From an optimization exercise on the open Yosys and OpenROAD flow, aimed at small area; shortcuts taken in it are not production practice. At most, simulation tests tie the RTL to the original design; equivalence was not proved. Not every run is shown, and edits may drop behaviour that the tests do not exercise. Function not checked in run 2: the RTL went through the layout flow alone. Power figures rest on the tool's default switching activity, not on a simulated workload.

===== flow/config.mk =====
export PLATFORM = sky130hd
export DESIGN_NAME = physics_core
export DESIGN_NICKNAME = physics_core
export VERILOG_FILES = /design/flow/design.v
export SDC_FILE = /design/flow/constraint.sdc
export NUM_CORES = 4
export LEC_CHECK = 0
export CAP_MARGIN = 20
export CORE_MARGIN = 2
export CORE_UTILIZATION = 40
export SLEW_MARGIN = 20

===== flow/constraint.sdc =====
create_clock -name core_clock -period 10.0 [get_ports {aclk}]
set_input_delay 2.0000 -clock core_clock [delete_from_list [all_inputs] [get_ports {aclk}]]
set_output_delay 2.0000 -clock core_clock [all_outputs]
set_load 0.01 [all_outputs]

===== flow/design.v =====
module physics_core # (
      parameter	  WIDTH     = 75,      
      parameter	  HEIGHT    = 50      
   )    (
   input wire		    aclk,	     
   input wire		    aresetn,
   input wire [15:0]	ip_pc_paddle_1_X,
   input wire [15:0]	ip_pc_paddle_1_Y,
   input wire [15:0]    ip_pc_paddle_1_Z,
   input wire           ip_pc_paddle_1_valid,
   input wire [15:0]	ip_pc_paddle_2_X,
   input wire [15:0]	ip_pc_paddle_2_Y,
   input wire [15:0]    ip_pc_paddle_2_Z,
   input wire           ip_pc_paddle_2_valid,
   input wire [15:0]	iBall_X,
   input wire [15:0]	iBall_Y,
   input wire [15:0]	iBall_Z,
   output wire [15:0]	pc_gr_ball_X_p1,
   output wire [15:0]	pc_gr_ball_Y_p1,
   output wire [15:0]	pc_gr_ball_Z_p1,
   output wire [15:0]  pc_gr_paddle_1_X_p1,  
   output wire [15:0]  pc_gr_paddle_1_Y_p1, 
   output wire [15:0]  pc_gr_paddle_1_Z_p1, 
   output wire [15:0]  pc_gr_paddle_2_X_p1, 
   output wire [15:0]  pc_gr_paddle_2_Y_p1,  
   output wire [15:0]  pc_gr_paddle_2_Z_p1
);
parameter GRAVITY        = 10;    
parameter SCREEN_HEIGHT  = 480;
parameter SCREEN_WIDTH   = 640;
parameter BALL_RADIUS    = 16;
parameter [2:0] BALL_IDLE               = 3'd0,
                PADDLE_1_BALL_COLLISION = 3'd1,
                PADDLE_2_BALL_COLLISION = 3'd2,
                BALL_COLLISION          = 3'd3; 
reg [15:0]  ip_pc_paddle_1_X_p1; 
reg [15:0]  ip_pc_paddle_1_Y_p1; 
reg [15:0]  ip_pc_paddle_1_Z_p1;  
reg [15:0]  ip_pc_paddle_2_X_p1; 
reg [15:0]  ip_pc_paddle_2_Y_p1;  
reg [15:0]  ip_pc_paddle_2_Z_p1;
reg [15:0] paddle_1_velocity_X;
reg [15:0] paddle_1_velocity_Y;
reg [15:0] paddle_1_velocity_Z;
reg [15:0] paddle_2_velocity_X;
reg [15:0] paddle_2_velocity_Y;
reg [15:0] paddle_2_velocity_Z;
reg [15:0] ball_X_p1;
reg [15:0] ball_Y_p1;
reg [15:0] ball_Z_p1; 
reg [2:0] ball_state;
always @(posedge aclk) begin
   if (~aresetn) begin
      ball_X_p1	                <= 16'd0;
	  ball_Y_p1	                <= 16'd0;
	  ball_Z_p1	                <= 16'd0;
      ip_pc_paddle_1_X_p1	    <= 16'd0;
      ip_pc_paddle_1_Y_p1		<= 16'd0;
      ip_pc_paddle_1_Z_p1		<= 16'd0;
      ip_pc_paddle_2_X_p1	    <= 16'd0;
      ip_pc_paddle_2_Y_p1		<= 16'd0;
      ip_pc_paddle_2_Z_p1		<= 16'd0;
      paddle_1_velocity_X       <= 16'd0;
      paddle_1_velocity_Y       <= 16'd0;
      paddle_1_velocity_Z       <= 16'd0;
      paddle_2_velocity_X       <= 16'd0;
      paddle_2_velocity_Y       <= 16'd0;
      paddle_2_velocity_Z       <= 16'd0;
      ball_state                <= BALL_IDLE;
    end else begin
        case (ball_state)
            BALL_IDLE : begin
               if (ip_pc_paddle_1_valid) begin
	               ip_pc_paddle_1_X_p1	   <= ip_pc_paddle_1_X;   
	               ip_pc_paddle_1_Y_p1	   <= ip_pc_paddle_1_Y;
	               ip_pc_paddle_1_Z_p1	   <= ip_pc_paddle_1_Z;   
	           end
	           if (ip_pc_paddle_2_valid) begin
	               ip_pc_paddle_2_X_p1	   <= ip_pc_paddle_2_X;   
	               ip_pc_paddle_2_Y_p1	   <= ip_pc_paddle_2_Y;
	               ip_pc_paddle_2_Z_p1	   <= ip_pc_paddle_2_Z;  
	           end
	           paddle_1_velocity_X       <= 16'd0;
               paddle_1_velocity_Y       <= 16'd0;
               paddle_1_velocity_Z       <= 16'd0;
               paddle_2_velocity_X       <= 16'd0;
               paddle_2_velocity_Y       <= 16'd0;
               paddle_2_velocity_Z       <= 16'd0;
               ball_X_p1                 <= iBall_X;
	           ball_Y_p1                 <= iBall_Y;
	           ball_Z_p1                 <= iBall_Z;
	           if ( (ball_X_p1 < (ip_pc_paddle_1_X_p1 + WIDTH) ) && (ball_X_p1 > ip_pc_paddle_1_X_p1 ) && 
	                (ball_Y_p1 < (ip_pc_paddle_1_Y_p1 + HEIGHT)) && (ball_Y_p1 > ip_pc_paddle_1_Y_p1 ) && 
	                ((ball_Z_p1 - ip_pc_paddle_1_Z_p1) == BALL_RADIUS) ) begin
                   ball_state  <= PADDLE_1_BALL_COLLISION;
	           end else if ( (ball_X_p1 < (ip_pc_paddle_2_X_p1 + WIDTH) ) && (ball_X_p1 > ip_pc_paddle_2_X_p1 ) && 
	                         (ball_Y_p1 < (ip_pc_paddle_2_Y_p1 + HEIGHT)) && (ball_Y_p1 > ip_pc_paddle_2_Y_p1 ) && 
	                         ((ball_Z_p1 + BALL_RADIUS) == ip_pc_paddle_2_Z_p1) ) begin
                   ball_state  <= PADDLE_2_BALL_COLLISION;
               end else begin
                   ball_state  <= BALL_IDLE; 
               end
            end
            PADDLE_1_BALL_COLLISION : begin
                if (ip_pc_paddle_1_X > ip_pc_paddle_1_X_p1) begin
	               paddle_1_velocity_X   <= (ip_pc_paddle_1_X - ip_pc_paddle_1_X_p1);
	            end
	            if (ip_pc_paddle_1_Y > ip_pc_paddle_1_Y_p1) begin
	               paddle_1_velocity_Y   <= (ip_pc_paddle_1_Y - ip_pc_paddle_1_Y_p1);
	            end
	            if (ip_pc_paddle_1_Z > ip_pc_paddle_1_Z_p1) begin
	               paddle_1_velocity_Z   <= (ip_pc_paddle_1_Z - ip_pc_paddle_1_Z_p1);
	            end
	            ball_state  <= BALL_COLLISION;
	       end
	       PADDLE_2_BALL_COLLISION : begin
                if (ip_pc_paddle_2_X > ip_pc_paddle_2_X_p1) begin
	               paddle_2_velocity_X   <= (ip_pc_paddle_2_X - ip_pc_paddle_2_X_p1);
	            end
	            if (ip_pc_paddle_2_Y > ip_pc_paddle_2_Y_p1) begin
	               paddle_2_velocity_Y   <= (ip_pc_paddle_2_Y - ip_pc_paddle_2_Y_p1);
	            end
	            if (ip_pc_paddle_2_Z > ip_pc_paddle_2_Z_p1) begin
	               paddle_2_velocity_Z   <= (ip_pc_paddle_2_Z - ip_pc_paddle_2_Z_p1);
	            end
	            ball_state  <= BALL_COLLISION;
	        end
	        BALL_COLLISION : begin
	           if (ball_X_p1 >= 16'd640) begin	     
	               ball_X_p1       <= SCREEN_WIDTH >> 1;
	               ball_Y_p1       <= ball_Y_p1 + paddle_1_velocity_Y - GRAVITY;
	               ball_Z_p1       <= ball_Z_p1 + paddle_1_velocity_Z - GRAVITY;	         
                end else if (ball_Y_p1 >= 16'd480) begin	      
	               ball_X_p1       <= ball_X_p1 + paddle_1_velocity_X - GRAVITY;
	               ball_Y_p1       <= SCREEN_HEIGHT >> 1;
	               ball_Z_p1       <= ball_Z_p1 + paddle_1_velocity_Z - GRAVITY;
                end else if (ball_Y_p1 == 0) begin	          
	               ball_X_p1       <= ball_X_p1 + paddle_1_velocity_X - GRAVITY;
	               ball_Y_p1       <= SCREEN_HEIGHT >> 1;
	               ball_Z_p1       <= ball_Z_p1 + paddle_1_velocity_Z - GRAVITY;
                end else begin	 
	               ball_X_p1	   <= ball_X_p1 + paddle_1_velocity_X - GRAVITY;
	               ball_Y_p1	   <= ball_Y_p1 + paddle_1_velocity_Y - GRAVITY;
	               ball_Z_p1	   <= ball_Z_p1 + paddle_1_velocity_Z - GRAVITY;
	            end 
	           if ( (ball_X_p1 < (ip_pc_paddle_1_X_p1 + WIDTH) ) && (ball_X_p1 > ip_pc_paddle_1_X_p1 ) && 
	                (ball_Y_p1 < (ip_pc_paddle_1_Y_p1 + HEIGHT)) && (ball_Y_p1 > ip_pc_paddle_1_Y_p1 ) && 
	                ((ball_Z_p1 - ip_pc_paddle_1_Z_p1) == BALL_RADIUS) ) begin
                   ball_state  <= PADDLE_1_BALL_COLLISION;
	           end else if ( (ball_X_p1 < (ip_pc_paddle_2_X_p1 + WIDTH) ) && (ball_X_p1 > ip_pc_paddle_2_X_p1 ) && 
	                         (ball_Y_p1 < (ip_pc_paddle_2_Y_p1 + HEIGHT)) && (ball_Y_p1 > ip_pc_paddle_2_Y_p1 ) && 
	                         ((ball_Z_p1 + BALL_RADIUS) == ip_pc_paddle_2_Z_p1) ) begin
                   ball_state  <= PADDLE_2_BALL_COLLISION;
               end else begin
                   ball_state  <= BALL_IDLE; 
               end
	         end
        endcase
    end
end
assign pc_gr_ball_X_p1  = ball_X_p1;
assign pc_gr_ball_Y_p1  = ball_Y_p1;
assign pc_gr_ball_Z_p1  = ball_Z_p1;
assign pc_gr_paddle_1_X_p1  = ip_pc_paddle_1_X_p1;
assign pc_gr_paddle_1_Y_p1  = ip_pc_paddle_1_Y_p1;
assign pc_gr_paddle_1_Z_p1  = ip_pc_paddle_1_Z_p1;
assign pc_gr_paddle_2_X_p1  = ip_pc_paddle_2_X_p1;
assign pc_gr_paddle_2_Y_p1  = ip_pc_paddle_2_Y_p1;
assign pc_gr_paddle_2_Z_p1  = ip_pc_paddle_2_Z_p1;
endmodule

===== flow/run.sh =====
#!/bin/bash
# synth_recipe.tcl (not shown) runs the flow's synth.tcl, then flattens the netlist and writes it again
# the make line also repeats each setting of config.mk as NAME=value (left out here)
make -C /OpenROAD-flow-scripts/flow DESIGN_CONFIG=/design/flow/config.mk WORK_HOME=/design/flow/orfs CLKGATE_MAP_FILE= SYNTH_SCRIPT=/design/flow/synth_recipe.tcl finish

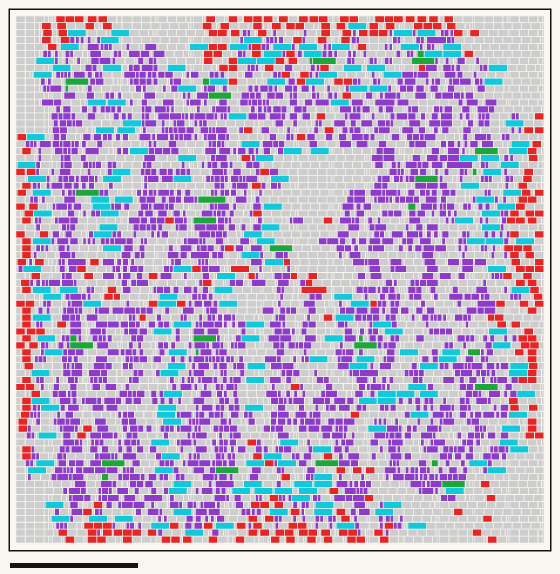
run_1/cell_classes.png
Bar = 50 µm. Fill, decap, tap and diode cells in grey.
| class | colour | cells | share of their area |
|---|---|---|---|
| clock drivers and dummy loads | green | 30 | 2.6% |
| other buffers and delay cells | red | 302 | 15% |
| flip-flops | cyan | 194 | 19% |
| all other logic | purple | 1,981 | 64% |
Seq area share: 0.183
Final Core Density: 0.496
FP Rows: 76
Final Cell Area: 21,200 µm²

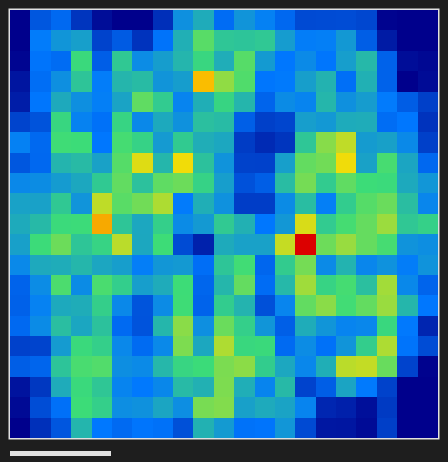
run_1/wire_density.png
Bar = 50 µm. 21 x 21 tiles, from dark blue (low) to red (high), scaled to the fullest tile. Values are wire area over tile area, all layers added.
nearly empty tiles: 4.5%
fullest tile: 0.63
tiles over half the peak: 17%
via count: 17,000
GRT Total Usage: 0.265
Routed WL: 59.2 mm
DR WL/cell: 19.4 µm

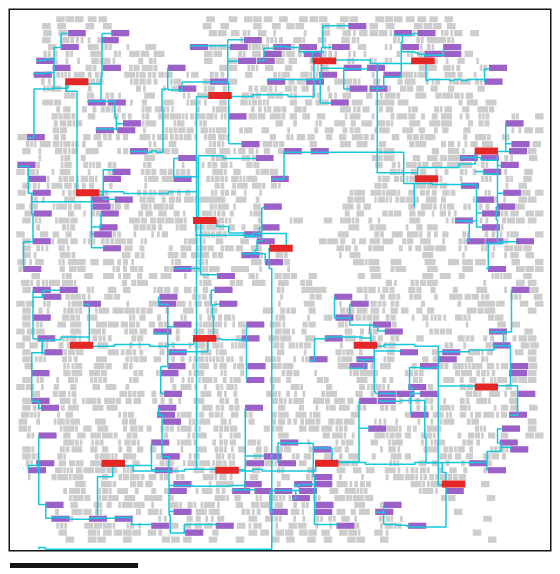
run_1/clock_map.png
Bar = 50 µm.
[clock wires] cyan | length: 3,290 µm
[flip-flops] purple | count: 194
[cells driving clock nets] red | count: 17
flops lie: all over the die
routed clock nets: 18

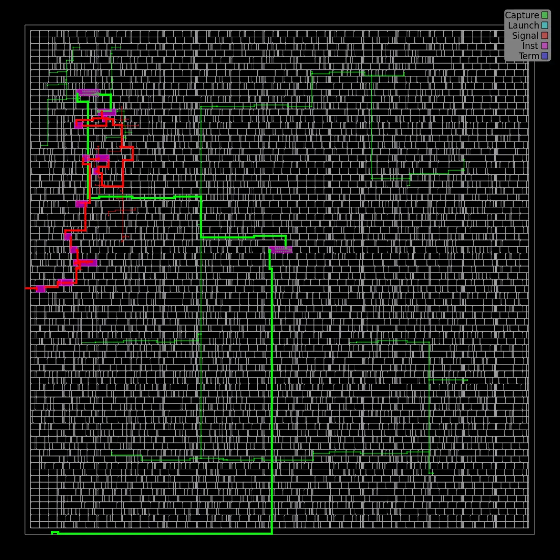
run_1/final_worst_path.png
TNS Setup: 0 ns
final cell count without fillers: 3,059
Period minus WS final: 4.97 ns
setup slack after layout: 5.03 ns

==> results.sh, run 1 <==
export IMPL_busiest_layer="met2"
export IMPL_synth_top_area_share=0.225
export IMPL_synth_top_area_cell="dfxtp_1"
export IMPL_worst_path_buf_inv=3
export IMPL_cap_violations=0
export IMPL_yosys_top_cells_area="dfxtp_1, ha_1, a21oi_1, nand2_1, xnor2_1"
export IMPL_synthCells=2249
export IMPL_grt_use_met2=0.443
export IMPL_ys_flop_type="dfxtp_1"
export IMPL_r2r_setup_slack_ns=5.52
export IMPL_post_cts_setup_buffers=0
export IMPL_min_from="paddle_1_velocity_Y[8]"
export IMPL_cellLeakagePower_nw=8.58
export IMPL_rsz0062_at_grt="no"
export IMPL_drt_met1_wl_mm=26.3
export IMPL_portBuffers=291
export IMPL_clkTransAtPathRegs_ns=0.08
export IMPL_synthMuxAreaShare=0.00348
export IMPL_synth_edf_count=0
export IMPL_crit_family="compound AO/OA/AOI/OAI gates"
export IMPL_rr_worst_depth=14
export IMPL_seq_power_w=0.00115
export IMPL_yosys_area_share_simple=0.199
export IMPL_power_density_nw_per_um2=211
export IMPL_synth_fa_ha_area_frac=0.214
export IMPL_cts_tree="built"
export IMPL_synth_top_family_by_area="adder cells"
export IMPL_cts_resized=0
export IMPL_powerClk_w=0.000688
export IMPL_area_share_clock_buf_inv=0.0253
export IMPL_drt_iter0_markers=1020
export IMPL_worstMarginPinSlew_ns=1.10
export IMPL_final_common_cell="clkdlybuf4s50_1"
export IMPL_antenna_found_initial=10
export IMPL_syn_num_nets=2688
export IMPL_timing_rr_start="ip_pc_paddle_1_X_p1[0]"
export IMPL_nonClockBufferCount=302
export IMPL_critPathLaunch="ip_pc_paddle_1_Z[0]"
export IMPL_power_leader="combinational cells"
export IMPL_place_inst=3021
export IMPL_finalHoldViolations=0
export IMPL_n_tap_cell=546
export IMPL_firstDrtPassIters=5
export IMPL_nets=2935
export IMPL_die_x_um=212
export IMPL_clk_path_buf_depth=2
export IMPL_grt_start_max_net_pins=109
export IMPL_yosysSeqAreaShare=0.225
export IMPL_fin_worst_skew_ns=0.0108
export IMPL_hold_class="reg -> reg"
export IMPL_netlist_area_um2=17300
export IMPL_synth_compound_area_frac=0.214
export IMPL_crit_slowest_cell="or2_1"
export IMPL_use_met3=0.0598
export IMPL_pwr_share_comb=0.590
export IMPL_cts_sinks=194
export IMPL_yosysMostFrequentCell="ha_1"
export IMPL_seq_area_um2=3880
export IMPL_hold_buffers=0
export IMPL_start_util=0.403
export IMPL_final_antenna_net_count=0
export IMPL_gp_congestion=0.920
export IMPL_path_depth=13
export IMPL_final_hold_worst_slack_ns=0.463
export IMPL_p_sw_w=0.00207
export IMPL_io_pins=292
export IMPL_core_area_um2=42800
export IMPL_route_met3_wl_mm=3.32
export IMPL_cp_end_kind="flop"
export IMPL_wl_met2_mm=27.8
export IMPL_nClkBuffers=21
export IMPL_grt_pass1_wl_mm=91.0
export IMPL_vdd_drop_max_mv=0.132
export IMPL_critical_path_required_ns=10.36
export IMPL_ys_ff_latch=194
export IMPL_drc=0
export IMPL_highest_layer="met5"
export IMPL_grtUsageMet1=0.333
export IMPL_startpoint_type="input port"
export IMPL_finalCritPeriodShare=0.497
export IMPL_synth_async_reset_ratio=0
export IMPL_fillers=4239
export IMPL_max_stage_delay_ns=0.60
export IMPL_h_tree_depth=4
export IMPL_crit_chain="clkdlybuf4s50_1 -> inv_1 -> ha_1 -> inv_1 -> fa_1 -> a21o_1 -> a21o_1 -> a211oi_2 -> o211ai_1 -> a311oi_2 -> or2_1 -> nand4b_1 -> a21oi_1"
export IMPL_timing_fmax_ghz=0.201
export IMPL_cts_made_buffers=17
export IMPL_synthXorXnorAreaFrac=0.0726
export IMPL_num_antenna_cells=6
export IMPL_overflow=0
export IMPL_multi_input_gates=1723
export IMPL_avgSynthCellArea_um2=7.67
export IMPL_whs_path_depth=2
export IMPL_setup_violations=0
export IMPL_yosysUniqueCellTypes=79
export IMPL_status="timing/DRC/antenna clean"
export IMPL_dp_worst_setup_slack_ns=4.51
export IMPL_clock_latency_ns=0.51
export IMPL_seq_cell_count=194
export IMPL_slew_headroom=0.263
run_1/gate_families.png
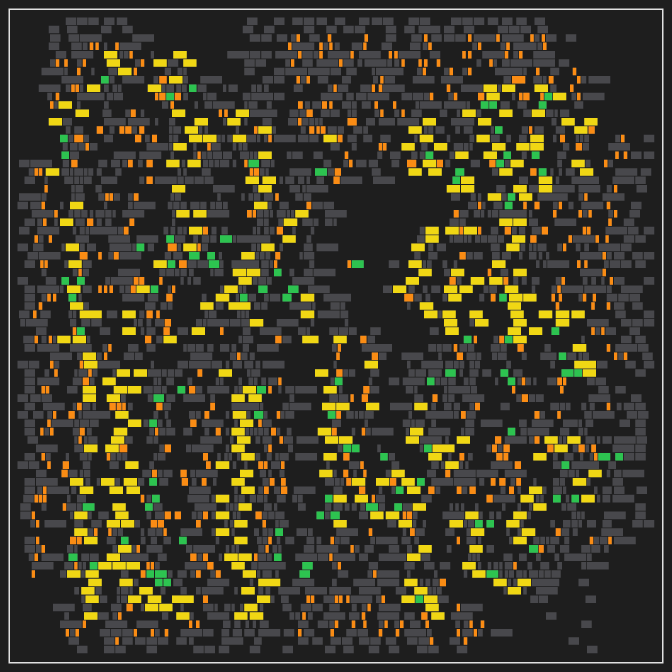

==> run 2: a larger rewrite; changed files in full <==
removed: flow/run.sh
==> flow/design.v <==
module physics_core (
   input wire           aclk,
   input wire           aresetn,
   input wire [15:0]    ip_pc_paddle_1_X,
   input wire [15:0]    ip_pc_paddle_1_Y,
   input wire [15:0]    ip_pc_paddle_1_Z,
   input wire           ip_pc_paddle_1_valid,
   input wire [15:0]    ip_pc_paddle_2_X,
   input wire [15:0]    ip_pc_paddle_2_Y,
   input wire [15:0]    ip_pc_paddle_2_Z,
   input wire           ip_pc_paddle_2_valid,
   input wire [15:0]    iBall_X,
   input wire [15:0]    iBall_Y,
   input wire [15:0]    iBall_Z,
   output wire [15:0]   pc_gr_ball_X_p1,
   output wire [15:0]   pc_gr_ball_Y_p1,
   output wire [15:0]   pc_gr_ball_Z_p1,
   output wire [15:0]   pc_gr_paddle_1_X_p1,
   output wire [15:0]   pc_gr_paddle_1_Y_p1,
   output wire [15:0]   pc_gr_paddle_1_Z_p1,
   output wire [15:0]   pc_gr_paddle_2_X_p1,
   output wire [15:0]   pc_gr_paddle_2_Y_p1,
   output wire [15:0]   pc_gr_paddle_2_Z_p1
);
localparam [1:0] S_IDLE = 2'd0, S_HIT1 = 2'd1, S_HIT2 = 2'd2, S_MOVE = 2'd3;
localparam [15:0] GRAVITY = 16'd10;
function [16:0] radd;
   input [15:0] a;
   input [15:0] b;
   input        ci;
   integer i;
   reg c;
   begin
      c = ci;
      for (i = 0; i < 16; i = i + 1) begin
         radd[i] = a[i] ^ b[i] ^ c;
         c = (a[i] & b[i]) | (a[i] & c) | (b[i] & c);
      end
      radd[16] = c;
   end
endfunction
reg [15:0] p1x, p1y, p1z, p2x, p2y, p2z;
reg [15:0] bx, by, bz;
reg [15:0] ux, uy, uz;
reg [1:0]  state;
wire idle    = (state == S_IDLE);
wire hit1_st = (state == S_HIT1);
wire [15:0] nax = ~(hit1_st ? ip_pc_paddle_1_X : bx);
wire [15:0] nay = ~(hit1_st ? ip_pc_paddle_1_Y : by);
wire [15:0] naz = ~(hit1_st ? ip_pc_paddle_1_Z : bz);
wire [16:0] e1x = radd(nax, p1x, 1'b0);
wire [16:0] e1y = radd(nay, p1y, 1'b0);
wire [16:0] e1z = radd(naz, p1z, 1'b0);
wire [16:0] e2x = radd(nax, p2x, 1'b0);
wire [16:0] e2y = radd(nay, p2y, 1'b0);
wire [16:0] d2z = radd(naz, p2z, 1'b1);
wire [15:0] d1x = ~e1x[15:0];
wire [15:0] d1y = ~e1y[15:0];
wire [15:0] d1z = ~e1z[15:0];
wire [15:0] d2x = ~e2x[15:0];
wire [15:0] d2y = ~e2y[15:0];
wire hit1 = !e1x[16] && (d1x >= 16'd1) && (d1x <= 16'd74) &&
            !e1y[16] && (d1y >= 16'd1) && (d1y <= 16'd49) &&
            !e1z[16] && (d1z == 16'd16);
wire hit2 = !e2x[16] && (d2x >= 16'd1) && (d2x <= 16'd74) &&
            !e2y[16] && (d2y >= 16'd1) && (d2y <= 16'd49) &&
             d2z[16] && (d2z[15:0] == 16'd16);
wire gx = !e1x[16] && (d1x != 16'd0);
wire gy = !e1y[16] && (d1y != 16'd0);
wire gz = !e1z[16] && (d1z != 16'd0);
wire [16:0] mx = radd(e1x[15:0], 16'd11, 1'b0);
wire [16:0] my = radd(e1y[15:0], 16'd11, 1'b0);
wire [16:0] mz = radd(e1z[15:0], 16'd11, 1'b0);
wire [16:0] nx = radd(nax, ux, 1'b0);
wire [16:0] ny = radd(nay, uy, 1'b0);
wire [16:0] nz = radd(naz, uz, 1'b0);
wire wall_x = (bx >= 16'd640);
wire wall_y = (by >= 16'd480) || (by == 16'd0);
wire [1:0] next_hit = hit1 ? S_HIT1 : hit2 ? S_HIT2 : S_IDLE;
always @(posedge aclk) begin
   if (!aresetn) begin
      p1x <= 16'd0; p1y <= 16'd0; p1z <= 16'd0;
      p2x <= 16'd0; p2y <= 16'd0; p2z <= 16'd0;
      bx  <= 16'd0; by  <= 16'd0; bz  <= 16'd0;
      state <= S_IDLE;
   end else begin
      case (state)
         S_IDLE: begin
            if (ip_pc_paddle_1_valid) begin
               p1x <= ip_pc_paddle_1_X;
               p1y <= ip_pc_paddle_1_Y;
               p1z <= ip_pc_paddle_1_Z;
            end
            if (ip_pc_paddle_2_valid) begin
               p2x <= ip_pc_paddle_2_X;
               p2y <= ip_pc_paddle_2_Y;
               p2z <= ip_pc_paddle_2_Z;
            end
            bx <= iBall_X; by <= iBall_Y; bz <= iBall_Z;
            state <= next_hit;
         end
         S_HIT1: state <= S_MOVE;
         S_HIT2: state <= S_MOVE;
         S_MOVE: begin
            bx <= wall_x ? 16'd320 : ~nx[15:0];
            by <= (!wall_x && wall_y) ? 16'd240 : ~ny[15:0];
            bz <= ~nz[15:0];
            state <= next_hit;
         end
      endcase
   end
end
always @(posedge aclk) begin
   if (idle) begin
      ux <= GRAVITY; uy <= GRAVITY; uz <= GRAVITY;
   end else if (hit1_st) begin
      if (gx) ux <= mx[15:0];
      if (gy) uy <= my[15:0];
      if (gz) uz <= mz[15:0];
   end
end
assign pc_gr_ball_X_p1 = bx;
assign pc_gr_ball_Y_p1 = by;
assign pc_gr_ball_Z_p1 = bz;
assign pc_gr_paddle_1_X_p1 = p1x;
assign pc_gr_paddle_1_Y_p1 = p1y;
assign pc_gr_paddle_1_Z_p1 = p1z;
assign pc_gr_paddle_2_X_p1 = p2x;
assign pc_gr_paddle_2_Y_p1 = p2y;
assign pc_gr_paddle_2_Z_p1 = p2z;
endmodule
==> flow/flow/run.sh <==
#!/bin/bash
# Own layout flow: ORFS as standard.sh runs it, with three changes to
# how the layout is made:
#  - synthesis maps logic with an area-oriented ABC script (flow/abc_area.script)
#    instead of ORFS's delay-oriented one; the rest of synthesis is unchanged,
#    so the registers, their names and cells are the standard synthesis's;
#  - the port buffers are the smallest buffer cell;
#  - the clock tree uses small clock buffers.
# Each tool's full output goes to the ORFS logs under orfs/logs and to
# make_*.log here.
set -euo pipefail
here=$(pwd)
rm -rf "$here/scripts_mod"
cp -r "$FLOW_HOME/scripts" "$here/scripts_mod"
cp "$here/flow/abc_area.script" "$here/scripts_mod/abc_speed.script"
source "$here/flow/knobs.sh"
bash standard.sh SCRIPTS_DIR="$here/scripts_mod" "${KNOBS[@]}" finish > make_finish.log 2>&1
==> flow/flow/abc_area.script <==
strash
dc2
dch
amap
topo
==> flow/flow/knobs.sh <==
KNOBS=(
  "BUFFER_PORTS_ARGS=-buffer_cell sky130_fd_sc_hd__buf_1"
  "CTS_BUF_LIST=sky130_fd_sc_hd__clkbuf_8"
  "CORE_UTILIZATION=60"
)
==> flow/standard.sh <==
#!/bin/bash
# synth_recipe.tcl (not shown) runs the flow's synth.tcl, then flattens the netlist and writes it again
# the make line also repeats each setting of config.mk as NAME=value (left out here)
make -C /OpenROAD-flow-scripts/flow DESIGN_CONFIG=/design/flow/config.mk WORK_HOME=/design/flow/orfs CLKGATE_MAP_FILE= SYNTH_SCRIPT=/design/flow/synth_recipe.tcl "${@:-finish}"
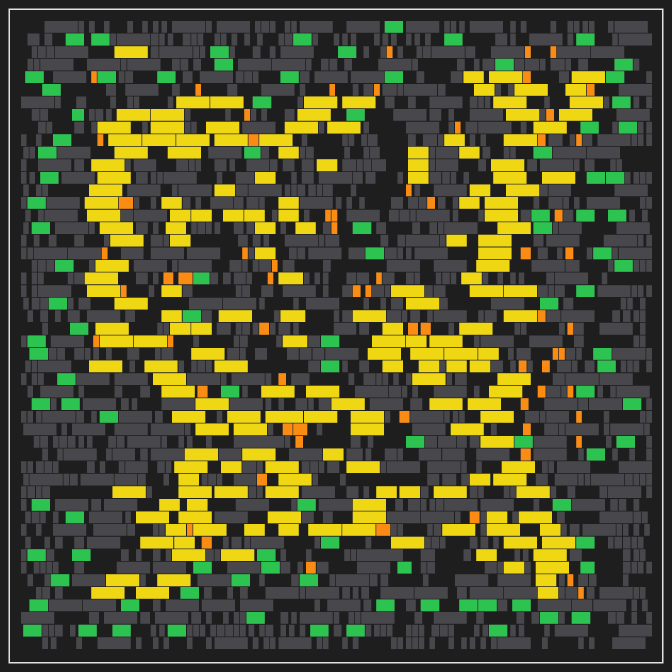
run_2/gate_families.png
| family | colour | cells | most used |
|---|---|---|---|
| AND-OR and OR-AND gates | green | 99 | o221a_1 |
| adder and majority cells | yellow | 189 | fa_1 |
| NAND gates | orange | 67 | nand2_1 |
final cell count without fillers: 1,676
most common cell after layout, fill and taps aside: buf_1
multi-input combinational area share: 0.518

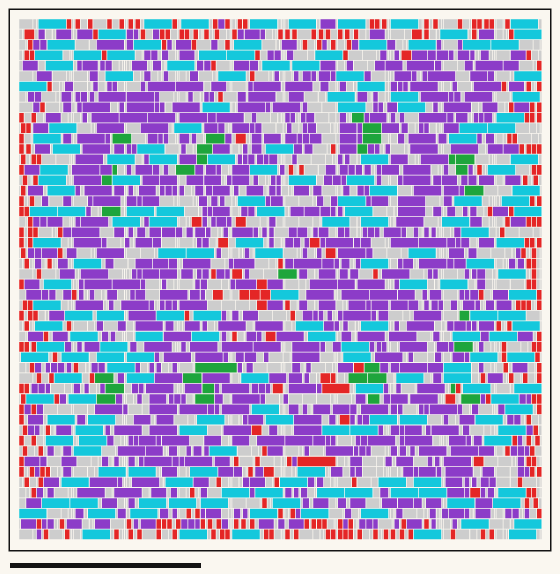
run_2/cell_classes.png
Bar = 50 µm. Fill, decap, tap and diode cells in grey.
| class | colour | cells | share of their area |
|---|---|---|---|
| other buffers and delay cells | red | 318 | 10% |
| flip-flops | cyan | 194 | 30% |
| clock drivers and dummy loads | green | 32 | 2.9% |
| all other logic | purple | 897 | 57% |

==> results.sh, run 2 <==
export IMPL_min_from="uy[8]"
export IMPL_startpoint_type="input port"
export IMPL_finalHoldViolations=0
export IMPL_place_inst=1643
export IMPL_rows=50
export IMPL_final_antenna_net_count=0
export IMPL_power_leader="registers"
export IMPL_drt_total_wl_mm=34.7
export IMPL_synth_top_area_share=0.345
export IMPL_use_met3=0.0764
export IMPL_hold_class="reg -> reg"
export IMPL_clk_path_buf_depth=2
export IMPL_grtUsageMet1=0.495
export IMPL_r2r_setup_slack_ns=0.61
export IMPL_grt_use_met2=0.563
export IMPL_syn_num_nets=1428
export IMPL_post_cts_setup_buffers=0
export IMPL_drt_met1_wl_mm=14.8
export IMPL_hold_buffers=0
export IMPL_synth_fa_ha_area_frac=0.296
export IMPL_ys_flop_type="dfxtp_1"
export IMPL_fin_util=0.716
export IMPL_multi_input_gates=757
export IMPL_timing_rr_start="state[0]"
export IMPL_num_antenna_cells=1
export IMPL_layout_setup_ws_ns=0.332
export IMPL_nClkBuffers=18
export IMPL_route_met3_wl_mm=2.99
export IMPL_via_count=10200
export IMPL_grt_pass1_wl_mm=54.4
export IMPL_synth_edf_count=0
export IMPL_status="timing/DRC/antenna clean"
export IMPL_synth_top_area_cell="dfxtp_1"
export IMPL_h_tree_depth=4
export IMPL_portBuffers=291
export IMPL_netlist_area_um2=11300
export IMPL_drt_iter0_markers=752
export IMPL_synthMuxAreaShare=0
export IMPL_powerClk_w=0.000511
export IMPL_cts_sinks=194
export IMPL_pwr_share_comb=0.262
export IMPL_seq_cell_count=194
export IMPL_finalCritPeriodShare=0.967
export IMPL_cts_resized=0
export IMPL_setup_total_negative_slack_ns=0
export IMPL_worstMarginPinSlew_ns=1.10
export IMPL_worst_path_buf_inv=7
export IMPL_highest_layer="met4"
export IMPL_synth_top_family_by_area="adder cells"
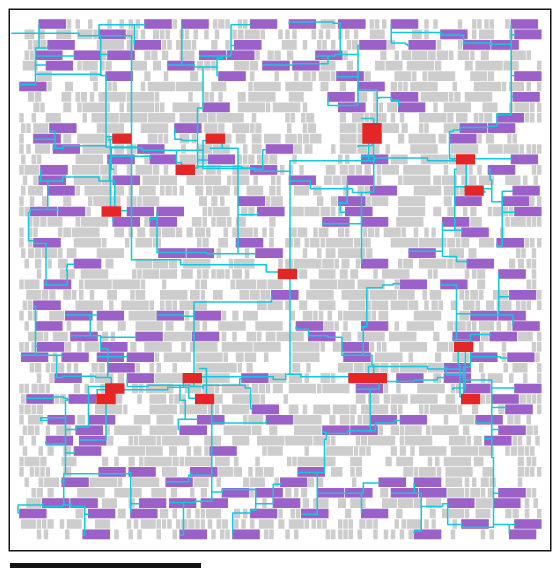
run_2/clock_map.png
Bar = 50 µm.
[clock wires] cyan | length: 2,310 µm
[cells driving clock nets] red | count: 17
[flip-flops] purple | count: 194
routed clock nets: 18

run_2/wire_density.png
Bar = 50 µm. 28 x 28 tiles, from dark blue (low) to red (high), scaled to the fullest tile. Values are wire area over tile area, all layers added.
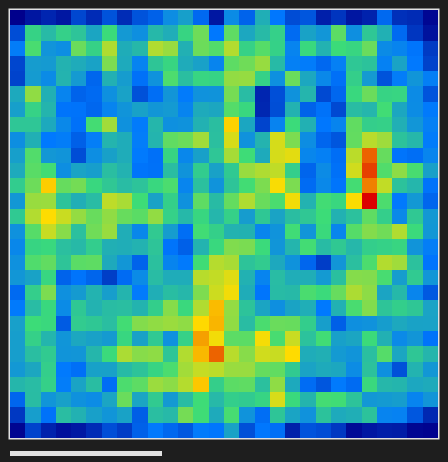

--- run 3 (changed files replaced; the others as in run 2) ---
==> flow/design.v <==
module physics_core (
   input wire           aclk,
   input wire           aresetn,
   input wire [15:0]    ip_pc_paddle_1_X,
   input wire [15:0]    ip_pc_paddle_1_Y,
   input wire [15:0]    ip_pc_paddle_1_Z,
   input wire           ip_pc_paddle_1_valid,
   input wire [15:0]    ip_pc_paddle_2_X,
   input wire [15:0]    ip_pc_paddle_2_Y,
   input wire [15:0]    ip_pc_paddle_2_Z,
   input wire           ip_pc_paddle_2_valid,
   input wire [15:0]    iBall_X,
   input wire [15:0]    iBall_Y,
   input wire [15:0]    iBall_Z,
   output wire [15:0]   pc_gr_ball_X_p1,
   output wire [15:0]   pc_gr_ball_Y_p1,
   output wire [15:0]   pc_gr_ball_Z_p1,
   output wire [15:0]   pc_gr_paddle_1_X_p1,
   output wire [15:0]   pc_gr_paddle_1_Y_p1,
   output wire [15:0]   pc_gr_paddle_1_Z_p1,
   output wire [15:0]   pc_gr_paddle_2_X_p1,
   output wire [15:0]   pc_gr_paddle_2_Y_p1,
   output wire [15:0]   pc_gr_paddle_2_Z_p1
);
localparam [1:0] S_IDLE = 2'd0, S_HIT1 = 2'd1, S_HIT2 = 2'd2, S_MOVE = 2'd3;
localparam [15:0] GRAVITY = 16'd10;
function [16:0] radd;
   input [15:0] a;
   input [15:0] b;
   input        ci;
   integer i;
   reg c;
   begin
      c = ci;
      for (i = 0; i < 16; i = i + 1) begin
         radd[i] = a[i] ^ b[i] ^ c;
         c = (a[i] & b[i]) | (a[i] & c) | (b[i] & c);
      end
      radd[16] = c;
   end
endfunction
reg [15:0] p1x, p1y, p1z, p2x, p2y, p2z;
reg [15:0] bx, by, bz;
reg [15:0] ux, uy, uz;
reg [1:0]  state;
wire idle    = (state == S_IDLE);
wire hit1_st = (state == S_HIT1);
wire [15:0] nax = ~(hit1_st ? ip_pc_paddle_1_X : bx);
wire [15:0] nay = ~(hit1_st ? ip_pc_paddle_1_Y : by);
wire [15:0] naz = ~(hit1_st ? ip_pc_paddle_1_Z : bz);
wire [16:0] f1x = radd(nax, p1x, 1'b1);
wire [16:0] f1y = radd(nay, p1y, 1'b1);
wire [16:0] f1z = radd(naz, p1z, 1'b1);
wire [16:0] f2x = radd(nax, p2x, 1'b1);
wire [16:0] f2y = radd(nay, p2y, 1'b1);
wire [16:0] d2z = radd(naz, p2z, 1'b1);
wire hit1 = !f1x[16] && (f1x[15:0] >= 16'd65462) &&
            !f1y[16] && (f1y[15:0] >= 16'd65487) &&
            !f1z[16] && (f1z[15:0] == 16'd65520);
wire hit2 = !f2x[16] && (f2x[15:0] >= 16'd65462) &&
            !f2y[16] && (f2y[15:0] >= 16'd65487) &&
             d2z[16] && (d2z[15:0] == 16'd16);
wire gx = !f1x[16];
wire gy = !f1y[16];
wire gz = !f1z[16];
wire [16:0] mx = radd(f1x[15:0], GRAVITY, 1'b0);
wire [16:0] my = radd(f1y[15:0], GRAVITY, 1'b0);
wire [16:0] mz = radd(f1z[15:0], GRAVITY, 1'b0);
wire [16:0] nx = radd(nax, ux, 1'b0);
wire [16:0] ny = radd(nay, uy, 1'b0);
wire [16:0] nz = radd(naz, uz, 1'b0);
wire wall_x = (bx >= 16'd640);
wire wall_y = (by >= 16'd480) || (by == 16'd0);
wire [1:0] next_hit = hit1 ? S_HIT1 : hit2 ? S_HIT2 : S_IDLE;
always @(posedge aclk) begin
   if (!aresetn) begin
      p1x <= 16'd0; p1y <= 16'd0; p1z <= 16'd0;
      p2x <= 16'd0; p2y <= 16'd0; p2z <= 16'd0;
      bx  <= 16'd0; by  <= 16'd0; bz  <= 16'd0;
      state <= S_IDLE;
   end else begin
      case (state)
         S_IDLE: begin
            if (ip_pc_paddle_1_valid) begin
               p1x <= ip_pc_paddle_1_X;
               p1y <= ip_pc_paddle_1_Y;
               p1z <= ip_pc_paddle_1_Z;
            end
            if (ip_pc_paddle_2_valid) begin
               p2x <= ip_pc_paddle_2_X;
               p2y <= ip_pc_paddle_2_Y;
               p2z <= ip_pc_paddle_2_Z;
            end
            bx <= iBall_X; by <= iBall_Y; bz <= iBall_Z;
            state <= next_hit;
         end
         S_HIT1: state <= S_MOVE;
         S_HIT2: state <= S_MOVE;
         S_MOVE: begin
            bx <= wall_x ? 16'd320 : ~nx[15:0];
            by <= (!wall_x && wall_y) ? 16'd240 : ~ny[15:0];
            bz <= ~nz[15:0];
            state <= next_hit;
         end
      endcase
   end
end
always @(posedge aclk) begin
   if (idle) begin
      ux <= GRAVITY; uy <= GRAVITY; uz <= GRAVITY;
   end else if (hit1_st) begin
      if (gx) ux <= mx[15:0];
      if (gy) uy <= my[15:0];
      if (gz) uz <= mz[15:0];
   end
end
assign pc_gr_ball_X_p1 = bx;
assign pc_gr_ball_Y_p1 = by;
assign pc_gr_ball_Z_p1 = bz;
assign pc_gr_paddle_1_X_p1 = p1x;
assign pc_gr_paddle_1_Y_p1 = p1y;
assign pc_gr_paddle_1_Z_p1 = p1z;
assign pc_gr_paddle_2_X_p1 = p2x;
assign pc_gr_paddle_2_Y_p1 = p2y;
assign pc_gr_paddle_2_Z_p1 = p2z;
endmodule
==> flow/flow/run.sh <==
#!/bin/bash
# Own layout flow: ORFS as standard.sh runs it, with these changes to
# how the layout is made:
#  - synthesis maps logic with an area-oriented ABC script (flow/abc_area.script)
#    instead of ORFS's delay-oriented one;
#  - right after synthesis maps the full adders, flow/fafix.py picks each full
#    adder's polarity to save inverters (a full adder is self-dual);
#    the rest of synthesis is unchanged, so the registers, their names and
#    cells are the standard synthesis's;
#  - the port buffers are the smallest buffer cell;
#  - the clock tree uses small clock buffers; knobs in flow/knobs.sh.
# Each tool's full output goes to the ORFS logs under orfs/logs and to
# make_finish.log here.
set -euo pipefail
here=$(pwd)
rm -rf "$here/scripts_mod"
cp -r "$FLOW_HOME/scripts" "$here/scripts_mod"
cp "$here/flow/abc_area.script" "$here/scripts_mod/abc_speed.script"
python3 - "$here/scripts_mod/synth.tcl" <<'PY'
import sys
p = sys.argv[1]
s = open(p).read()
old = """  opt -fast -purge
  dont_use_after_adder_step"""
new = """  opt -fast -purge
  write_json $::env(RESULTS_DIR)/pre_fafix.json
  exec python3 $::env(FAFIX_PY) $::env(RESULTS_DIR)/pre_fafix.json $::env(RESULTS_DIR)/post_fafix.json $::env(DESIGN_NAME) >@ stdout
  delete $::env(DESIGN_NAME)
  read_json $::env(RESULTS_DIR)/post_fafix.json
  hierarchy -top $::env(DESIGN_NAME)
  opt_clean -purge
  dont_use_after_adder_step"""
assert s.count(old) == 1
open(p, 'w').write(s.replace(old, new))
PY
export FAFIX_PY="$here/flow/fafix.py"
source "$here/flow/knobs.sh"
bash standard.sh SCRIPTS_DIR="$here/scripts_mod" "${KNOBS[@]}" finish > make_finish.log 2>&1
==> flow/flow/abc_area.script <==
strash
dch -f
amap
strash
dch -f
amap
topo
==> flow/flow/fafix.py <==
#!/usr/bin/env python3
"""Choose the polarity of each full-adder cell to save inverters.

A full adder is self-dual: fa(~a, ~b, ~c) = (~cout, ~sum). Yosys's extract_fa
fixes each adder's polarity on its own, which leaves inverters between the
cells of a carry chain and on their operands. This reads the netlist (Yosys
JSON) right after the adders are mapped, removes every $_NOT_ gate, picks for
each sky130 fa cell whether to build it on complemented signals (a local
search that minimises the inverters needed next to adder pins), and adds back
one $_NOT_ per signal that is needed in the polarity its driver does not give.
The function of the module is unchanged.
usage: fafix.py in.json out.json top
"""
import json, sys, random

FA = 'sky130_fd_sc_hd__fa_1'
HARD_IN = {  # cell type -> input pins whose inverters logic mapping cannot absorb
    'sky130_fd_sc_hd__fa_1': ('A', 'B', 'CIN'),
    'sky130_fd_sc_hd__ha_1': ('A', 'B'),
}
SOFT_W = 0.4

def main(inp, outp, top):
    d = json.load(open(inp))
    m = d['modules'][top]
    cells = m['cells']
    maxbit = 1
    for n in m['netnames'].values():
        for b in n['bits']:
            if isinstance(b, int): maxbit = max(maxbit, b)
    for c in cells.values():
        for bits in c['connections'].values():
            for b in bits:
                if isinstance(b, int): maxbit = max(maxbit, b)
    nots = {}  # Y bit -> A bit
    notcells = []
    for name, c in cells.items():
        if c['type'] == '$_NOT_':
            nots[c['connections']['Y'][0]] = c['connections']['A'][0]
            notcells.append(name)

    def lit(b):
        inv = 0
        seen = 0
        while isinstance(b, int) and b in nots:
            b = nots[b]; inv ^= 1; seen += 1
            if seen > 1000: raise SystemExit('NOT loop')
        if isinstance(b, str):  # constant
            if b in ('0', '1') and inv:
                return ('1' if b == '0' else '0', 0)
            return (b, 0) if not inv else (b, 1)
        return (b, inv)

    fas = [n for n, c in cells.items() if c['type'] == FA]
    fa_idx = {n: i for i, n in enumerate(fas)}
    # base bit -> driving fa index (its outputs)
    out_fa = {}
    for n in fas:
        for p in ('COUT', 'SUM'):
            out_fa[m['cells'][n]['connections'][p][0]] = fa_idx[n]
    # consumers: list of (cellname or None for port, pin/portname, index, base, inv, hard, fa_index or -1)
    cons = []
    for name, c in cells.items():
        if c['type'] == '$_NOT_':
            continue
        dirs = c.get('port_directions', {})
        for p, bits in c['connections'].items():
            if dirs.get(p, 'input') != 'input':
                continue
            for k, b in enumerate(bits):
                base, inv = lit(b)
                hard = p in HARD_IN.get(c['type'], ())
                cons.append((name, p, k, base, inv, hard, fa_idx.get(name, -1) if c['type'] == FA else -1))
    port_bits = []  # (original bit, base, inv) of output port bits
    pinned = set()
    for pname, pd in m['ports'].items():
        if pd['direction'] == 'output':
            for k, b in enumerate(pd['bits']):
                base, inv = lit(b)
                if isinstance(b, int) and b in out_fa:
                    pinned.add(out_fa[b])
                if isinstance(b, int) and b in nots:
                    port_bits.append((b, base, inv))
                    cons.append((None, pname, k, base, inv, True, -1))

    # per base: list of consumer indices
    by_base = {}
    for i, cn in enumerate(cons):
        if isinstance(cn[3], int):
            by_base.setdefault(cn[3], []).append(i)
    bases = list(by_base)
    pol = [0] * len(fas)
    # bases touched by each fa (its outputs and its inputs' bases)
    touch = [set() for _ in fas]
    for b in bases:
        if b in out_fa: touch[out_fa[b]].add(b)
        for i in by_base[b]:
            if cons[i][6] >= 0: touch[cons[i][6]].add(b)

    def base_cost(b):
        phys = pol[out_fa[b]] if b in out_fa else 0
        hard = soft = False
        for i in by_base[b]:
            _, _, _, _, inv, h, f = cons[i]
            need = inv ^ (pol[f] if f >= 0 else 0)
            if need != phys:
                if h: hard = True
                else: soft = True
        return 1.0 if hard else (SOFT_W if soft else 0.0)

    def local(f):
        return sum(base_cost(b) for b in touch[f])

    total0 = sum(base_cost(b) for b in bases)
    rnd = random.Random(1)
    improved = True
    it = 0
    while improved and it < 100:
        improved = False
        it += 1
        order = list(range(len(fas)))
        rnd.shuffle(order)
        for f in order:
            if f in pinned: continue
            before = local(f)
            pol[f] ^= 1
            after = local(f)
            if after < before - 1e-9:
                improved = True
            else:
                pol[f] ^= 1
    # try flipping pairs of neighbouring cells (carry chains)
    for _ in range(3):
        for f in range(len(fas)):
            for b in list(touch[f]):
                for i in by_base[b]:
                    g = cons[i][6]
                    if g < 0 or g == f or f in pinned or g in pinned: continue
                    s = touch[f] | touch[g]
                    before = sum(base_cost(x) for x in s)
                    pol[f] ^= 1; pol[g] ^= 1
                    after = sum(base_cost(x) for x in s)
                    if after >= before - 1e-9:
                        pol[f] ^= 1; pol[g] ^= 1
    total1 = sum(base_cost(b) for b in bases)

    # rebuild
    for n in notcells:
        del cells[n]
    inv_bit = {}
    newcells = {}
    def get_inv(b):
        if b not in inv_bit:
            nonlocal maxbit
            maxbit += 1
            nb = maxbit
            inv_bit[b] = nb
            newcells['$fafix$not$%d' % nb] = {
                'hide_name': 1, 'type': '$_NOT_', 'parameters': {}, 'attributes': {},
                'port_directions': {'A': 'input', 'Y': 'output'},
                'connections': {'A': [b], 'Y': [nb]}}
        return inv_bit[b]
    for (name, p, k, base, inv, hard, f) in cons:
        need = inv ^ (pol[f] if f >= 0 else 0)
        if isinstance(base, str):
            if base in ('0', '1'):
                v = base if not need else ('1' if base == '0' else '0')
            else:
                v = base  # x/z: leave
            bit = v
        else:
            phys = pol[out_fa[base]] if base in out_fa else 0
            bit = base if need == phys else get_inv(base)
        if name is None:
            # the port keeps its bit, which a NOT drove: drive it again
            b0 = m['ports'][p]['bits'][k]
            newcells['$fafix$portdrv$%d' % b0] = {
                'hide_name': 1, 'type': '$_BUF_', 'parameters': {}, 'attributes': {},
                'port_directions': {'A': 'input', 'Y': 'output'},
                'connections': {'A': [bit], 'Y': [b0]}}
        else:
            cells[name]['connections'][p][k] = bit
    cells.update(newcells)
    # netnames of NOT outputs that vanished: drop them; names on flipped fa
    # outputs now carry the complement, so drop those too (purely cosmetic)
    driven = set()
    for c in cells.values():
        for p, bits in c['connections'].items():
            if c.get('port_directions', {}).get(p) == 'output':
                driven.update(b for b in bits if isinstance(b, int))
    for pd in m['ports'].values():
        if pd['direction'] == 'input':
            driven.update(b for b in pd['bits'] if isinstance(b, int))
    flipped_out = set(b for b, f in out_fa.items() if pol[f])
    for nn in list(m['netnames']):
        if nn in m['ports']:
            continue
        bits = m['netnames'][nn]['bits']
        if any(isinstance(b, int) and (b not in driven or b in flipped_out) for b in bits):
            del m['netnames'][nn]
    json.dump({'creator': d.get('creator', ''), 'modules': {top: m}}, open(outp, 'w'))
    print('fafix: %d fa cells, %d flipped, %d NOT gates before, %d after, cost %.1f -> %.1f'
          % (len(fas), sum(pol), len(notcells), len(newcells), total0, total1))

if __name__ == '__main__':
    main(sys.argv[1], sys.argv[2], sys.argv[3])
==> flow/flow/knobs.sh <==
KNOBS=(
  "BUFFER_PORTS_ARGS=-buffer_cell sky130_fd_sc_hd__buf_1"
  "CTS_ARGS=-sink_clustering_enable -repair_clock_nets -buf_list sky130_fd_sc_hd__clkbuf_8 -dont_use_dummy_load"
  "CORE_UTILIZATION=70"
  "PLACE_DENSITY=0.75"
  "SLEW_MARGIN=5"
  "CAP_MARGIN=5"
)
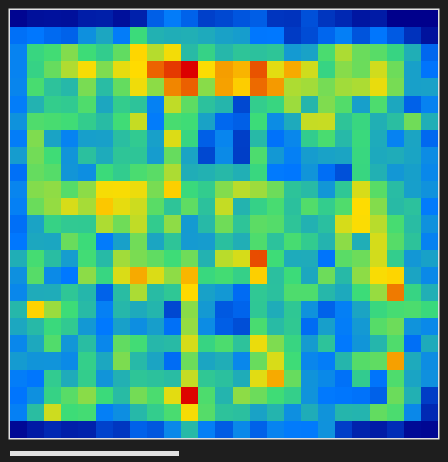
run_3/wire_density.png
Bar = 50 µm. 25 x 25 tiles, from dark blue (low) to red (high), scaled to the fullest tile. Values are wire area over tile area, all layers added.
fullest tile: 0.82
nearly empty tiles: 1.0%
tiles over half the peak: 34%
mean over tiles: 0.35

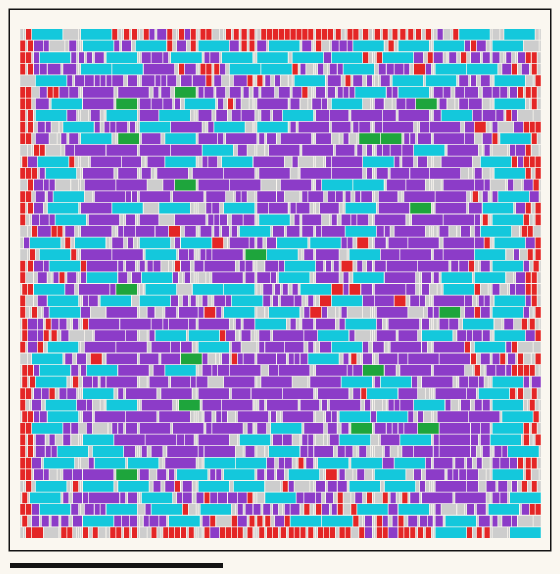
run_3/cell_classes.png
Bar = 50 µm. Fill, decap, tap and diode cells in grey.
| class | colour | cells | share of their area |
|---|---|---|---|
| other buffers and delay cells | red | 306 | 10% |
| flip-flops | cyan | 194 | 32% |
| all other logic | purple | 832 | 56% |
| cells driving clock nets | green | 17 | 1.9% |
Seq area share: 0.317
Final Cell Area: 12,200 µm²
Final Core Density: 0.835
core outline area: 14,600 µm²
FP Rows: 44

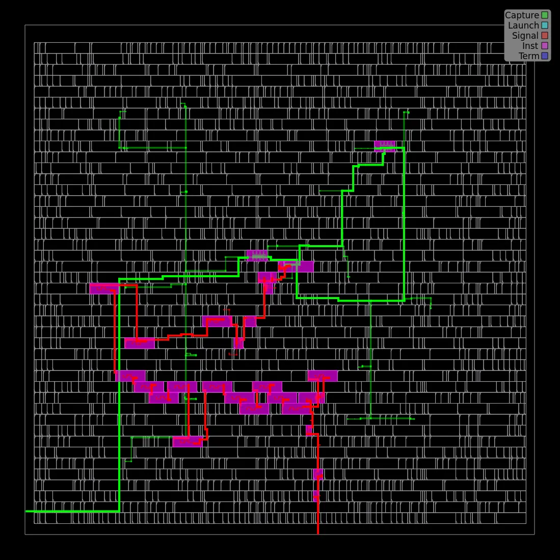
run_3/final_worst_path.png
final cell count without fillers: 1,533
setup slack after layout: 0.577 ns

==> results.sh, run 3 <==
export IMPL_status="timing/DRC/antenna clean"
export IMPL_nClkBuffers=17
export IMPL_cts_tree="built"
export IMPL_post_drt_wl_per_cell_um=21.1
export IMPL_place_inst=1516
export IMPL_crit_family="adder cells"
export IMPL_grt_pass1_wl_mm=51.5
export IMPL_clk_path_buf_depth=2
export IMPL_whs_path_depth=2
export IMPL_yosysUniqueCellTypes=30
export IMPL_p_sw_w=0.000542
export IMPL_cts_made_buffers=17
export IMPL_netlist_area_um2=10600
export IMPL_firstDrtPassIters=5
export IMPL_vdd_drop_max_mv=0.0927
export IMPL_grtUsageMet1=0.510
export IMPL_yosysMostFrequentCell="dfxtp_1"
export IMPL_ys_ff_latch=194
export IMPL_avgSynthCellArea_um2=10.3
export IMPL_timing_rr_start="state[1]"
export IMPL_start_util=0.720
export IMPL_timing_fmax_ghz=0.106
export IMPL_synth_top_area_cell="dfxtp_1"
export IMPL_critPathLaunch="ip_pc_paddle_1_Z[0]"
export IMPL_cts_resized=0
export IMPL_worstMarginPinSlew_ns=1.18
export IMPL_max_stage_delay_ns=0.55
export IMPL_portBuffers=291
export IMPL_yosys_top_cells_area="dfxtp_1, fa_1, o22ai_1, nor2_1, ha_1"
export IMPL_post_cts_setup_buffers=0
export IMPL_synth_compound_area_frac=0.193
export IMPL_io_pins=292
export IMPL_final_antenna_net_count=0
export IMPL_critical_path_required_ns=10.33
export IMPL_use_met3=0.120
export IMPL_hold_class="reg -> reg"
export IMPL_synthCells=1026
export IMPL_fillers=990
export IMPL_period_needed_ns=9.42
export IMPL_wl_met2_mm=15.3
export IMPL_yosysSeqAreaShare=0.368
export IMPL_antenna_found_initial=1
export IMPL_fin_worst_skew_ns=0.0215
export IMPL_drc=0
export IMPL_drt_iter0_markers=1039
export IMPL_min_from="p2x[0]"
export IMPL_die_x_um=127
export IMPL_powerClk_w=0.000396
export IMPL_drt_total_wl_mm=32.3
export IMPL_n_tap_cell=184
export IMPL_busiest_layer="met2"
export IMPL_final_hold_worst_slack_ns=0.482
export IMPL_worst_path_buf_inv=3
export IMPL_cap_violations=0
export IMPL_h_tree_depth=4
export IMPL_cellLeakagePower_nw=4.40
export IMPL_slew_headroom=0.211
export IMPL_setup_total_negative_slack_ns=0
export IMPL_syn_num_nets=1356
export IMPL_rsz0062_at_grt="no"
export IMPL_r2r_setup_slack_ns=0.91
export IMPL_power_leader="registers"
export IMPL_rr_worst_depth=29
export IMPL_yosys_area_share_simple=0.110
export IMPL_cts_sinks=194
export IMPL_area_share_clock_buf_inv=0.0191
export IMPL_synth_top_area_share=0.368
export IMPL_synth_fa_ha_area_frac=0.309
export IMPL_via_count=10200
export IMPL_whs_endpoint="p2x[0]"
export IMPL_nets=1681
export IMPL_clkTransAtPathRegs_ns=0.08
export IMPL_seq_cell_count=194
export IMPL_synth_edf_count=0
export IMPL_seq_power_w=0.000855
export IMPL_ys_flop_type="dfxtp_1"
export IMPL_cp_end_kind="flop"
export IMPL_setup_violations=0
export IMPL_overflow=0
export IMPL_finalCritPeriodShare=0.942
export IMPL_dp_worst_setup_slack_ns=0.135
export IMPL_pwr_share_comb=0.259
export IMPL_synthMuxAreaShare=0
export IMPL_grt_start_max_net_pins=65
export IMPL_grt_use_total=0.414
export IMPL_nonClockBufferCount=306
export IMPL_route_met3_wl_mm=3.87
export IMPL_hold_buffers=0
export IMPL_path_depth=26
export IMPL_highest_layer="met5"
export IMPL_multi_input_area_um2=6480
export IMPL_synthXorXnorAreaFrac=0
export IMPL_startpoint_type="input port"
export IMPL_gp_congestion=0.908
export IMPL_drt_met1_wl_mm=11.8
export IMPL_crit_slowest_cell="fa_1"
export IMPL_final_common_cell="buf_1"
export IMPL_finalHoldViolations=0
run_3/clock_map.png
Bar = 50 µm.
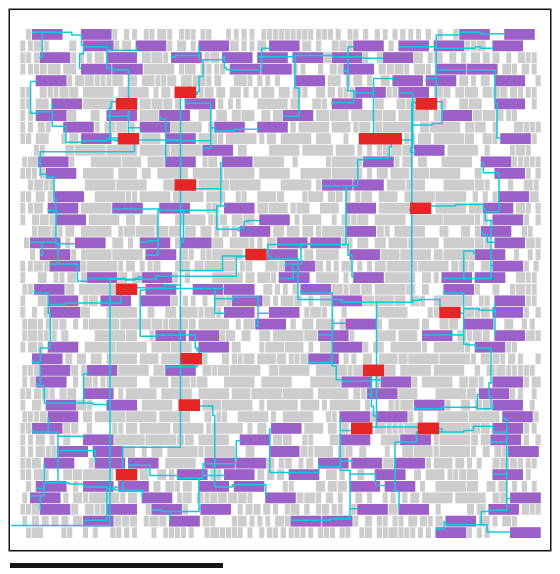

--- run 4 (diff from run 3) ---
==> flow/flow/knobs.sh (replaced) <==
KNOBS=(
  "BUFFER_PORTS_ARGS=-buffer_cell sky130_fd_sc_hd__buf_1"
  "CTS_BUF_LIST=sky130_fd_sc_hd__clkbuf_8"
  "CORE_UTILIZATION=70"
  "PLACE_DENSITY=0.75"
)
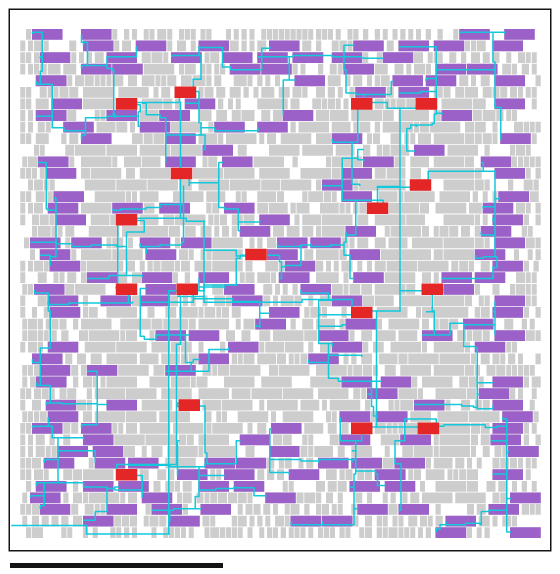
run_4/clock_map.png
Bar = 50 µm.
[flip-flops] purple | count: 194
[clock wires] cyan | length: 2,100 µm
[cells driving clock nets] red | count: 17
routed clock nets: 18
Clock Power Share: 0.303
clk_skew: 0.00867 ns

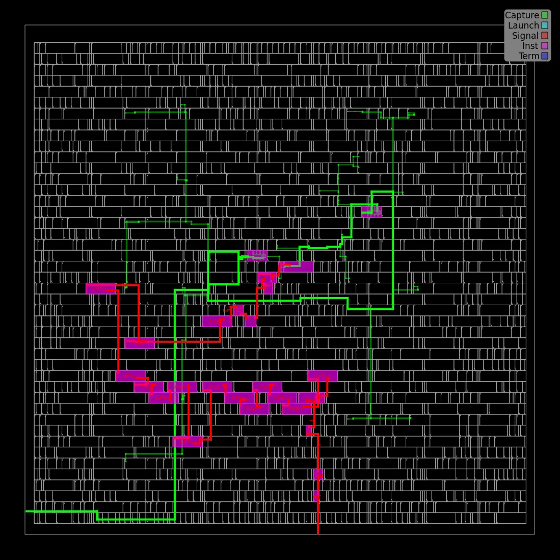
run_4/final_worst_path.png
final cell count without fillers: 1,547
setup slack after layout: 0.592 ns
Final Core Density: 0.850
Period minus WS final: 9.41 ns

==> results.sh, run 4 <==
export IMPL_status="timing/DRC/antenna clean"
export IMPL_dp_worst_setup_slack_ns=0.135
export IMPL_min_from="p2x[0]"
export IMPL_multi_input_area_share=0.521
export IMPL_fillers=941
export IMPL_syn_num_nets=1356
export IMPL_synth_top_family_by_area="adder cells"
export IMPL_final_hold_worst_slack_ns=0.480
export IMPL_route_met3_wl_mm=4.01
export IMPL_wl_met2_mm=16.0
export IMPL_core_area_um2=14600
export IMPL_p_sw_w=0.000581
export IMPL_pwr_share_comb=0.239
export IMPL_finalHoldViolations=0
export IMPL_synth_compound_area_frac=0.193
export IMPL_synth_fa_ha_area_frac=0.309
export IMPL_hold_class="reg -> reg"
export IMPL_synth_top_area_cell="dfxtp_1"
export IMPL_stdcell_area_um2=12400
export IMPL_multi_input_area_um2=6480
export IMPL_worst_path_buf_inv=3
export IMPL_grt_use_met2=0.700
export IMPL_clkTransAtPathRegs_ns=0.09
export IMPL_cap_violations=0
export IMPL_num_antenna_cells=0
export IMPL_synthXorXnorAreaFrac=0
export IMPL_critical_path_required_ns=10.35
export IMPL_rsz0062_at_grt="no"
export IMPL_synthCells=1026
export IMPL_place_inst=1516
export IMPL_io_pins=292
export IMPL_final_common_cell="buf_1"
export IMPL_power_density_nw_per_um2=150
export IMPL_n_tap_cell=184
export IMPL_timing_rr_start="state[1]"
export IMPL_whs_path_depth=2
export IMPL_finalCritPeriodShare=0.941
export IMPL_synth_async_reset_ratio=0
export IMPL_yosysMostFrequentCell="dfxtp_1"
export IMPL_cellLeakagePower_nw=4.51
export IMPL_clk_path_buf_depth=2
export IMPL_drc=0
export IMPL_ys_flop_type="dfxtp_1"
export IMPL_antenna_found_initial=0
export IMPL_power_leader="registers"
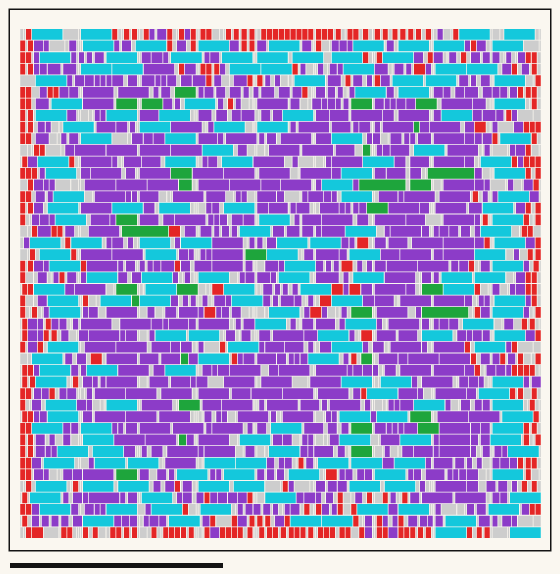
run_4/cell_classes.png
Bar = 50 µm. Fill, decap, tap and diode cells in grey.
| class | colour | cells | share of their area |
|---|---|---|---|
| other buffers and delay cells | red | 306 | 9.9% |
| flip-flops | cyan | 194 | 32% |
| all other logic | purple | 832 | 55% |
| clock drivers and dummy loads | green | 31 | 3.6% |

run_4/wire_density.png
Bar = 50 µm. 25 x 25 tiles, from dark blue (low) to red (high), scaled to the fullest tile. Values are wire area over tile area, all layers added.
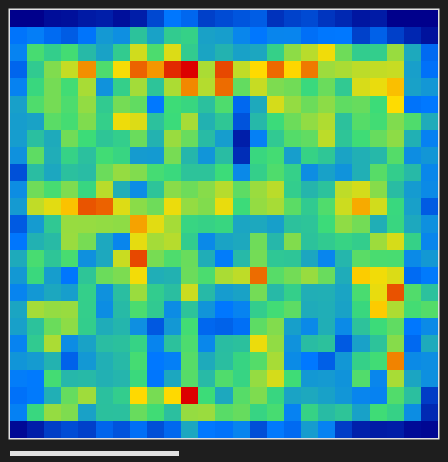

--- run 5 (diff from run 4) ---
==> flow/flow/knobs.sh (replaced) <==
KNOBS=(
  "BUFFER_PORTS_ARGS=-buffer_cell sky130_fd_sc_hd__buf_1"
  "CTS_ARGS=-sink_clustering_enable -repair_clock_nets -buf_list sky130_fd_sc_hd__clkbuf_16 -sink_clustering_size 40 -sink_clustering_max_diameter 100 -dont_use_dummy_load"
  "CORE_UTILIZATION=70"
  "PLACE_DENSITY=0.75"
  "SLEW_MARGIN=5"
  "CAP_MARGIN=5"
)
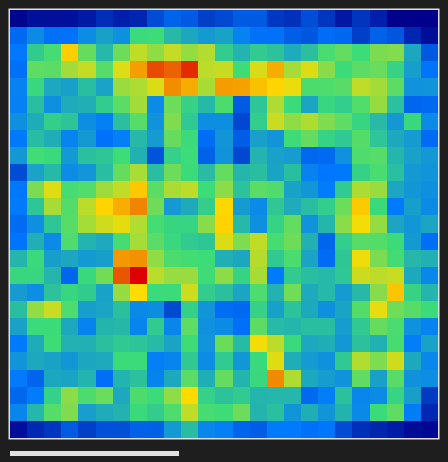
run_5/wire_density.png
Bar = 50 µm. 25 x 25 tiles, from dark blue (low) to red (high), scaled to the fullest tile. Values are wire area over tile area, all layers added.
tiles over half the peak: 32%
nearly empty tiles: 0.80%
mean over tiles: 0.36
fullest tile: 0.85
DR WL/cell: 21.5 µm
Routed WL: 33.0 mm

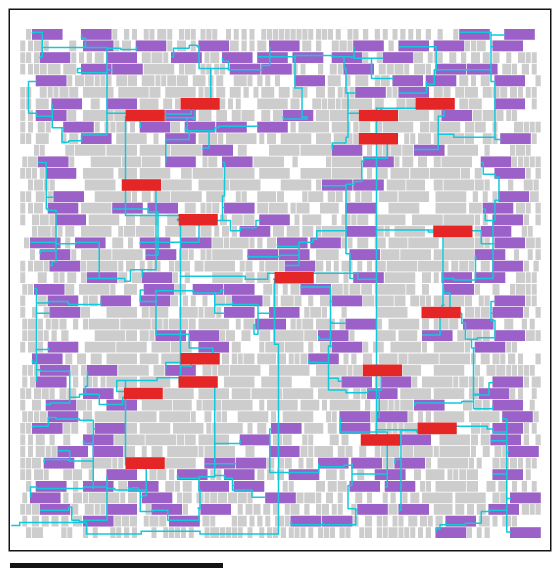
run_5/clock_map.png
Bar = 50 µm.
[clock wires] cyan | length: 2,070 µm
[flip-flops] purple | count: 194
[cells driving clock nets] red | count: 17
routed clock nets: 18

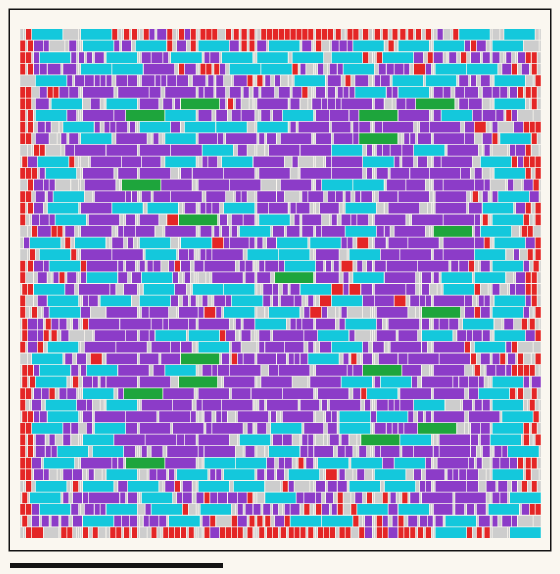
run_5/cell_classes.png
Bar = 50 µm. Fill, decap, tap and diode cells in grey.
| class | colour | cells | share of their area |
|---|---|---|---|
| cells driving clock nets | green | 17 | 3.5% |
| other buffers and delay cells | red | 306 | 9.9% |
| all other logic | purple | 832 | 55% |
| flip-flops | cyan | 194 | 32% |
Final Core Density: 0.849
Seq area share: 0.313
Final Cell Area: 12,400 µm²

==> results.sh, run 5 <==
export IMPL_netlist_area_um2=10600
export IMPL_buffer_area_frac=0.0970
export IMPL_final_antenna_net_count=0
export IMPL_route_met3_wl_mm=4.03
export IMPL_nonClockBufferCount=306
export IMPL_fillers=930
export IMPL_max_stage_delay_ns=0.55
export IMPL_start_util=0.720
export IMPL_portBuffers=291
export IMPL_rsz0062_at_grt="no"
export IMPL_yosys_top_cells_area="dfxtp_1, fa_1, o22ai_1, nor2_1, ha_1"
export IMPL_vdd_drop_max_mv=0.131
export IMPL_io_pins=292
export IMPL_via_count=10300
export IMPL_post_cts_setup_buffers=0
export IMPL_yosysUniqueCellTypes=30
export IMPL_synth_top_area_cell="dfxtp_1"
export IMPL_busiest_layer="met2"
export IMPL_worst_path_buf_inv=3
export IMPL_die_x_um=127
export IMPL_final_hold_worst_slack_ns=0.476
export IMPL_fin_worst_skew_ns=0.0174
export IMPL_critPathLaunch="ip_pc_paddle_1_Z[0]"
export IMPL_wl_met2_mm=15.6
export IMPL_highest_layer="met4"
export IMPL_period_needed_ns=9.51
export IMPL_antenna_found_initial=1
export IMPL_num_antenna_cells=0
export IMPL_drt_met1_wl_mm=11.8
export IMPL_synthMuxAreaShare=0
export IMPL_status="timing/DRC/antenna clean"
export IMPL_dp_worst_setup_slack_ns=0.135
export IMPL_use_met3=0.113
export IMPL_setup_violations=0
export IMPL_synth_async_reset_ratio=0
export IMPL_syn_num_nets=1356
export IMPL_rows=44
export IMPL_layout_setup_ws_ns=0.494
export IMPL_seq_power_w=0.000856
export IMPL_synth_top_family_by_area="adder cells"
export IMPL_power_total_w=0.00186
export IMPL_avgSynthCellArea_um2=10.3
export IMPL_overflow=0
export IMPL_path_depth=26
export IMPL_cts_tree="built"
export IMPL_crit_family="adder cells"
export IMPL_power_leader="registers"
export IMPL_firstDrtPassIters=5
export IMPL_powerClk_w=0.000563
export IMPL_seq_area_um2=3880
export IMPL_ys_flop_type="dfxtp_1"
export IMPL_crit_slowest_cell="fa_1"
export IMPL_cts_sinks=194
export IMPL_synth_compound_area_frac=0.193
export IMPL_h_tree_depth=4
export IMPL_cts_resized=0
export IMPL_ys_ff_latch=194
export IMPL_rr_worst_depth=29
export IMPL_clock_latency_ns=0.44
export IMPL_power_density_nw_per_um2=150
export IMPL_whs_path_depth=2
export IMPL_grt_pass1_wl_mm=52.0
export IMPL_cts_made_buffers=17
export IMPL_finalCritPeriodShare=0.951
export IMPL_timing_rr_start="state[1]"
export IMPL_pwr_share_comb=0.238
export IMPL_hold_class="reg -> reg"
export IMPL_gp_congestion=0.908
export IMPL_grtUsageMet1=0.509
export IMPL_cp_end_kind="flop"
export IMPL_timing_fmax_ghz=0.105
export IMPL_nets=1681
export IMPL_grt_start_max_net_pins=65
export IMPL_core_area_um2=14600
export IMPL_synth_fa_ha_area_frac=0.309
export IMPL_multi_input_gates=778
export IMPL_p_sw_w=0.000569
export IMPL_multi_input_area_share=0.521
export IMPL_synthXorXnorAreaFrac=0
export IMPL_critical_path_required_ns=10.30
export IMPL_viasPerCell=6.70
export IMPL_r2r_setup_slack_ns=0.90
export IMPL_yosysSeqAreaShare=0.368
export IMPL_finalHoldViolations=0
export IMPL_hold_buffers=0
export IMPL_clk_path_buf_depth=2
export IMPL_p_clk_frac=0.302
export IMPL_drt_iter0_markers=938
export IMPL_synth_top_area_share=0.368
export IMPL_clkTransAtPathRegs_ns=0.06
export IMPL_cellLeakagePower_nw=4.49
export IMPL_final_common_cell="buf_1"
export IMPL_grt_use_met2=0.689
export IMPL_startpoint_type="input port"
export IMPL_synth_edf_count=0
export IMPL_worstMarginPinSlew_ns=1.19
export IMPL_place_inst=1516
export IMPL_setup_total_negative_slack_ns=0
export IMPL_n_tap_cell=184
export IMPL_yosys_area_share_simple=0.110
export IMPL_seq_cell_count=194
export IMPL_multi_input_area_um2=6480
export IMPL_stdcell_count=1533
export IMPL_grt_use_total=0.418
export IMPL_yosysMostFrequentCell="dfxtp_1"
export IMPL_area_share_clock_buf_inv=0.0342
export IMPL_slew_headroom=0.206
--- run 6 (diff from run 5) ---
==> flow/flow/knobs.sh (replaced) <==
KNOBS=(
  "BUFFER_PORTS_ARGS=-buffer_cell sky130_fd_sc_hd__buf_1"
  "CTS_ARGS=-sink_clustering_enable -repair_clock_nets -buf_list sky130_fd_sc_hd__clkbuf_8 -root_buf sky130_fd_sc_hd__clkbuf_16 -sink_clustering_size 30 -sink_clustering_max_diameter 60 -dont_use_dummy_load"
  "CORE_UTILIZATION=80"
  "PLACE_DENSITY=0.85"
  "SLEW_MARGIN=5"
  "CAP_MARGIN=5"
)
==> results.sh, run 6 <==
export IMPL_yosysSeqAreaShare=0.368
export IMPL_synthMuxAreaShare=0
export IMPL_gp_congestion=0.960
export IMPL_syn_num_nets=1356
export IMPL_place_area_um2=12000
export IMPL_synth_top_family_by_area="adder cells"
export IMPL_use_met3=0.505
export IMPL_synth_compound_area_frac=0.193
export IMPL_yosys_top_cells_area="dfxtp_1, fa_1, o22ai_1, nor2_1, ha_1"
export IMPL_synthTopCellsByCount="dfxtp_1, nor2_1, o22ai_1"
export IMPL_yosysMostFrequentCell="dfxtp_1"
export IMPL_grtUsageMet1=0.758
export IMPL_synth_async_reset_ratio=0
export IMPL_synthCells=1026
export IMPL_netlist_area_um2=10600
export IMPL_avgSynthCellArea_um2=10.3
export IMPL_post_cts_setup_buffers=0
export IMPL_lastStage="global routing (5_1_grt)"
export IMPL_place_inst=1505
export IMPL_error_line="[ERROR GRT-0116] Global routing finished with congestion. Check the congestion regions in the DRC Viewer."
export IMPL_hold_buffers=0
export IMPL_yosys_area_share_simple=0.110
export IMPL_cts_made_buffers=17
export IMPL_grt_pass1_wl_mm=76.8
export IMPL_synth_fa_ha_area_frac=0.309
export IMPL_synth_top_area_cell="dfxtp_1"
export IMPL_synthXorXnorAreaFrac=0
export IMPL_chipHeight_um=119
export IMPL_clock_root_buffer="clkbuf_16"
export IMPL_cts_resized=0
export IMPL_synth_top_area_share=0.368
export IMPL_busiest_layer="met2"
export IMPL_grt_start_max_net_pins=65
export IMPL_dp_worst_setup_slack_ns=-0.248
export IMPL_portBuffers=291
export IMPL_h_tree_depth=4
export IMPL_synth_warnings=1
export IMPL_yosysUniqueCellTypes=30
export IMPL_rows=41
export IMPL_start_util=0.829
export IMPL_overflow=8
export IMPL_io_pins=292
export IMPL_ys_ff_latch=194
export IMPL_grt_use_total=0.723
export IMPL_ys_flop_type="dfxtp_1"
export IMPL_clk_path_buf_depth=2
export IMPL_grt_use_met2=0.941
export IMPL_die_x_um=119
export IMPL_status="aborted with a tool error"
export IMPL_cts_sinks=194
export IMPL_dp_final_hpwl_mm=28.3
export IMPL_synth_edf_count=0
export IMPL_grt_pass1_vias=13700
--- run 7 (diff from run 6) ---
--- a/flow/design.v
+++ b/flow/design.v
@@ -76,7 +76,6 @@
    if (!aresetn) begin
       p1x <= 16'd0; p1y <= 16'd0; p1z <= 16'd0;
       p2x <= 16'd0; p2y <= 16'd0; p2z <= 16'd0;
-      bx  <= 16'd0; by  <= 16'd0; bz  <= 16'd0;
       state <= S_IDLE;
    end else begin
       case (state)
@@ -91,28 +90,34 @@
                p2y <= ip_pc_paddle_2_Y;
                p2z <= ip_pc_paddle_2_Z;
             end
-            bx <= iBall_X; by <= iBall_Y; bz <= iBall_Z;
             state <= next_hit;
          end
          S_HIT1: state <= S_MOVE;
          S_HIT2: state <= S_MOVE;
-         S_MOVE: begin
-            bx <= wall_x ? 16'd320 : ~nx[15:0];
-            by <= (!wall_x && wall_y) ? 16'd240 : ~ny[15:0];
-            bz <= ~nz[15:0];
-            state <= next_hit;
-         end
+         S_MOVE: state <= next_hit;
       endcase
    end
 end
+wire move    = (state == S_MOVE);
+wire c_load  = aresetn & idle;
+wire c_hold  = aresetn & !idle & !move;
+wire c_mx    = aresetn & move & !wall_x;              
+wire c_my    = aresetn & move & !(!wall_x && wall_y);  
+wire c_mz    = aresetn & move;
+wire c_wx    = aresetn & move & wall_x;                
+wire c_wy    = aresetn & move & !wall_x && wall_y;     
 always @(posedge aclk) begin
-   if (idle) begin
-      ux <= GRAVITY; uy <= GRAVITY; uz <= GRAVITY;
-   end else if (hit1_st) begin
-      if (gx) ux <= mx[15:0];
-      if (gy) uy <= my[15:0];
-      if (gz) uz <= mz[15:0];
-   end
+   bx <= ({16{c_load}} & iBall_X) | ({16{c_mx}} & ~nx[15:0]) | ({16{c_hold}} & bx) | ({16{c_wx}} & 16'd320);
+   by <= ({16{c_load}} & iBall_Y) | ({16{c_my}} & ~ny[15:0]) | ({16{c_hold}} & by) | ({16{c_wy}} & 16'd240);
+   bz <= ({16{c_load}} & iBall_Z) | ({16{c_mz}} & ~nz[15:0]) | ({16{c_hold}} & bz);
+end
+wire c_ux = hit1_st & gx;
+wire c_uy = hit1_st & gy;
+wire c_uz = hit1_st & gz;
+always @(posedge aclk) begin
+   ux <= ({16{idle}} & GRAVITY) | ({16{c_ux}} & mx[15:0]) | ({16{!idle && !c_ux}} & ux);
+   uy <= ({16{idle}} & GRAVITY) | ({16{c_uy}} & my[15:0]) | ({16{!idle && !c_uy}} & uy);
+   uz <= ({16{idle}} & GRAVITY) | ({16{c_uz}} & mz[15:0]) | ({16{!idle && !c_uz}} & uz);
 end
 assign pc_gr_ball_X_p1 = bx;
 assign pc_gr_ball_Y_p1 = by;
==> flow/flow/knobs.sh (replaced) <==
KNOBS=(
  "BUFFER_PORTS_ARGS=-buffer_cell sky130_fd_sc_hd__buf_1"
  "CTS_ARGS=-sink_clustering_enable -repair_clock_nets -buf_list sky130_fd_sc_hd__clkbuf_8 -dont_use_dummy_load"
  "CORE_UTILIZATION=70"
  "PLACE_DENSITY=0.75"
  "SLEW_MARGIN=5"
  "CAP_MARGIN=5"
)
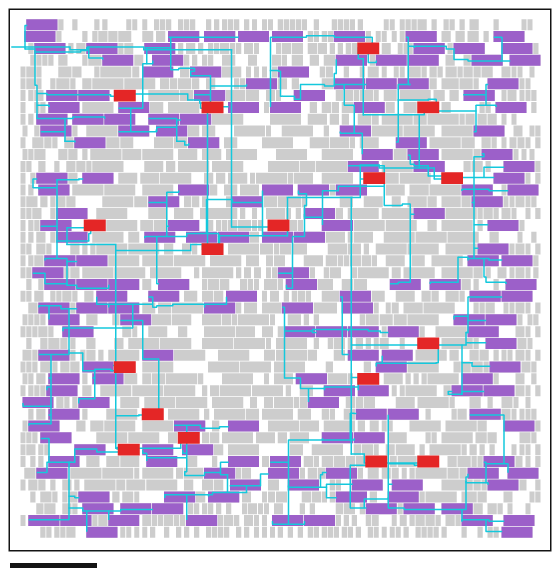
run_7/clock_map.png
Bar = 20 µm.
[cells driving clock nets] red | count: 17
[clock wires] cyan | length: 2,110 µm
[flip-flops] purple | count: 194
flops lie: all over the die
routed clock nets: 18

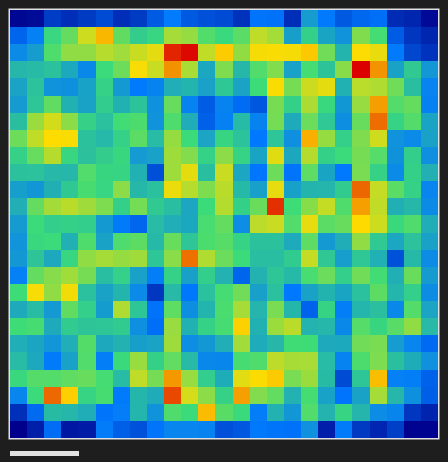
run_7/wire_density.png
Bar = 20 µm. 25 x 25 tiles, from dark blue (low) to red (high), scaled to the fullest tile. Values are wire area over tile area, all layers added.
fullest tile: 0.77
mean over tiles: 0.34
tiles over half the peak: 37%
nearly empty tiles: 0.60%
DR WL/cell: 21.7 µm
Routed WL: 31.0 mm
GRT Total Usage: 0.406
via count: 9,365

==> results.sh, run 7 <==
export IMPL_status="timing/DRC/antenna clean"
export IMPL_wl_met2_mm=14.8
export IMPL_multi_input_area_share=0.513
export IMPL_io_pins=292
export IMPL_slew_headroom=0.240
export IMPL_cts_sinks=194
export IMPL_cts_resized=0
export IMPL_rsz0062_at_grt="no"
export IMPL_seq_cell_count=194
export IMPL_crit_family="adder cells"
export IMPL_powerClk_w=0.000399
export IMPL_max_stage_delay_ns=0.54
export IMPL_fin_util=0.825
export IMPL_stdcell_count=1428
export IMPL_clk_path_buf_depth=2
export IMPL_cap_violations=0
export IMPL_setup_violations=0
export IMPL_place_inst=1411
export IMPL_p_clk_frac=0.237
export IMPL_path_depth=27
export IMPL_synth_top_area_share=0.382
export IMPL_finalCritPeriodShare=0.937
export IMPL_clock_latency_ns=0.49
export IMPL_worst_path_buf_inv=3
export IMPL_final_antenna_net_count=0
export IMPL_n_tap_cell=184
export IMPL_yosys_top_cells_area="dfxtp_1, fa_1, o22ai_1, ha_1, nor2_1"
export IMPL_synth_fa_ha_area_frac=0.321
export IMPL_multi_input_gates=670
export IMPL_die_x_um=124
export IMPL_drt_met1_wl_mm=11.6
export IMPL_synth_edf_count=0
export IMPL_firstDrtPassIters=5
export IMPL_cts_tree="built"
export IMPL_sh_seq_area=0.328
export IMPL_pwr_share_comb=0.254
export IMPL_final_hold_worst_slack_ns=0.482
export IMPL_setup_total_negative_slack_ns=0
export IMPL_whs_endpoint="p2x[0]"
export IMPL_avgSynthCellArea_um2=11.0
export IMPL_r2r_setup_slack_ns=0.86
export IMPL_worstMarginPinSlew_ns=1.14
export IMPL_ys_flop_type="dfxtp_1"
export IMPL_grt_use_met2=0.654
export IMPL_yosysMostFrequentCell="dfxtp_1"
export IMPL_grt_pass1_wl_mm=48.9
export IMPL_grtUsageMet1=0.539
export IMPL_synth_compound_area_frac=0.195
export IMPL_timing_rr_start="state[1]"
export IMPL_highest_layer="met4"
export IMPL_cp_end_kind="flop"
export IMPL_rows=44
export IMPL_seq_power_w=0.000856
export IMPL_synth_warnings=1
export IMPL_layout_setup_ws_ns=0.634
export IMPL_chipHeight_um=124
export IMPL_core_area_um2=14400
export IMPL_buffer_area_frac=0.102
export IMPL_yosys_area_share_simple=0.0795
export IMPL_yosysUniqueCellTypes=38
export IMPL_dp_worst_setup_slack_ns=0.158
export IMPL_synthCells=920
export IMPL_syn_num_nets=1250
export IMPL_power_leader="registers"
export IMPL_clock_root_buffer="clkbuf_8"
export IMPL_nets=1576
export IMPL_timing_fmax_ghz=0.107
export IMPL_whs_path_depth=2
export IMPL_netlist_area_um2=10200
export IMPL_area_share_clock_buf_inv=0.0197
export IMPL_fillers=912
export IMPL_post_cts_setup_buffers=0
export IMPL_synthMuxAreaShare=0
export IMPL_synthTopCellsByCount="dfxtp_1, o22ai_1, fa_1"
export IMPL_synth_async_reset_ratio=0
export IMPL_power_total_w=0.00168
export IMPL_dp_final_hpwl_mm=23.3
export IMPL_antenna_found_initial=0
export IMPL_seq_area_um2=3880
export IMPL_overflow=0
export IMPL_synth_top_area_cell="dfxtp_1"
export IMPL_final_common_cell="buf_1"
export IMPL_grt_pass1_vias=9104
export IMPL_drt_iter0_markers=969
export IMPL_portBuffers=291
export IMPL_yosysSeqAreaShare=0.382
export IMPL_crit_slowest_cell="fa_1"
export IMPL_min_from="p2x[0]"
export IMPL_hold_class="reg -> reg"
export IMPL_cts_made_buffers=17
export IMPL_viasPerCell=6.56
export IMPL_route_met3_wl_mm=3.37
export IMPL_period_needed_ns=9.37
export IMPL_num_antenna_cells=0
export IMPL_stdcell_area_um2=11900
export IMPL_place_area_um2=11600
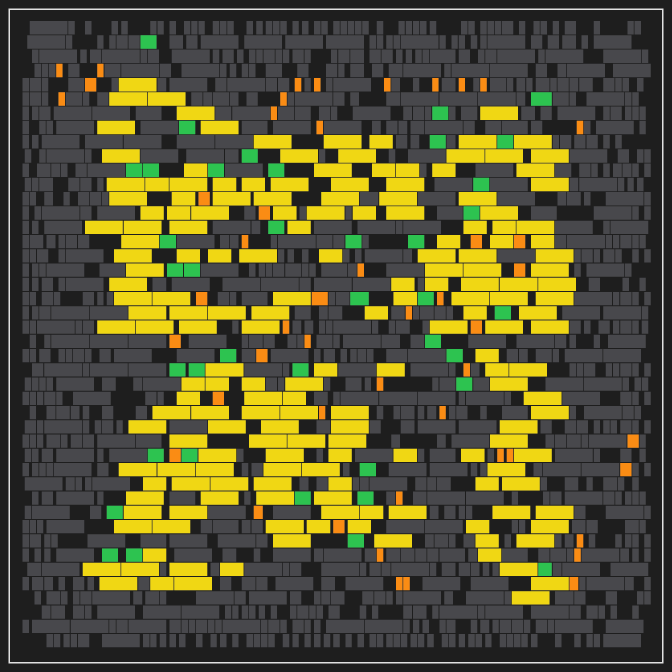
run_7/gate_families.png
| family | colour | cells | most used |
|---|---|---|---|
| adder and majority cells | yellow | 182 | fa_1 |
| AND-OR and OR-AND gates | green | 39 | a22o_1 |
| NAND gates | orange | 49 | nand2_1 |

run_7/final_worst_path.png
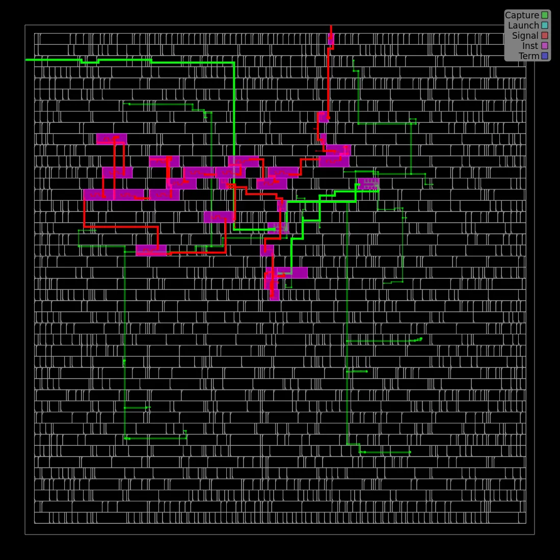

--- run 8 (diff from run 7) ---
--- a/flow/design.v
+++ b/flow/design.v
@@ -53,13 +53,14 @@
 wire [16:0] f1z = radd(naz, p1z, 1'b1);
 wire [16:0] f2x = radd(nax, p2x, 1'b1);
 wire [16:0] f2y = radd(nay, p2y, 1'b1);
-wire [16:0] d2z = radd(naz, p2z, 1'b1);
+wire [16:0] d2z = radd({4'h0, naz[15:4]}, {4'h0, p2z[15:4]}, 1'b0);
+wire        z2_lo_eq = (p2z[3:0] == bz[3:0]);
 wire hit1 = !f1x[16] && (f1x[15:0] >= 16'd65462) &&
             !f1y[16] && (f1y[15:0] >= 16'd65487) &&
             !f1z[16] && (f1z[15:0] == 16'd65520);
 wire hit2 = !f2x[16] && (f2x[15:0] >= 16'd65462) &&
             !f2y[16] && (f2y[15:0] >= 16'd65487) &&
-             d2z[16] && (d2z[15:0] == 16'd16);
+             z2_lo_eq && d2z[12] && (d2z[11:0] == 12'd0);
 wire gx = !f1x[16];
 wire gy = !f1y[16];
 wire gz = !f1z[16];
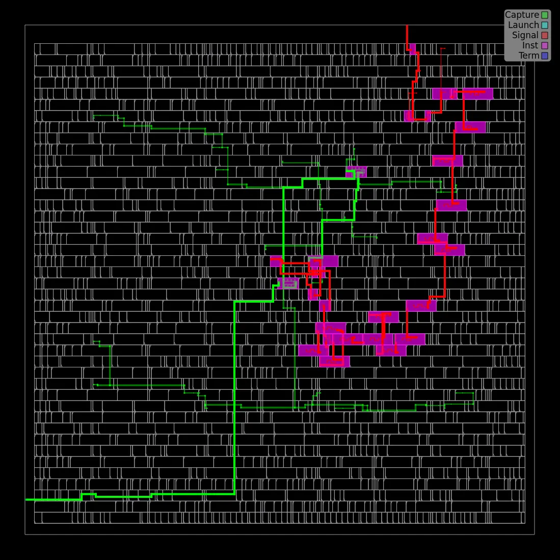
run_8/final_worst_path.png
final cell count without fillers: 1,420
Final Core Density: 0.844
setup slack after layout: 0.321 ns
Period minus WS final: 9.68 ns

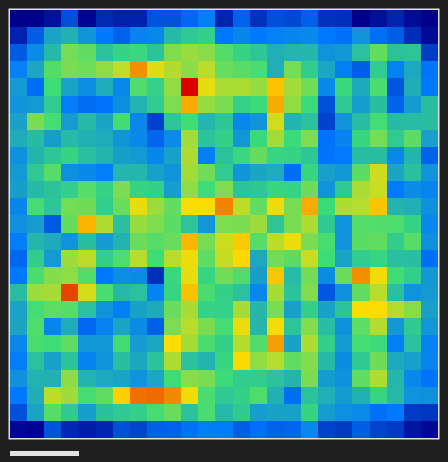
run_8/wire_density.png
Bar = 20 µm. 25 x 25 tiles, from dark blue (low) to red (high), scaled to the fullest tile. Values are wire area over tile area, all layers added.
mean over tiles: 0.35
fullest tile: 0.83
nearly empty tiles: 1.3%
densest ninth of the die: middle

==> results.sh, run 8 <==
export IMPL_setup_violations=0
export IMPL_use_met3=0.0990
export IMPL_antenna_found_initial=0
export IMPL_gp_congestion=0.884
export IMPL_cts_made_buffers=17
export IMPL_power_leader="registers"
export IMPL_via_count=9495
export IMPL_synthTopCellsByCount="dfxtp_1, o22ai_1, fa_1"
export IMPL_worstMarginPinSlew_ns=1.26
export IMPL_hold_buffers=0
export IMPL_portBuffers=291
export IMPL_pwr_share_comb=0.255
export IMPL_yosysUniqueCellTypes=35
export IMPL_yosysMostFrequentCell="dfxtp_1"
export IMPL_yosysSeqAreaShare=0.384
export IMPL_drt_total_wl_mm=31.3
export IMPL_powerClk_w=0.000396
export IMPL_synth_top_area_share=0.384
export IMPL_dp_worst_setup_slack_ns=-0.0937
export IMPL_timing_fmax_ghz=0.103
export IMPL_grt_pass1_wl_mm=49.7
export IMPL_yosys_top_cells_area="dfxtp_1, fa_1, o22ai_1, ha_1, nor2_1"
export IMPL_finalCritPeriodShare=0.968
export IMPL_status="timing/DRC/antenna clean"
export IMPL_nonClockBufferCount=305
export IMPL_multi_input_gates=663
export IMPL_crit_family="adder cells"
export IMPL_die_x_um=124
export IMPL_multi_input_area_share=0.510
export IMPL_crit_slowest_cell="or4_1"
export IMPL_post_cts_setup_buffers=0
export IMPL_avgSynthCellArea_um2=11.0
export IMPL_io_pins=292
export IMPL_clk_path_buf_depth=2
export IMPL_place_inst=1403
export IMPL_grt_use_met2=0.673
export IMPL_place_area_um2=11600
export IMPL_dp_final_hpwl_mm=23.0
export IMPL_seq_area_um2=3880
export IMPL_cts_tree="built"
export IMPL_cap_violations=0
export IMPL_cts_sinks=194
export IMPL_ys_flop_type="dfxtp_1"
export IMPL_synth_fa_ha_area_frac=0.314
export IMPL_overflow=0
export IMPL_final_hold_worst_slack_ns=0.470
export IMPL_rsz0062_at_grt="no"
export IMPL_timing_rr_start="state[0]"
export IMPL_vdd_drop_max_mv=0.135
export IMPL_cellLeakagePower_nw=4.39
export IMPL_final_common_cell="buf_1"
export IMPL_num_antenna_cells=0
export IMPL_route_met3_wl_mm=3.55
export IMPL_hold_class="reg -> reg"
export IMPL_critical_path_required_ns=10.39
export IMPL_seq_cell_count=194
export IMPL_nets=1568
export IMPL_whs_endpoint="p1x[0]"
export IMPL_whs_path_depth=2
export IMPL_drt_iter0_markers=1101
export IMPL_path_depth=26
export IMPL_synth_edf_count=0
export IMPL_drt_met1_wl_mm=11.3
export IMPL_max_stage_delay_ns=0.50
export IMPL_r2r_setup_slack_ns=0.75
export IMPL_synth_compound_area_frac=0.199
export IMPL_wl_met2_mm=15.0
export IMPL_ys_ff_latch=194
export IMPL_slew_headroom=0.154
export IMPL_synthMuxAreaShare=0
export IMPL_nClkBuffers=17
export IMPL_chipHeight_um=124
export IMPL_multi_input_area_um2=6020
export IMPL_finalHoldViolations=0
export IMPL_grt_pass1_vias=9548
export IMPL_area_share_clock_buf_inv=0.0198
export IMPL_critPathLaunch="ip_pc_paddle_1_X[0]"
export IMPL_synth_top_area_cell="dfxtp_1"
export IMPL_drc=0
export IMPL_clock_latency_ns=0.47
export IMPL_synth_warnings=1
export IMPL_power_total_w=0.00168
export IMPL_setup_total_negative_slack_ns=0
export IMPL_synth_async_reset_ratio=0
export IMPL_seq_power_w=0.000855
export IMPL_cts_resized=0
export IMPL_netlist_area_um2=10100
export IMPL_post_drt_wl_per_cell_um=22.0
export IMPL_fillers=860
export IMPL_rr_worst_depth=26
export IMPL_min_from="p1x[0]"
export IMPL_clock_root_buffer="clkbuf_8"
export IMPL_synthCells=918
export IMPL_busiest_layer="met2"
export IMPL_cp_end_kind="flop"
export IMPL_n_tap_cell=180
export IMPL_syn_num_nets=1244
export IMPL_power_density_nw_per_um2=142
export IMPL_start_util=0.723
export IMPL_viasPerCell=6.69
export IMPL_clkTransAtPathRegs_ns=0.08
export IMPL_grt_use_total=0.406
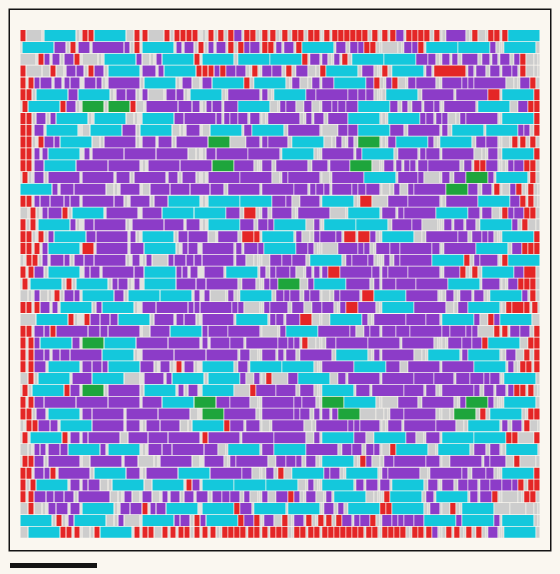
run_8/cell_classes.png
Bar = 20 µm. Fill, decap, tap and diode cells in grey.
| class | colour | cells | share of their area |
|---|---|---|---|
| all other logic | purple | 724 | 54% |
| cells driving clock nets | green | 17 | 2.0% |
| other buffers and delay cells | red | 305 | 10% |
| flip-flops | cyan | 194 | 34% |
FP Rows: 43
core outline area: 14,000 µm²
Final Cell Area: 11,800 µm²
Seq area share: 0.329

run_8/gate_families.png
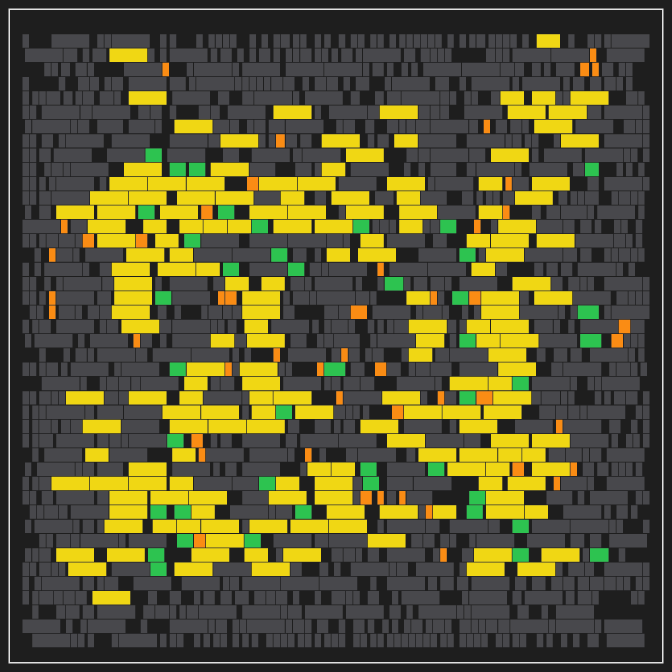

--- run 9 (diff from run 8) ---
==> flow/flow/knobs.sh (replaced) <==
KNOBS=(
  "BUFFER_PORTS_ARGS=-buffer_cell sky130_fd_sc_hd__buf_1"
  "CTS_ARGS=-sink_clustering_enable -repair_clock_nets -buf_list sky130_fd_sc_hd__clkbuf_8 -dont_use_dummy_load"
  "CORE_UTILIZATION=75"
  "PLACE_DENSITY=0.8"
  "SLEW_MARGIN=5"
  "CAP_MARGIN=5"
)
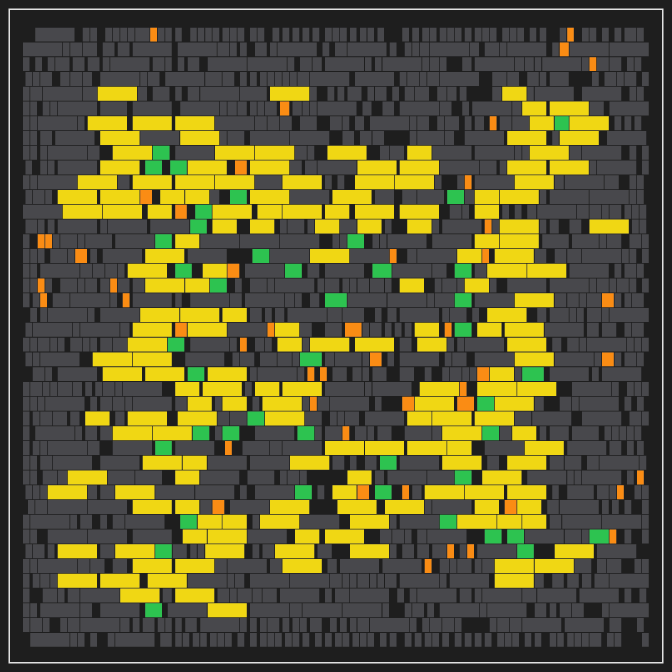
run_9/gate_families.png
| family | colour | cells | most used |
|---|---|---|---|
| NAND gates | orange | 48 | nand2_1 |
| adder and majority cells | yellow | 178 | fa_1 |
| AND-OR and OR-AND gates | green | 42 | a22o_1 |

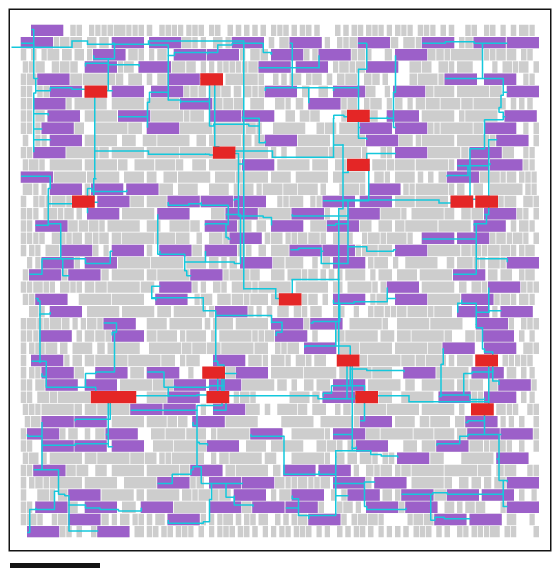
run_9/clock_map.png
Bar = 20 µm.
[clock wires] cyan | length: 1,990 µm
[cells driving clock nets] red | count: 17
[flip-flops] purple | count: 194
flops lie: all over the die

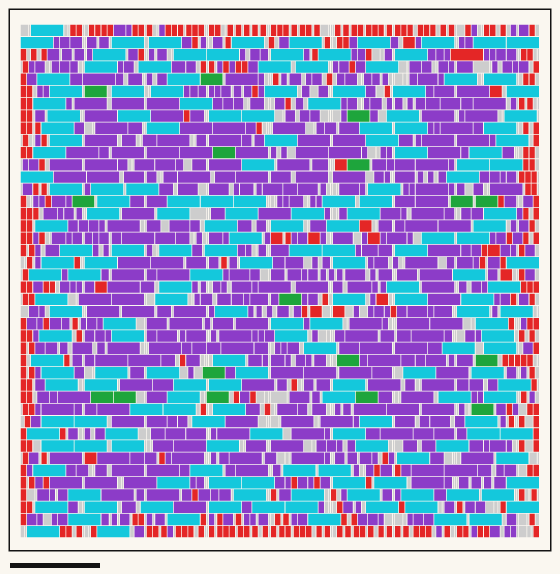
run_9/cell_classes.png
Bar = 20 µm. Fill, decap, tap and diode cells in grey.
| class | colour | cells | share of their area |
|---|---|---|---|
| flip-flops | cyan | 194 | 34% |
| cells driving clock nets | green | 17 | 2.0% |
| all other logic | purple | 724 | 54% |
| other buffers and delay cells | red | 306 | 11% |
Final Cell Area: 11,800 µm²
core outline area: 13,200 µm²
Final Core Density: 0.895
FP Rows: 42

==> results.sh, run 9 <==
export IMPL_status="timing/DRC/antenna clean"
export IMPL_layout_setup_ws_ns=0.324
export IMPL_drt_iter0_markers=1137
export IMPL_dp_worst_setup_slack_ns=-0.119
export IMPL_r2r_end="state[1]"
export IMPL_synthTopCellsByCount="dfxtp_1, o22ai_1, fa_1"
export IMPL_p_sw_w=0.000535
export IMPL_slew_headroom=0.247
export IMPL_yosys_top_cells_area="dfxtp_1, fa_1, o22ai_1, ha_1, nor2_1"
export IMPL_multi_input_gates=663
export IMPL_powerClk_w=0.000393
export IMPL_cts_sinks=194
export IMPL_drt_total_wl_mm=31.4
export IMPL_grt_use_total=0.448
export IMPL_setup_violations=0
export IMPL_power_leader="registers"
export IMPL_synthMuxAreaShare=0
export IMPL_crit_family="adder cells"
export IMPL_clk_path_buf_depth=2
export IMPL_firstDrtPassIters=11
export IMPL_busiest_layer="met2"
export IMPL_synth_async_reset_ratio=0
export IMPL_nets=1569
export IMPL_highest_layer="met4"
export IMPL_gp_congestion=0.922
export IMPL_post_cts_setup_buffers=0
export IMPL_dp_final_hpwl_mm=22.8
export IMPL_power_density_nw_per_um2=142
export IMPL_startpoint_type="input port"
export IMPL_power_total_w=0.00168
export IMPL_synthXorXnorAreaFrac=0
export IMPL_crit_slowest_cell="or4_1"
export IMPL_crit_end="state[1]"
export IMPL_place_inst=1400
export IMPL_r2r_setup_slack_ns=0.69
export IMPL_synth_warnings=1
export IMPL_grt_pass1_vias=9460
export IMPL_grtUsageMet1=0.568
export IMPL_rsz0062_at_grt="no"
export IMPL_hold_class="reg -> reg"
export IMPL_final_common_cell="buf_1"
export IMPL_grt_pass1_wl_mm=49.1
export IMPL_stdcell_count=1417
export IMPL_overflow=0
export IMPL_chipHeight_um=120
export IMPL_area_share_clock_buf_inv=0.0198
export IMPL_n_tap_cell=176
export IMPL_drc=0
export IMPL_nonClockBufferCount=306
export IMPL_viasPerCell=6.80
export IMPL_cts_tree="built"
export IMPL_timing_fmax_ghz=0.103
export IMPL_seq_cell_count=194
export IMPL_period_needed_ns=9.68
export IMPL_wl_met2_mm=15.0
export IMPL_synth_top_family_by_area="adder cells"
export IMPL_critPathLaunch="ip_pc_paddle_1_X[0]"
export IMPL_whs_path_depth=2
export IMPL_multi_input_area_um2=6020
export IMPL_synth_fa_ha_area_frac=0.314
export IMPL_die_x_um=120
export IMPL_clock_root_buffer="clkbuf_8"
export IMPL_netlist_area_um2=10100
export IMPL_antenna_found_initial=0
export IMPL_synth_edf_count=0
export IMPL_finalCritPeriodShare=0.968
export IMPL_h_tree_depth=4
export IMPL_cts_resized=0
export IMPL_vdd_drop_max_mv=0.123
export IMPL_pwr_share_comb=0.256
export IMPL_yosysMostFrequentCell="dfxtp_1"
export IMPL_synth_top_area_cell="dfxtp_1"
export IMPL_seq_area_um2=3880
export IMPL_post_drt_wl_per_cell_um=22.2
export IMPL_worstMarginPinSlew_ns=1.13
export IMPL_cts_made_buffers=17
export IMPL_clock_latency_ns=0.47
export IMPL_critical_path_required_ns=10.40
export IMPL_yosysSeqAreaShare=0.384
export IMPL_cap_violations=0
export IMPL_rr_worst_depth=28
export IMPL_seq_power_w=0.000854
export IMPL_grt_start_max_net_pins=72
export IMPL_final_antenna_net_count=0
export IMPL_worst_path_buf_inv=3
export IMPL_yosys_area_share_simple=0.0798
export IMPL_via_count=9640
export IMPL_min_from="ux[0]"
export IMPL_path_depth=26
export IMPL_num_antenna_cells=0
export IMPL_syn_num_nets=1244
export IMPL_synthCells=918
export IMPL_io_pins=292
export IMPL_ys_ff_latch=194
export IMPL_drt_met1_wl_mm=11.2
export IMPL_hold_buffers=0
export IMPL_route_met3_wl_mm=3.54
export IMPL_portBuffers=291
export IMPL_use_met3=0.121
export IMPL_setup_total_negative_slack_ns=0
export IMPL_p_clk_frac=0.234
export IMPL_nClkBuffers=17
run_9/wire_density.png
Bar = 20 µm. 24 x 24 tiles, from dark blue (low) to red (high), scaled to the fullest tile. Values are wire area over tile area, all layers added.
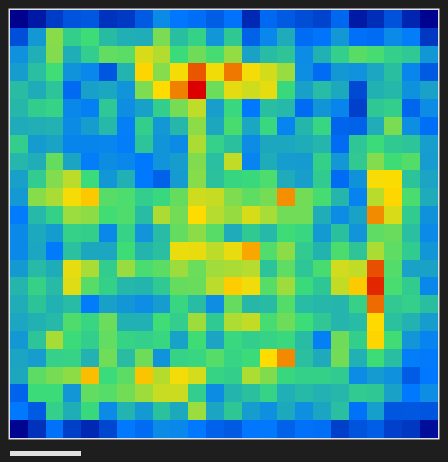

--- run 10 (diff from run 9) ---
--- a/flow/design.v
+++ b/flow/design.v
@@ -22,7 +22,7 @@
    output wire [15:0]   pc_gr_paddle_2_Y_p1,
    output wire [15:0]   pc_gr_paddle_2_Z_p1
 );
-localparam [1:0] S_IDLE = 2'd0, S_HIT1 = 2'd1, S_HIT2 = 2'd2, S_MOVE = 2'd3;
+localparam [1:0] S_IDLE = 2'd0, S_HIT1 = 2'd3, S_HIT2 = 2'd1, S_MOVE = 2'd2;
 localparam [15:0] GRAVITY = 16'd10;
 function [16:0] radd;
    input [15:0] a;
==> flow/flow/knobs.sh (replaced) <==
KNOBS=(
  "BUFFER_PORTS_ARGS=-buffer_cell sky130_fd_sc_hd__buf_1"
  "CTS_ARGS=-sink_clustering_enable -repair_clock_nets -buf_list sky130_fd_sc_hd__clkbuf_8 -dont_use_dummy_load"
  "CORE_UTILIZATION=70"
  "PLACE_DENSITY=0.75"
  "SLEW_MARGIN=5"
  "CAP_MARGIN=5"
)
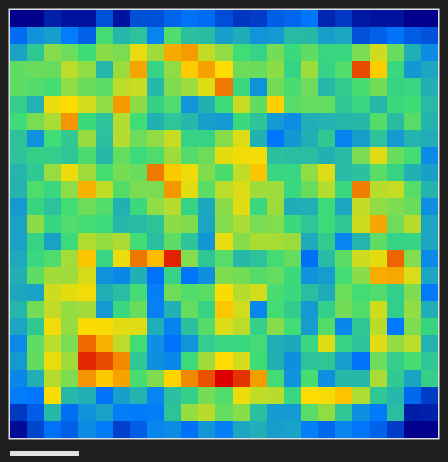
run_10/wire_density.png
Bar = 20 µm. 25 x 25 tiles, from dark blue (low) to red (high), scaled to the fullest tile. Values are wire area over tile area, all layers added.
nearly empty tiles: 1.0%
densest ninth of the die: middle
fullest tile: 0.71
mean over tiles: 0.35
tiles over half the peak: 48%

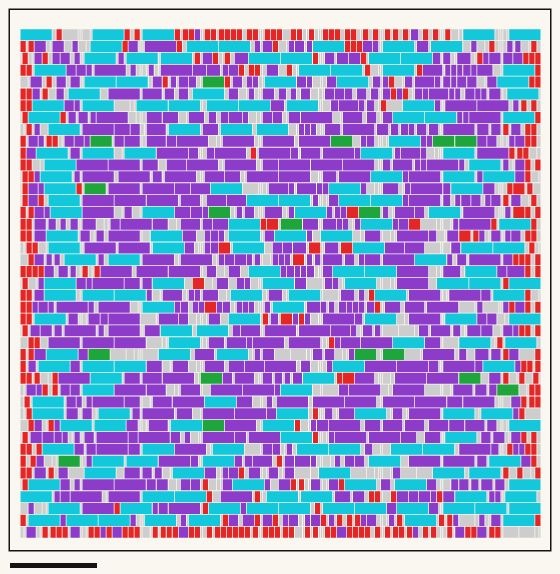
run_10/cell_classes.png
Bar = 20 µm. Fill, decap, tap and diode cells in grey.
| class | colour | cells | share of their area |
|---|---|---|---|
| cells driving clock nets | green | 17 | 2.0% |
| all other logic | purple | 715 | 54% |
| flip-flops | cyan | 194 | 34% |
| other buffers and delay cells | red | 305 | 10% |

==> results.sh, run 10 <==
export IMPL_final_antenna_net_count=0
export IMPL_whs_endpoint="p1x[0]"
export IMPL_synth_warnings=1
export IMPL_portBuffers=291
export IMPL_place_inst=1394
export IMPL_layout_setup_ws_ns=0.589
export IMPL_cts_resized=0
export IMPL_seq_power_w=0.000855
export IMPL_p_sw_w=0.000533
export IMPL_multi_input_area_share=0.513
export IMPL_synthTopCellsByCount="dfxtp_1, o22ai_1, fa_1"
export IMPL_timing_rr_start="state[0]"
export IMPL_cts_made_buffers=17
export IMPL_clkTransAtPathRegs_ns=0.09
export IMPL_yosysMostFrequentCell="dfxtp_1"
export IMPL_chipHeight_um=124
export IMPL_gp_congestion=0.937
export IMPL_yosys_area_share_simple=0.0790
export IMPL_viasPerCell=6.70
export IMPL_dp_final_hpwl_mm=22.7
export IMPL_grt_pass1_vias=8981
export IMPL_timing_fmax_ghz=0.106
export IMPL_ys_ff_latch=194
export IMPL_clock_root_buffer="clkbuf_8"
export IMPL_fin_worst_skew_ns=0.0324
export IMPL_grt_use_total=0.415
export IMPL_post_drt_wl_per_cell_um=22.0
export IMPL_place_area_um2=11500
export IMPL_powerClk_w=0.000396
export IMPL_sh_seq_area=0.330
export IMPL_route_met3_wl_mm=3.30
export IMPL_rr_worst_depth=26
export IMPL_antenna_found_initial=1
export IMPL_drc=0
export IMPL_synth_top_area_cell="dfxtp_1"
export IMPL_stdcell_count=1411
export IMPL_seq_cell_count=194
export IMPL_netlist_area_um2=10100
export IMPL_clock_latency_ns=0.49
export IMPL_yosysSeqAreaShare=0.385
export IMPL_num_antenna_cells=0
export IMPL_worstMarginPinSlew_ns=1.16
export IMPL_via_count=9454
export IMPL_synth_async_reset_ratio=0
export IMPL_ys_flop_type="dfxtp_1"
export IMPL_clk_path_buf_depth=2
export IMPL_synthCells=909
export IMPL_yosys_top_cells_area="dfxtp_1, fa_1, o22ai_1, ha_1, nor2_1"
export IMPL_nonClockBufferCount=305
export IMPL_avgSynthCellArea_um2=11.1
export IMPL_cp_end_kind="flop"
export IMPL_crit_slowest_cell="fa_1"
export IMPL_multi_input_gates=667
export IMPL_rsz0062_at_grt="no"
export IMPL_stdcell_area_um2=11800
export IMPL_post_cts_setup_buffers=0
export IMPL_cts_tree="built"
export IMPL_crit_chain="buf_1 -> o22ai_1 -> clkinv_1 -> ha_1 -> clkinv_1 -> fa_1 -> fa_1 -> fa_1 -> fa_1 -> fa_1 -> fa_1 -> fa_1 -> fa_1 -> fa_1 -> fa_1 -> fa_1 -> fa_1 -> fa_1 -> fa_1 -> fa_1 -> nand4_1 -> or4_1 -> nor4_1 -> o21a_1"
export IMPL_crit_end="state[0]"
export IMPL_power_density_nw_per_um2=142
export IMPL_fillers=884
export IMPL_synth_edf_count=0
export IMPL_die_x_um=124
export IMPL_grt_start_max_net_pins=92
export IMPL_pwr_share_comb=0.252
export IMPL_highest_layer="met5"
export IMPL_crit_family="adder cells"
export IMPL_power_leader="registers"
export IMPL_n_tap_cell=180
export IMPL_cellLeakagePower_nw=4.30
export IMPL_final_common_cell="buf_1"
export IMPL_setup_total_negative_slack_ns=0
export IMPL_buffer_area_frac=0.102
export IMPL_status="timing/DRC/antenna clean"
export IMPL_io_pins=292
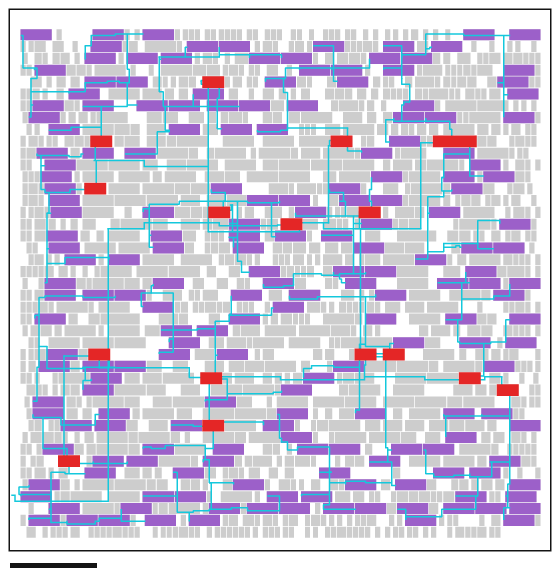
run_10/clock_map.png
Bar = 20 µm.
[clock wires] cyan | length: 2,080 µm
[cells driving clock nets] red | count: 17
[flip-flops] purple | count: 194
flops lie: all over the die


==> screenshots <==
Gate families picked out.
Plate I
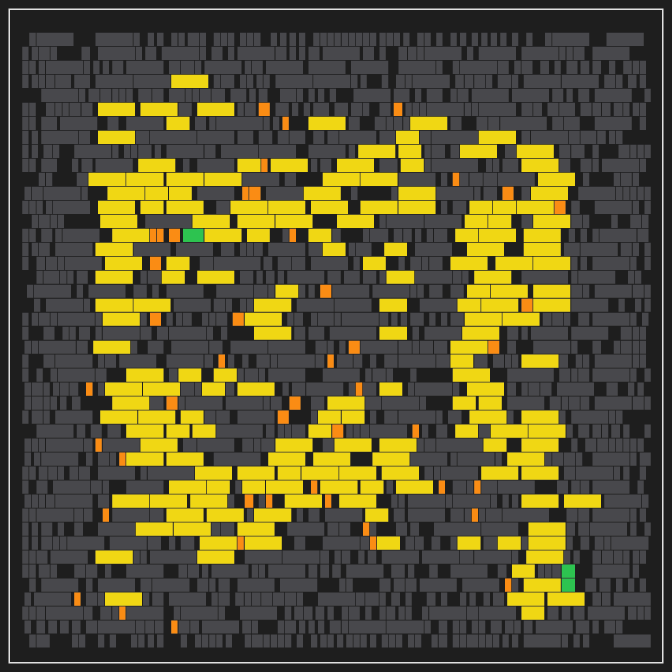
Plate II
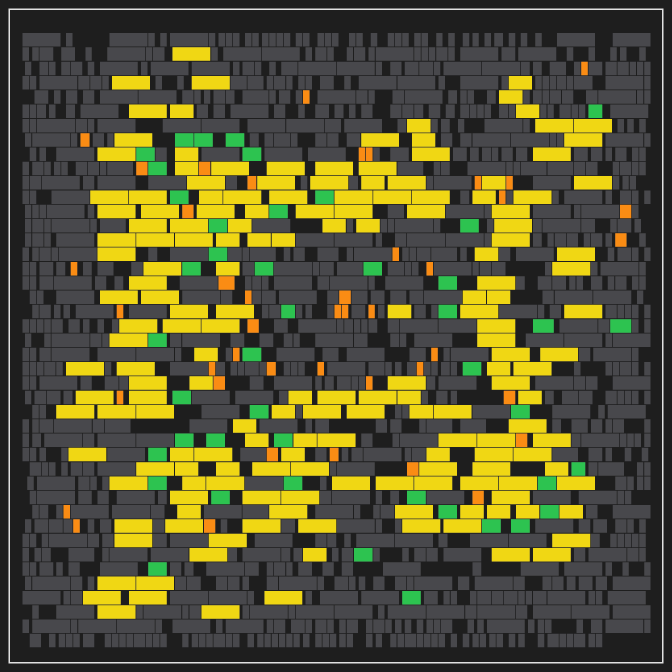
Plate II: run 10
Plate I: run 5

Key to Plate II:
| family | colour | cells | most used |
|---|---|---|---|
| AND-OR and OR-AND gates | green | 44 | a32o_1 |
| adder and majority cells | yellow | 174 | fa_1 |
| NAND gates | orange | 43 | nand2_1 |


==> notes/layouts.md <==
Pictures saved along the way, in no particular order.

Worst path highlighted.
(a)
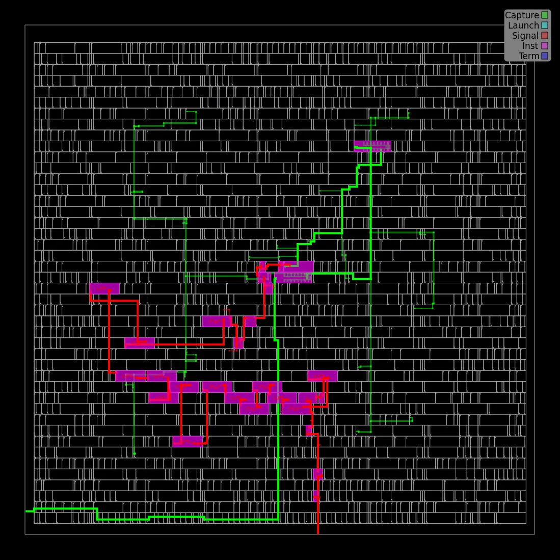
(b)
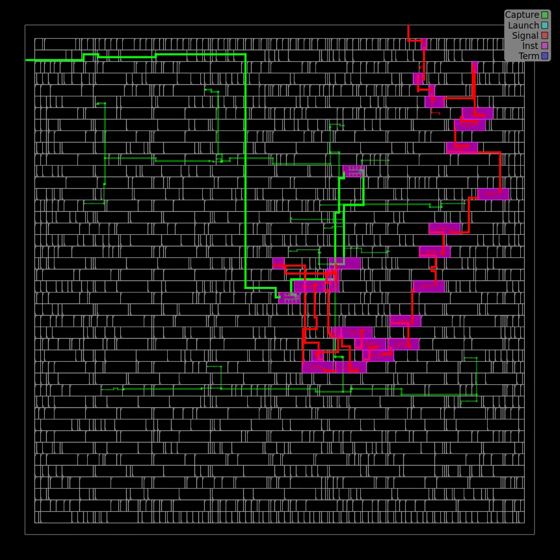
- (b) = run 9
- (a) = run 5

-- static timing again, ports no longer ideal --
No port has a modelled driver above. Below, the same layouts with a new extraction and two added sets of constraints.
Step 1, drivers: a clkbuf_16 drives aclk and a buf_2 each remaining input, both assumed.
Step 2 adds t to the input delays and takes it off the output delays; t is the mean of the earliest and latest rising clock arrival at the registers after step 1. Input paths then give back, and output paths get back, about the clock's delay inside the block.
Three values: no drivers, after step 1, after step 2; two values: the first two.
run | t (ns) | setup slack, ns | hold WS [ns] | worst setup path at the end | slew at the worst register clock pin (ns)
run 1 | 0.557 | 5.032 / 5.066 / 4.509 | 0.463 / 0.463 / 0.463 | input to register | 0.08 / 0.08
run 2 | 0.518 | 0.332 / 0.353 / -0.165 | 0.479 / 0.479 / 0.479 | input to register | 0.11 / 0.11
run 3 | 0.504 | 0.577 / 0.591 / 0.087 | 0.482 / 0.482 / 0.482 | input to register | 0.10 / 0.10
run 4 | 0.519 | 0.592 / 0.606 / 0.087 | 0.480 / 0.480 / 0.480 | input to register | 0.10 / 0.10
run 5 | 0.477 | 0.494 / 0.513 / 0.036 | 0.476 / 0.476 / 0.476 | input to register | 0.07 / 0.07
run 7 | 0.517 | 0.634 / 0.652 / 0.135 | 0.482 / 0.482 / 0.482 | input to register | 0.10 / 0.10
run 8 | 0.495 | 0.321 / 0.338 / -0.157 | 0.470 / 0.470 / 0.470 | input to register | 0.10 / 0.10
run 9 | 0.501 | 0.324 / 0.340 / -0.161 | 0.473 / 0.473 / 0.473 | input to register | 0.10 / 0.10
run 10 | 0.516 | 0.589 / 0.599 / 0.084 | 0.471 / 0.471 / 0.471 | input to register | 0.10 / 0.10
With both steps, setup timing fails in run 2, run 8 and run 9, where it was met with ideal ports. The setup slack of run 1, which loses most, moves by +0.034 ns with the drivers and by -0.523 ns with both steps.
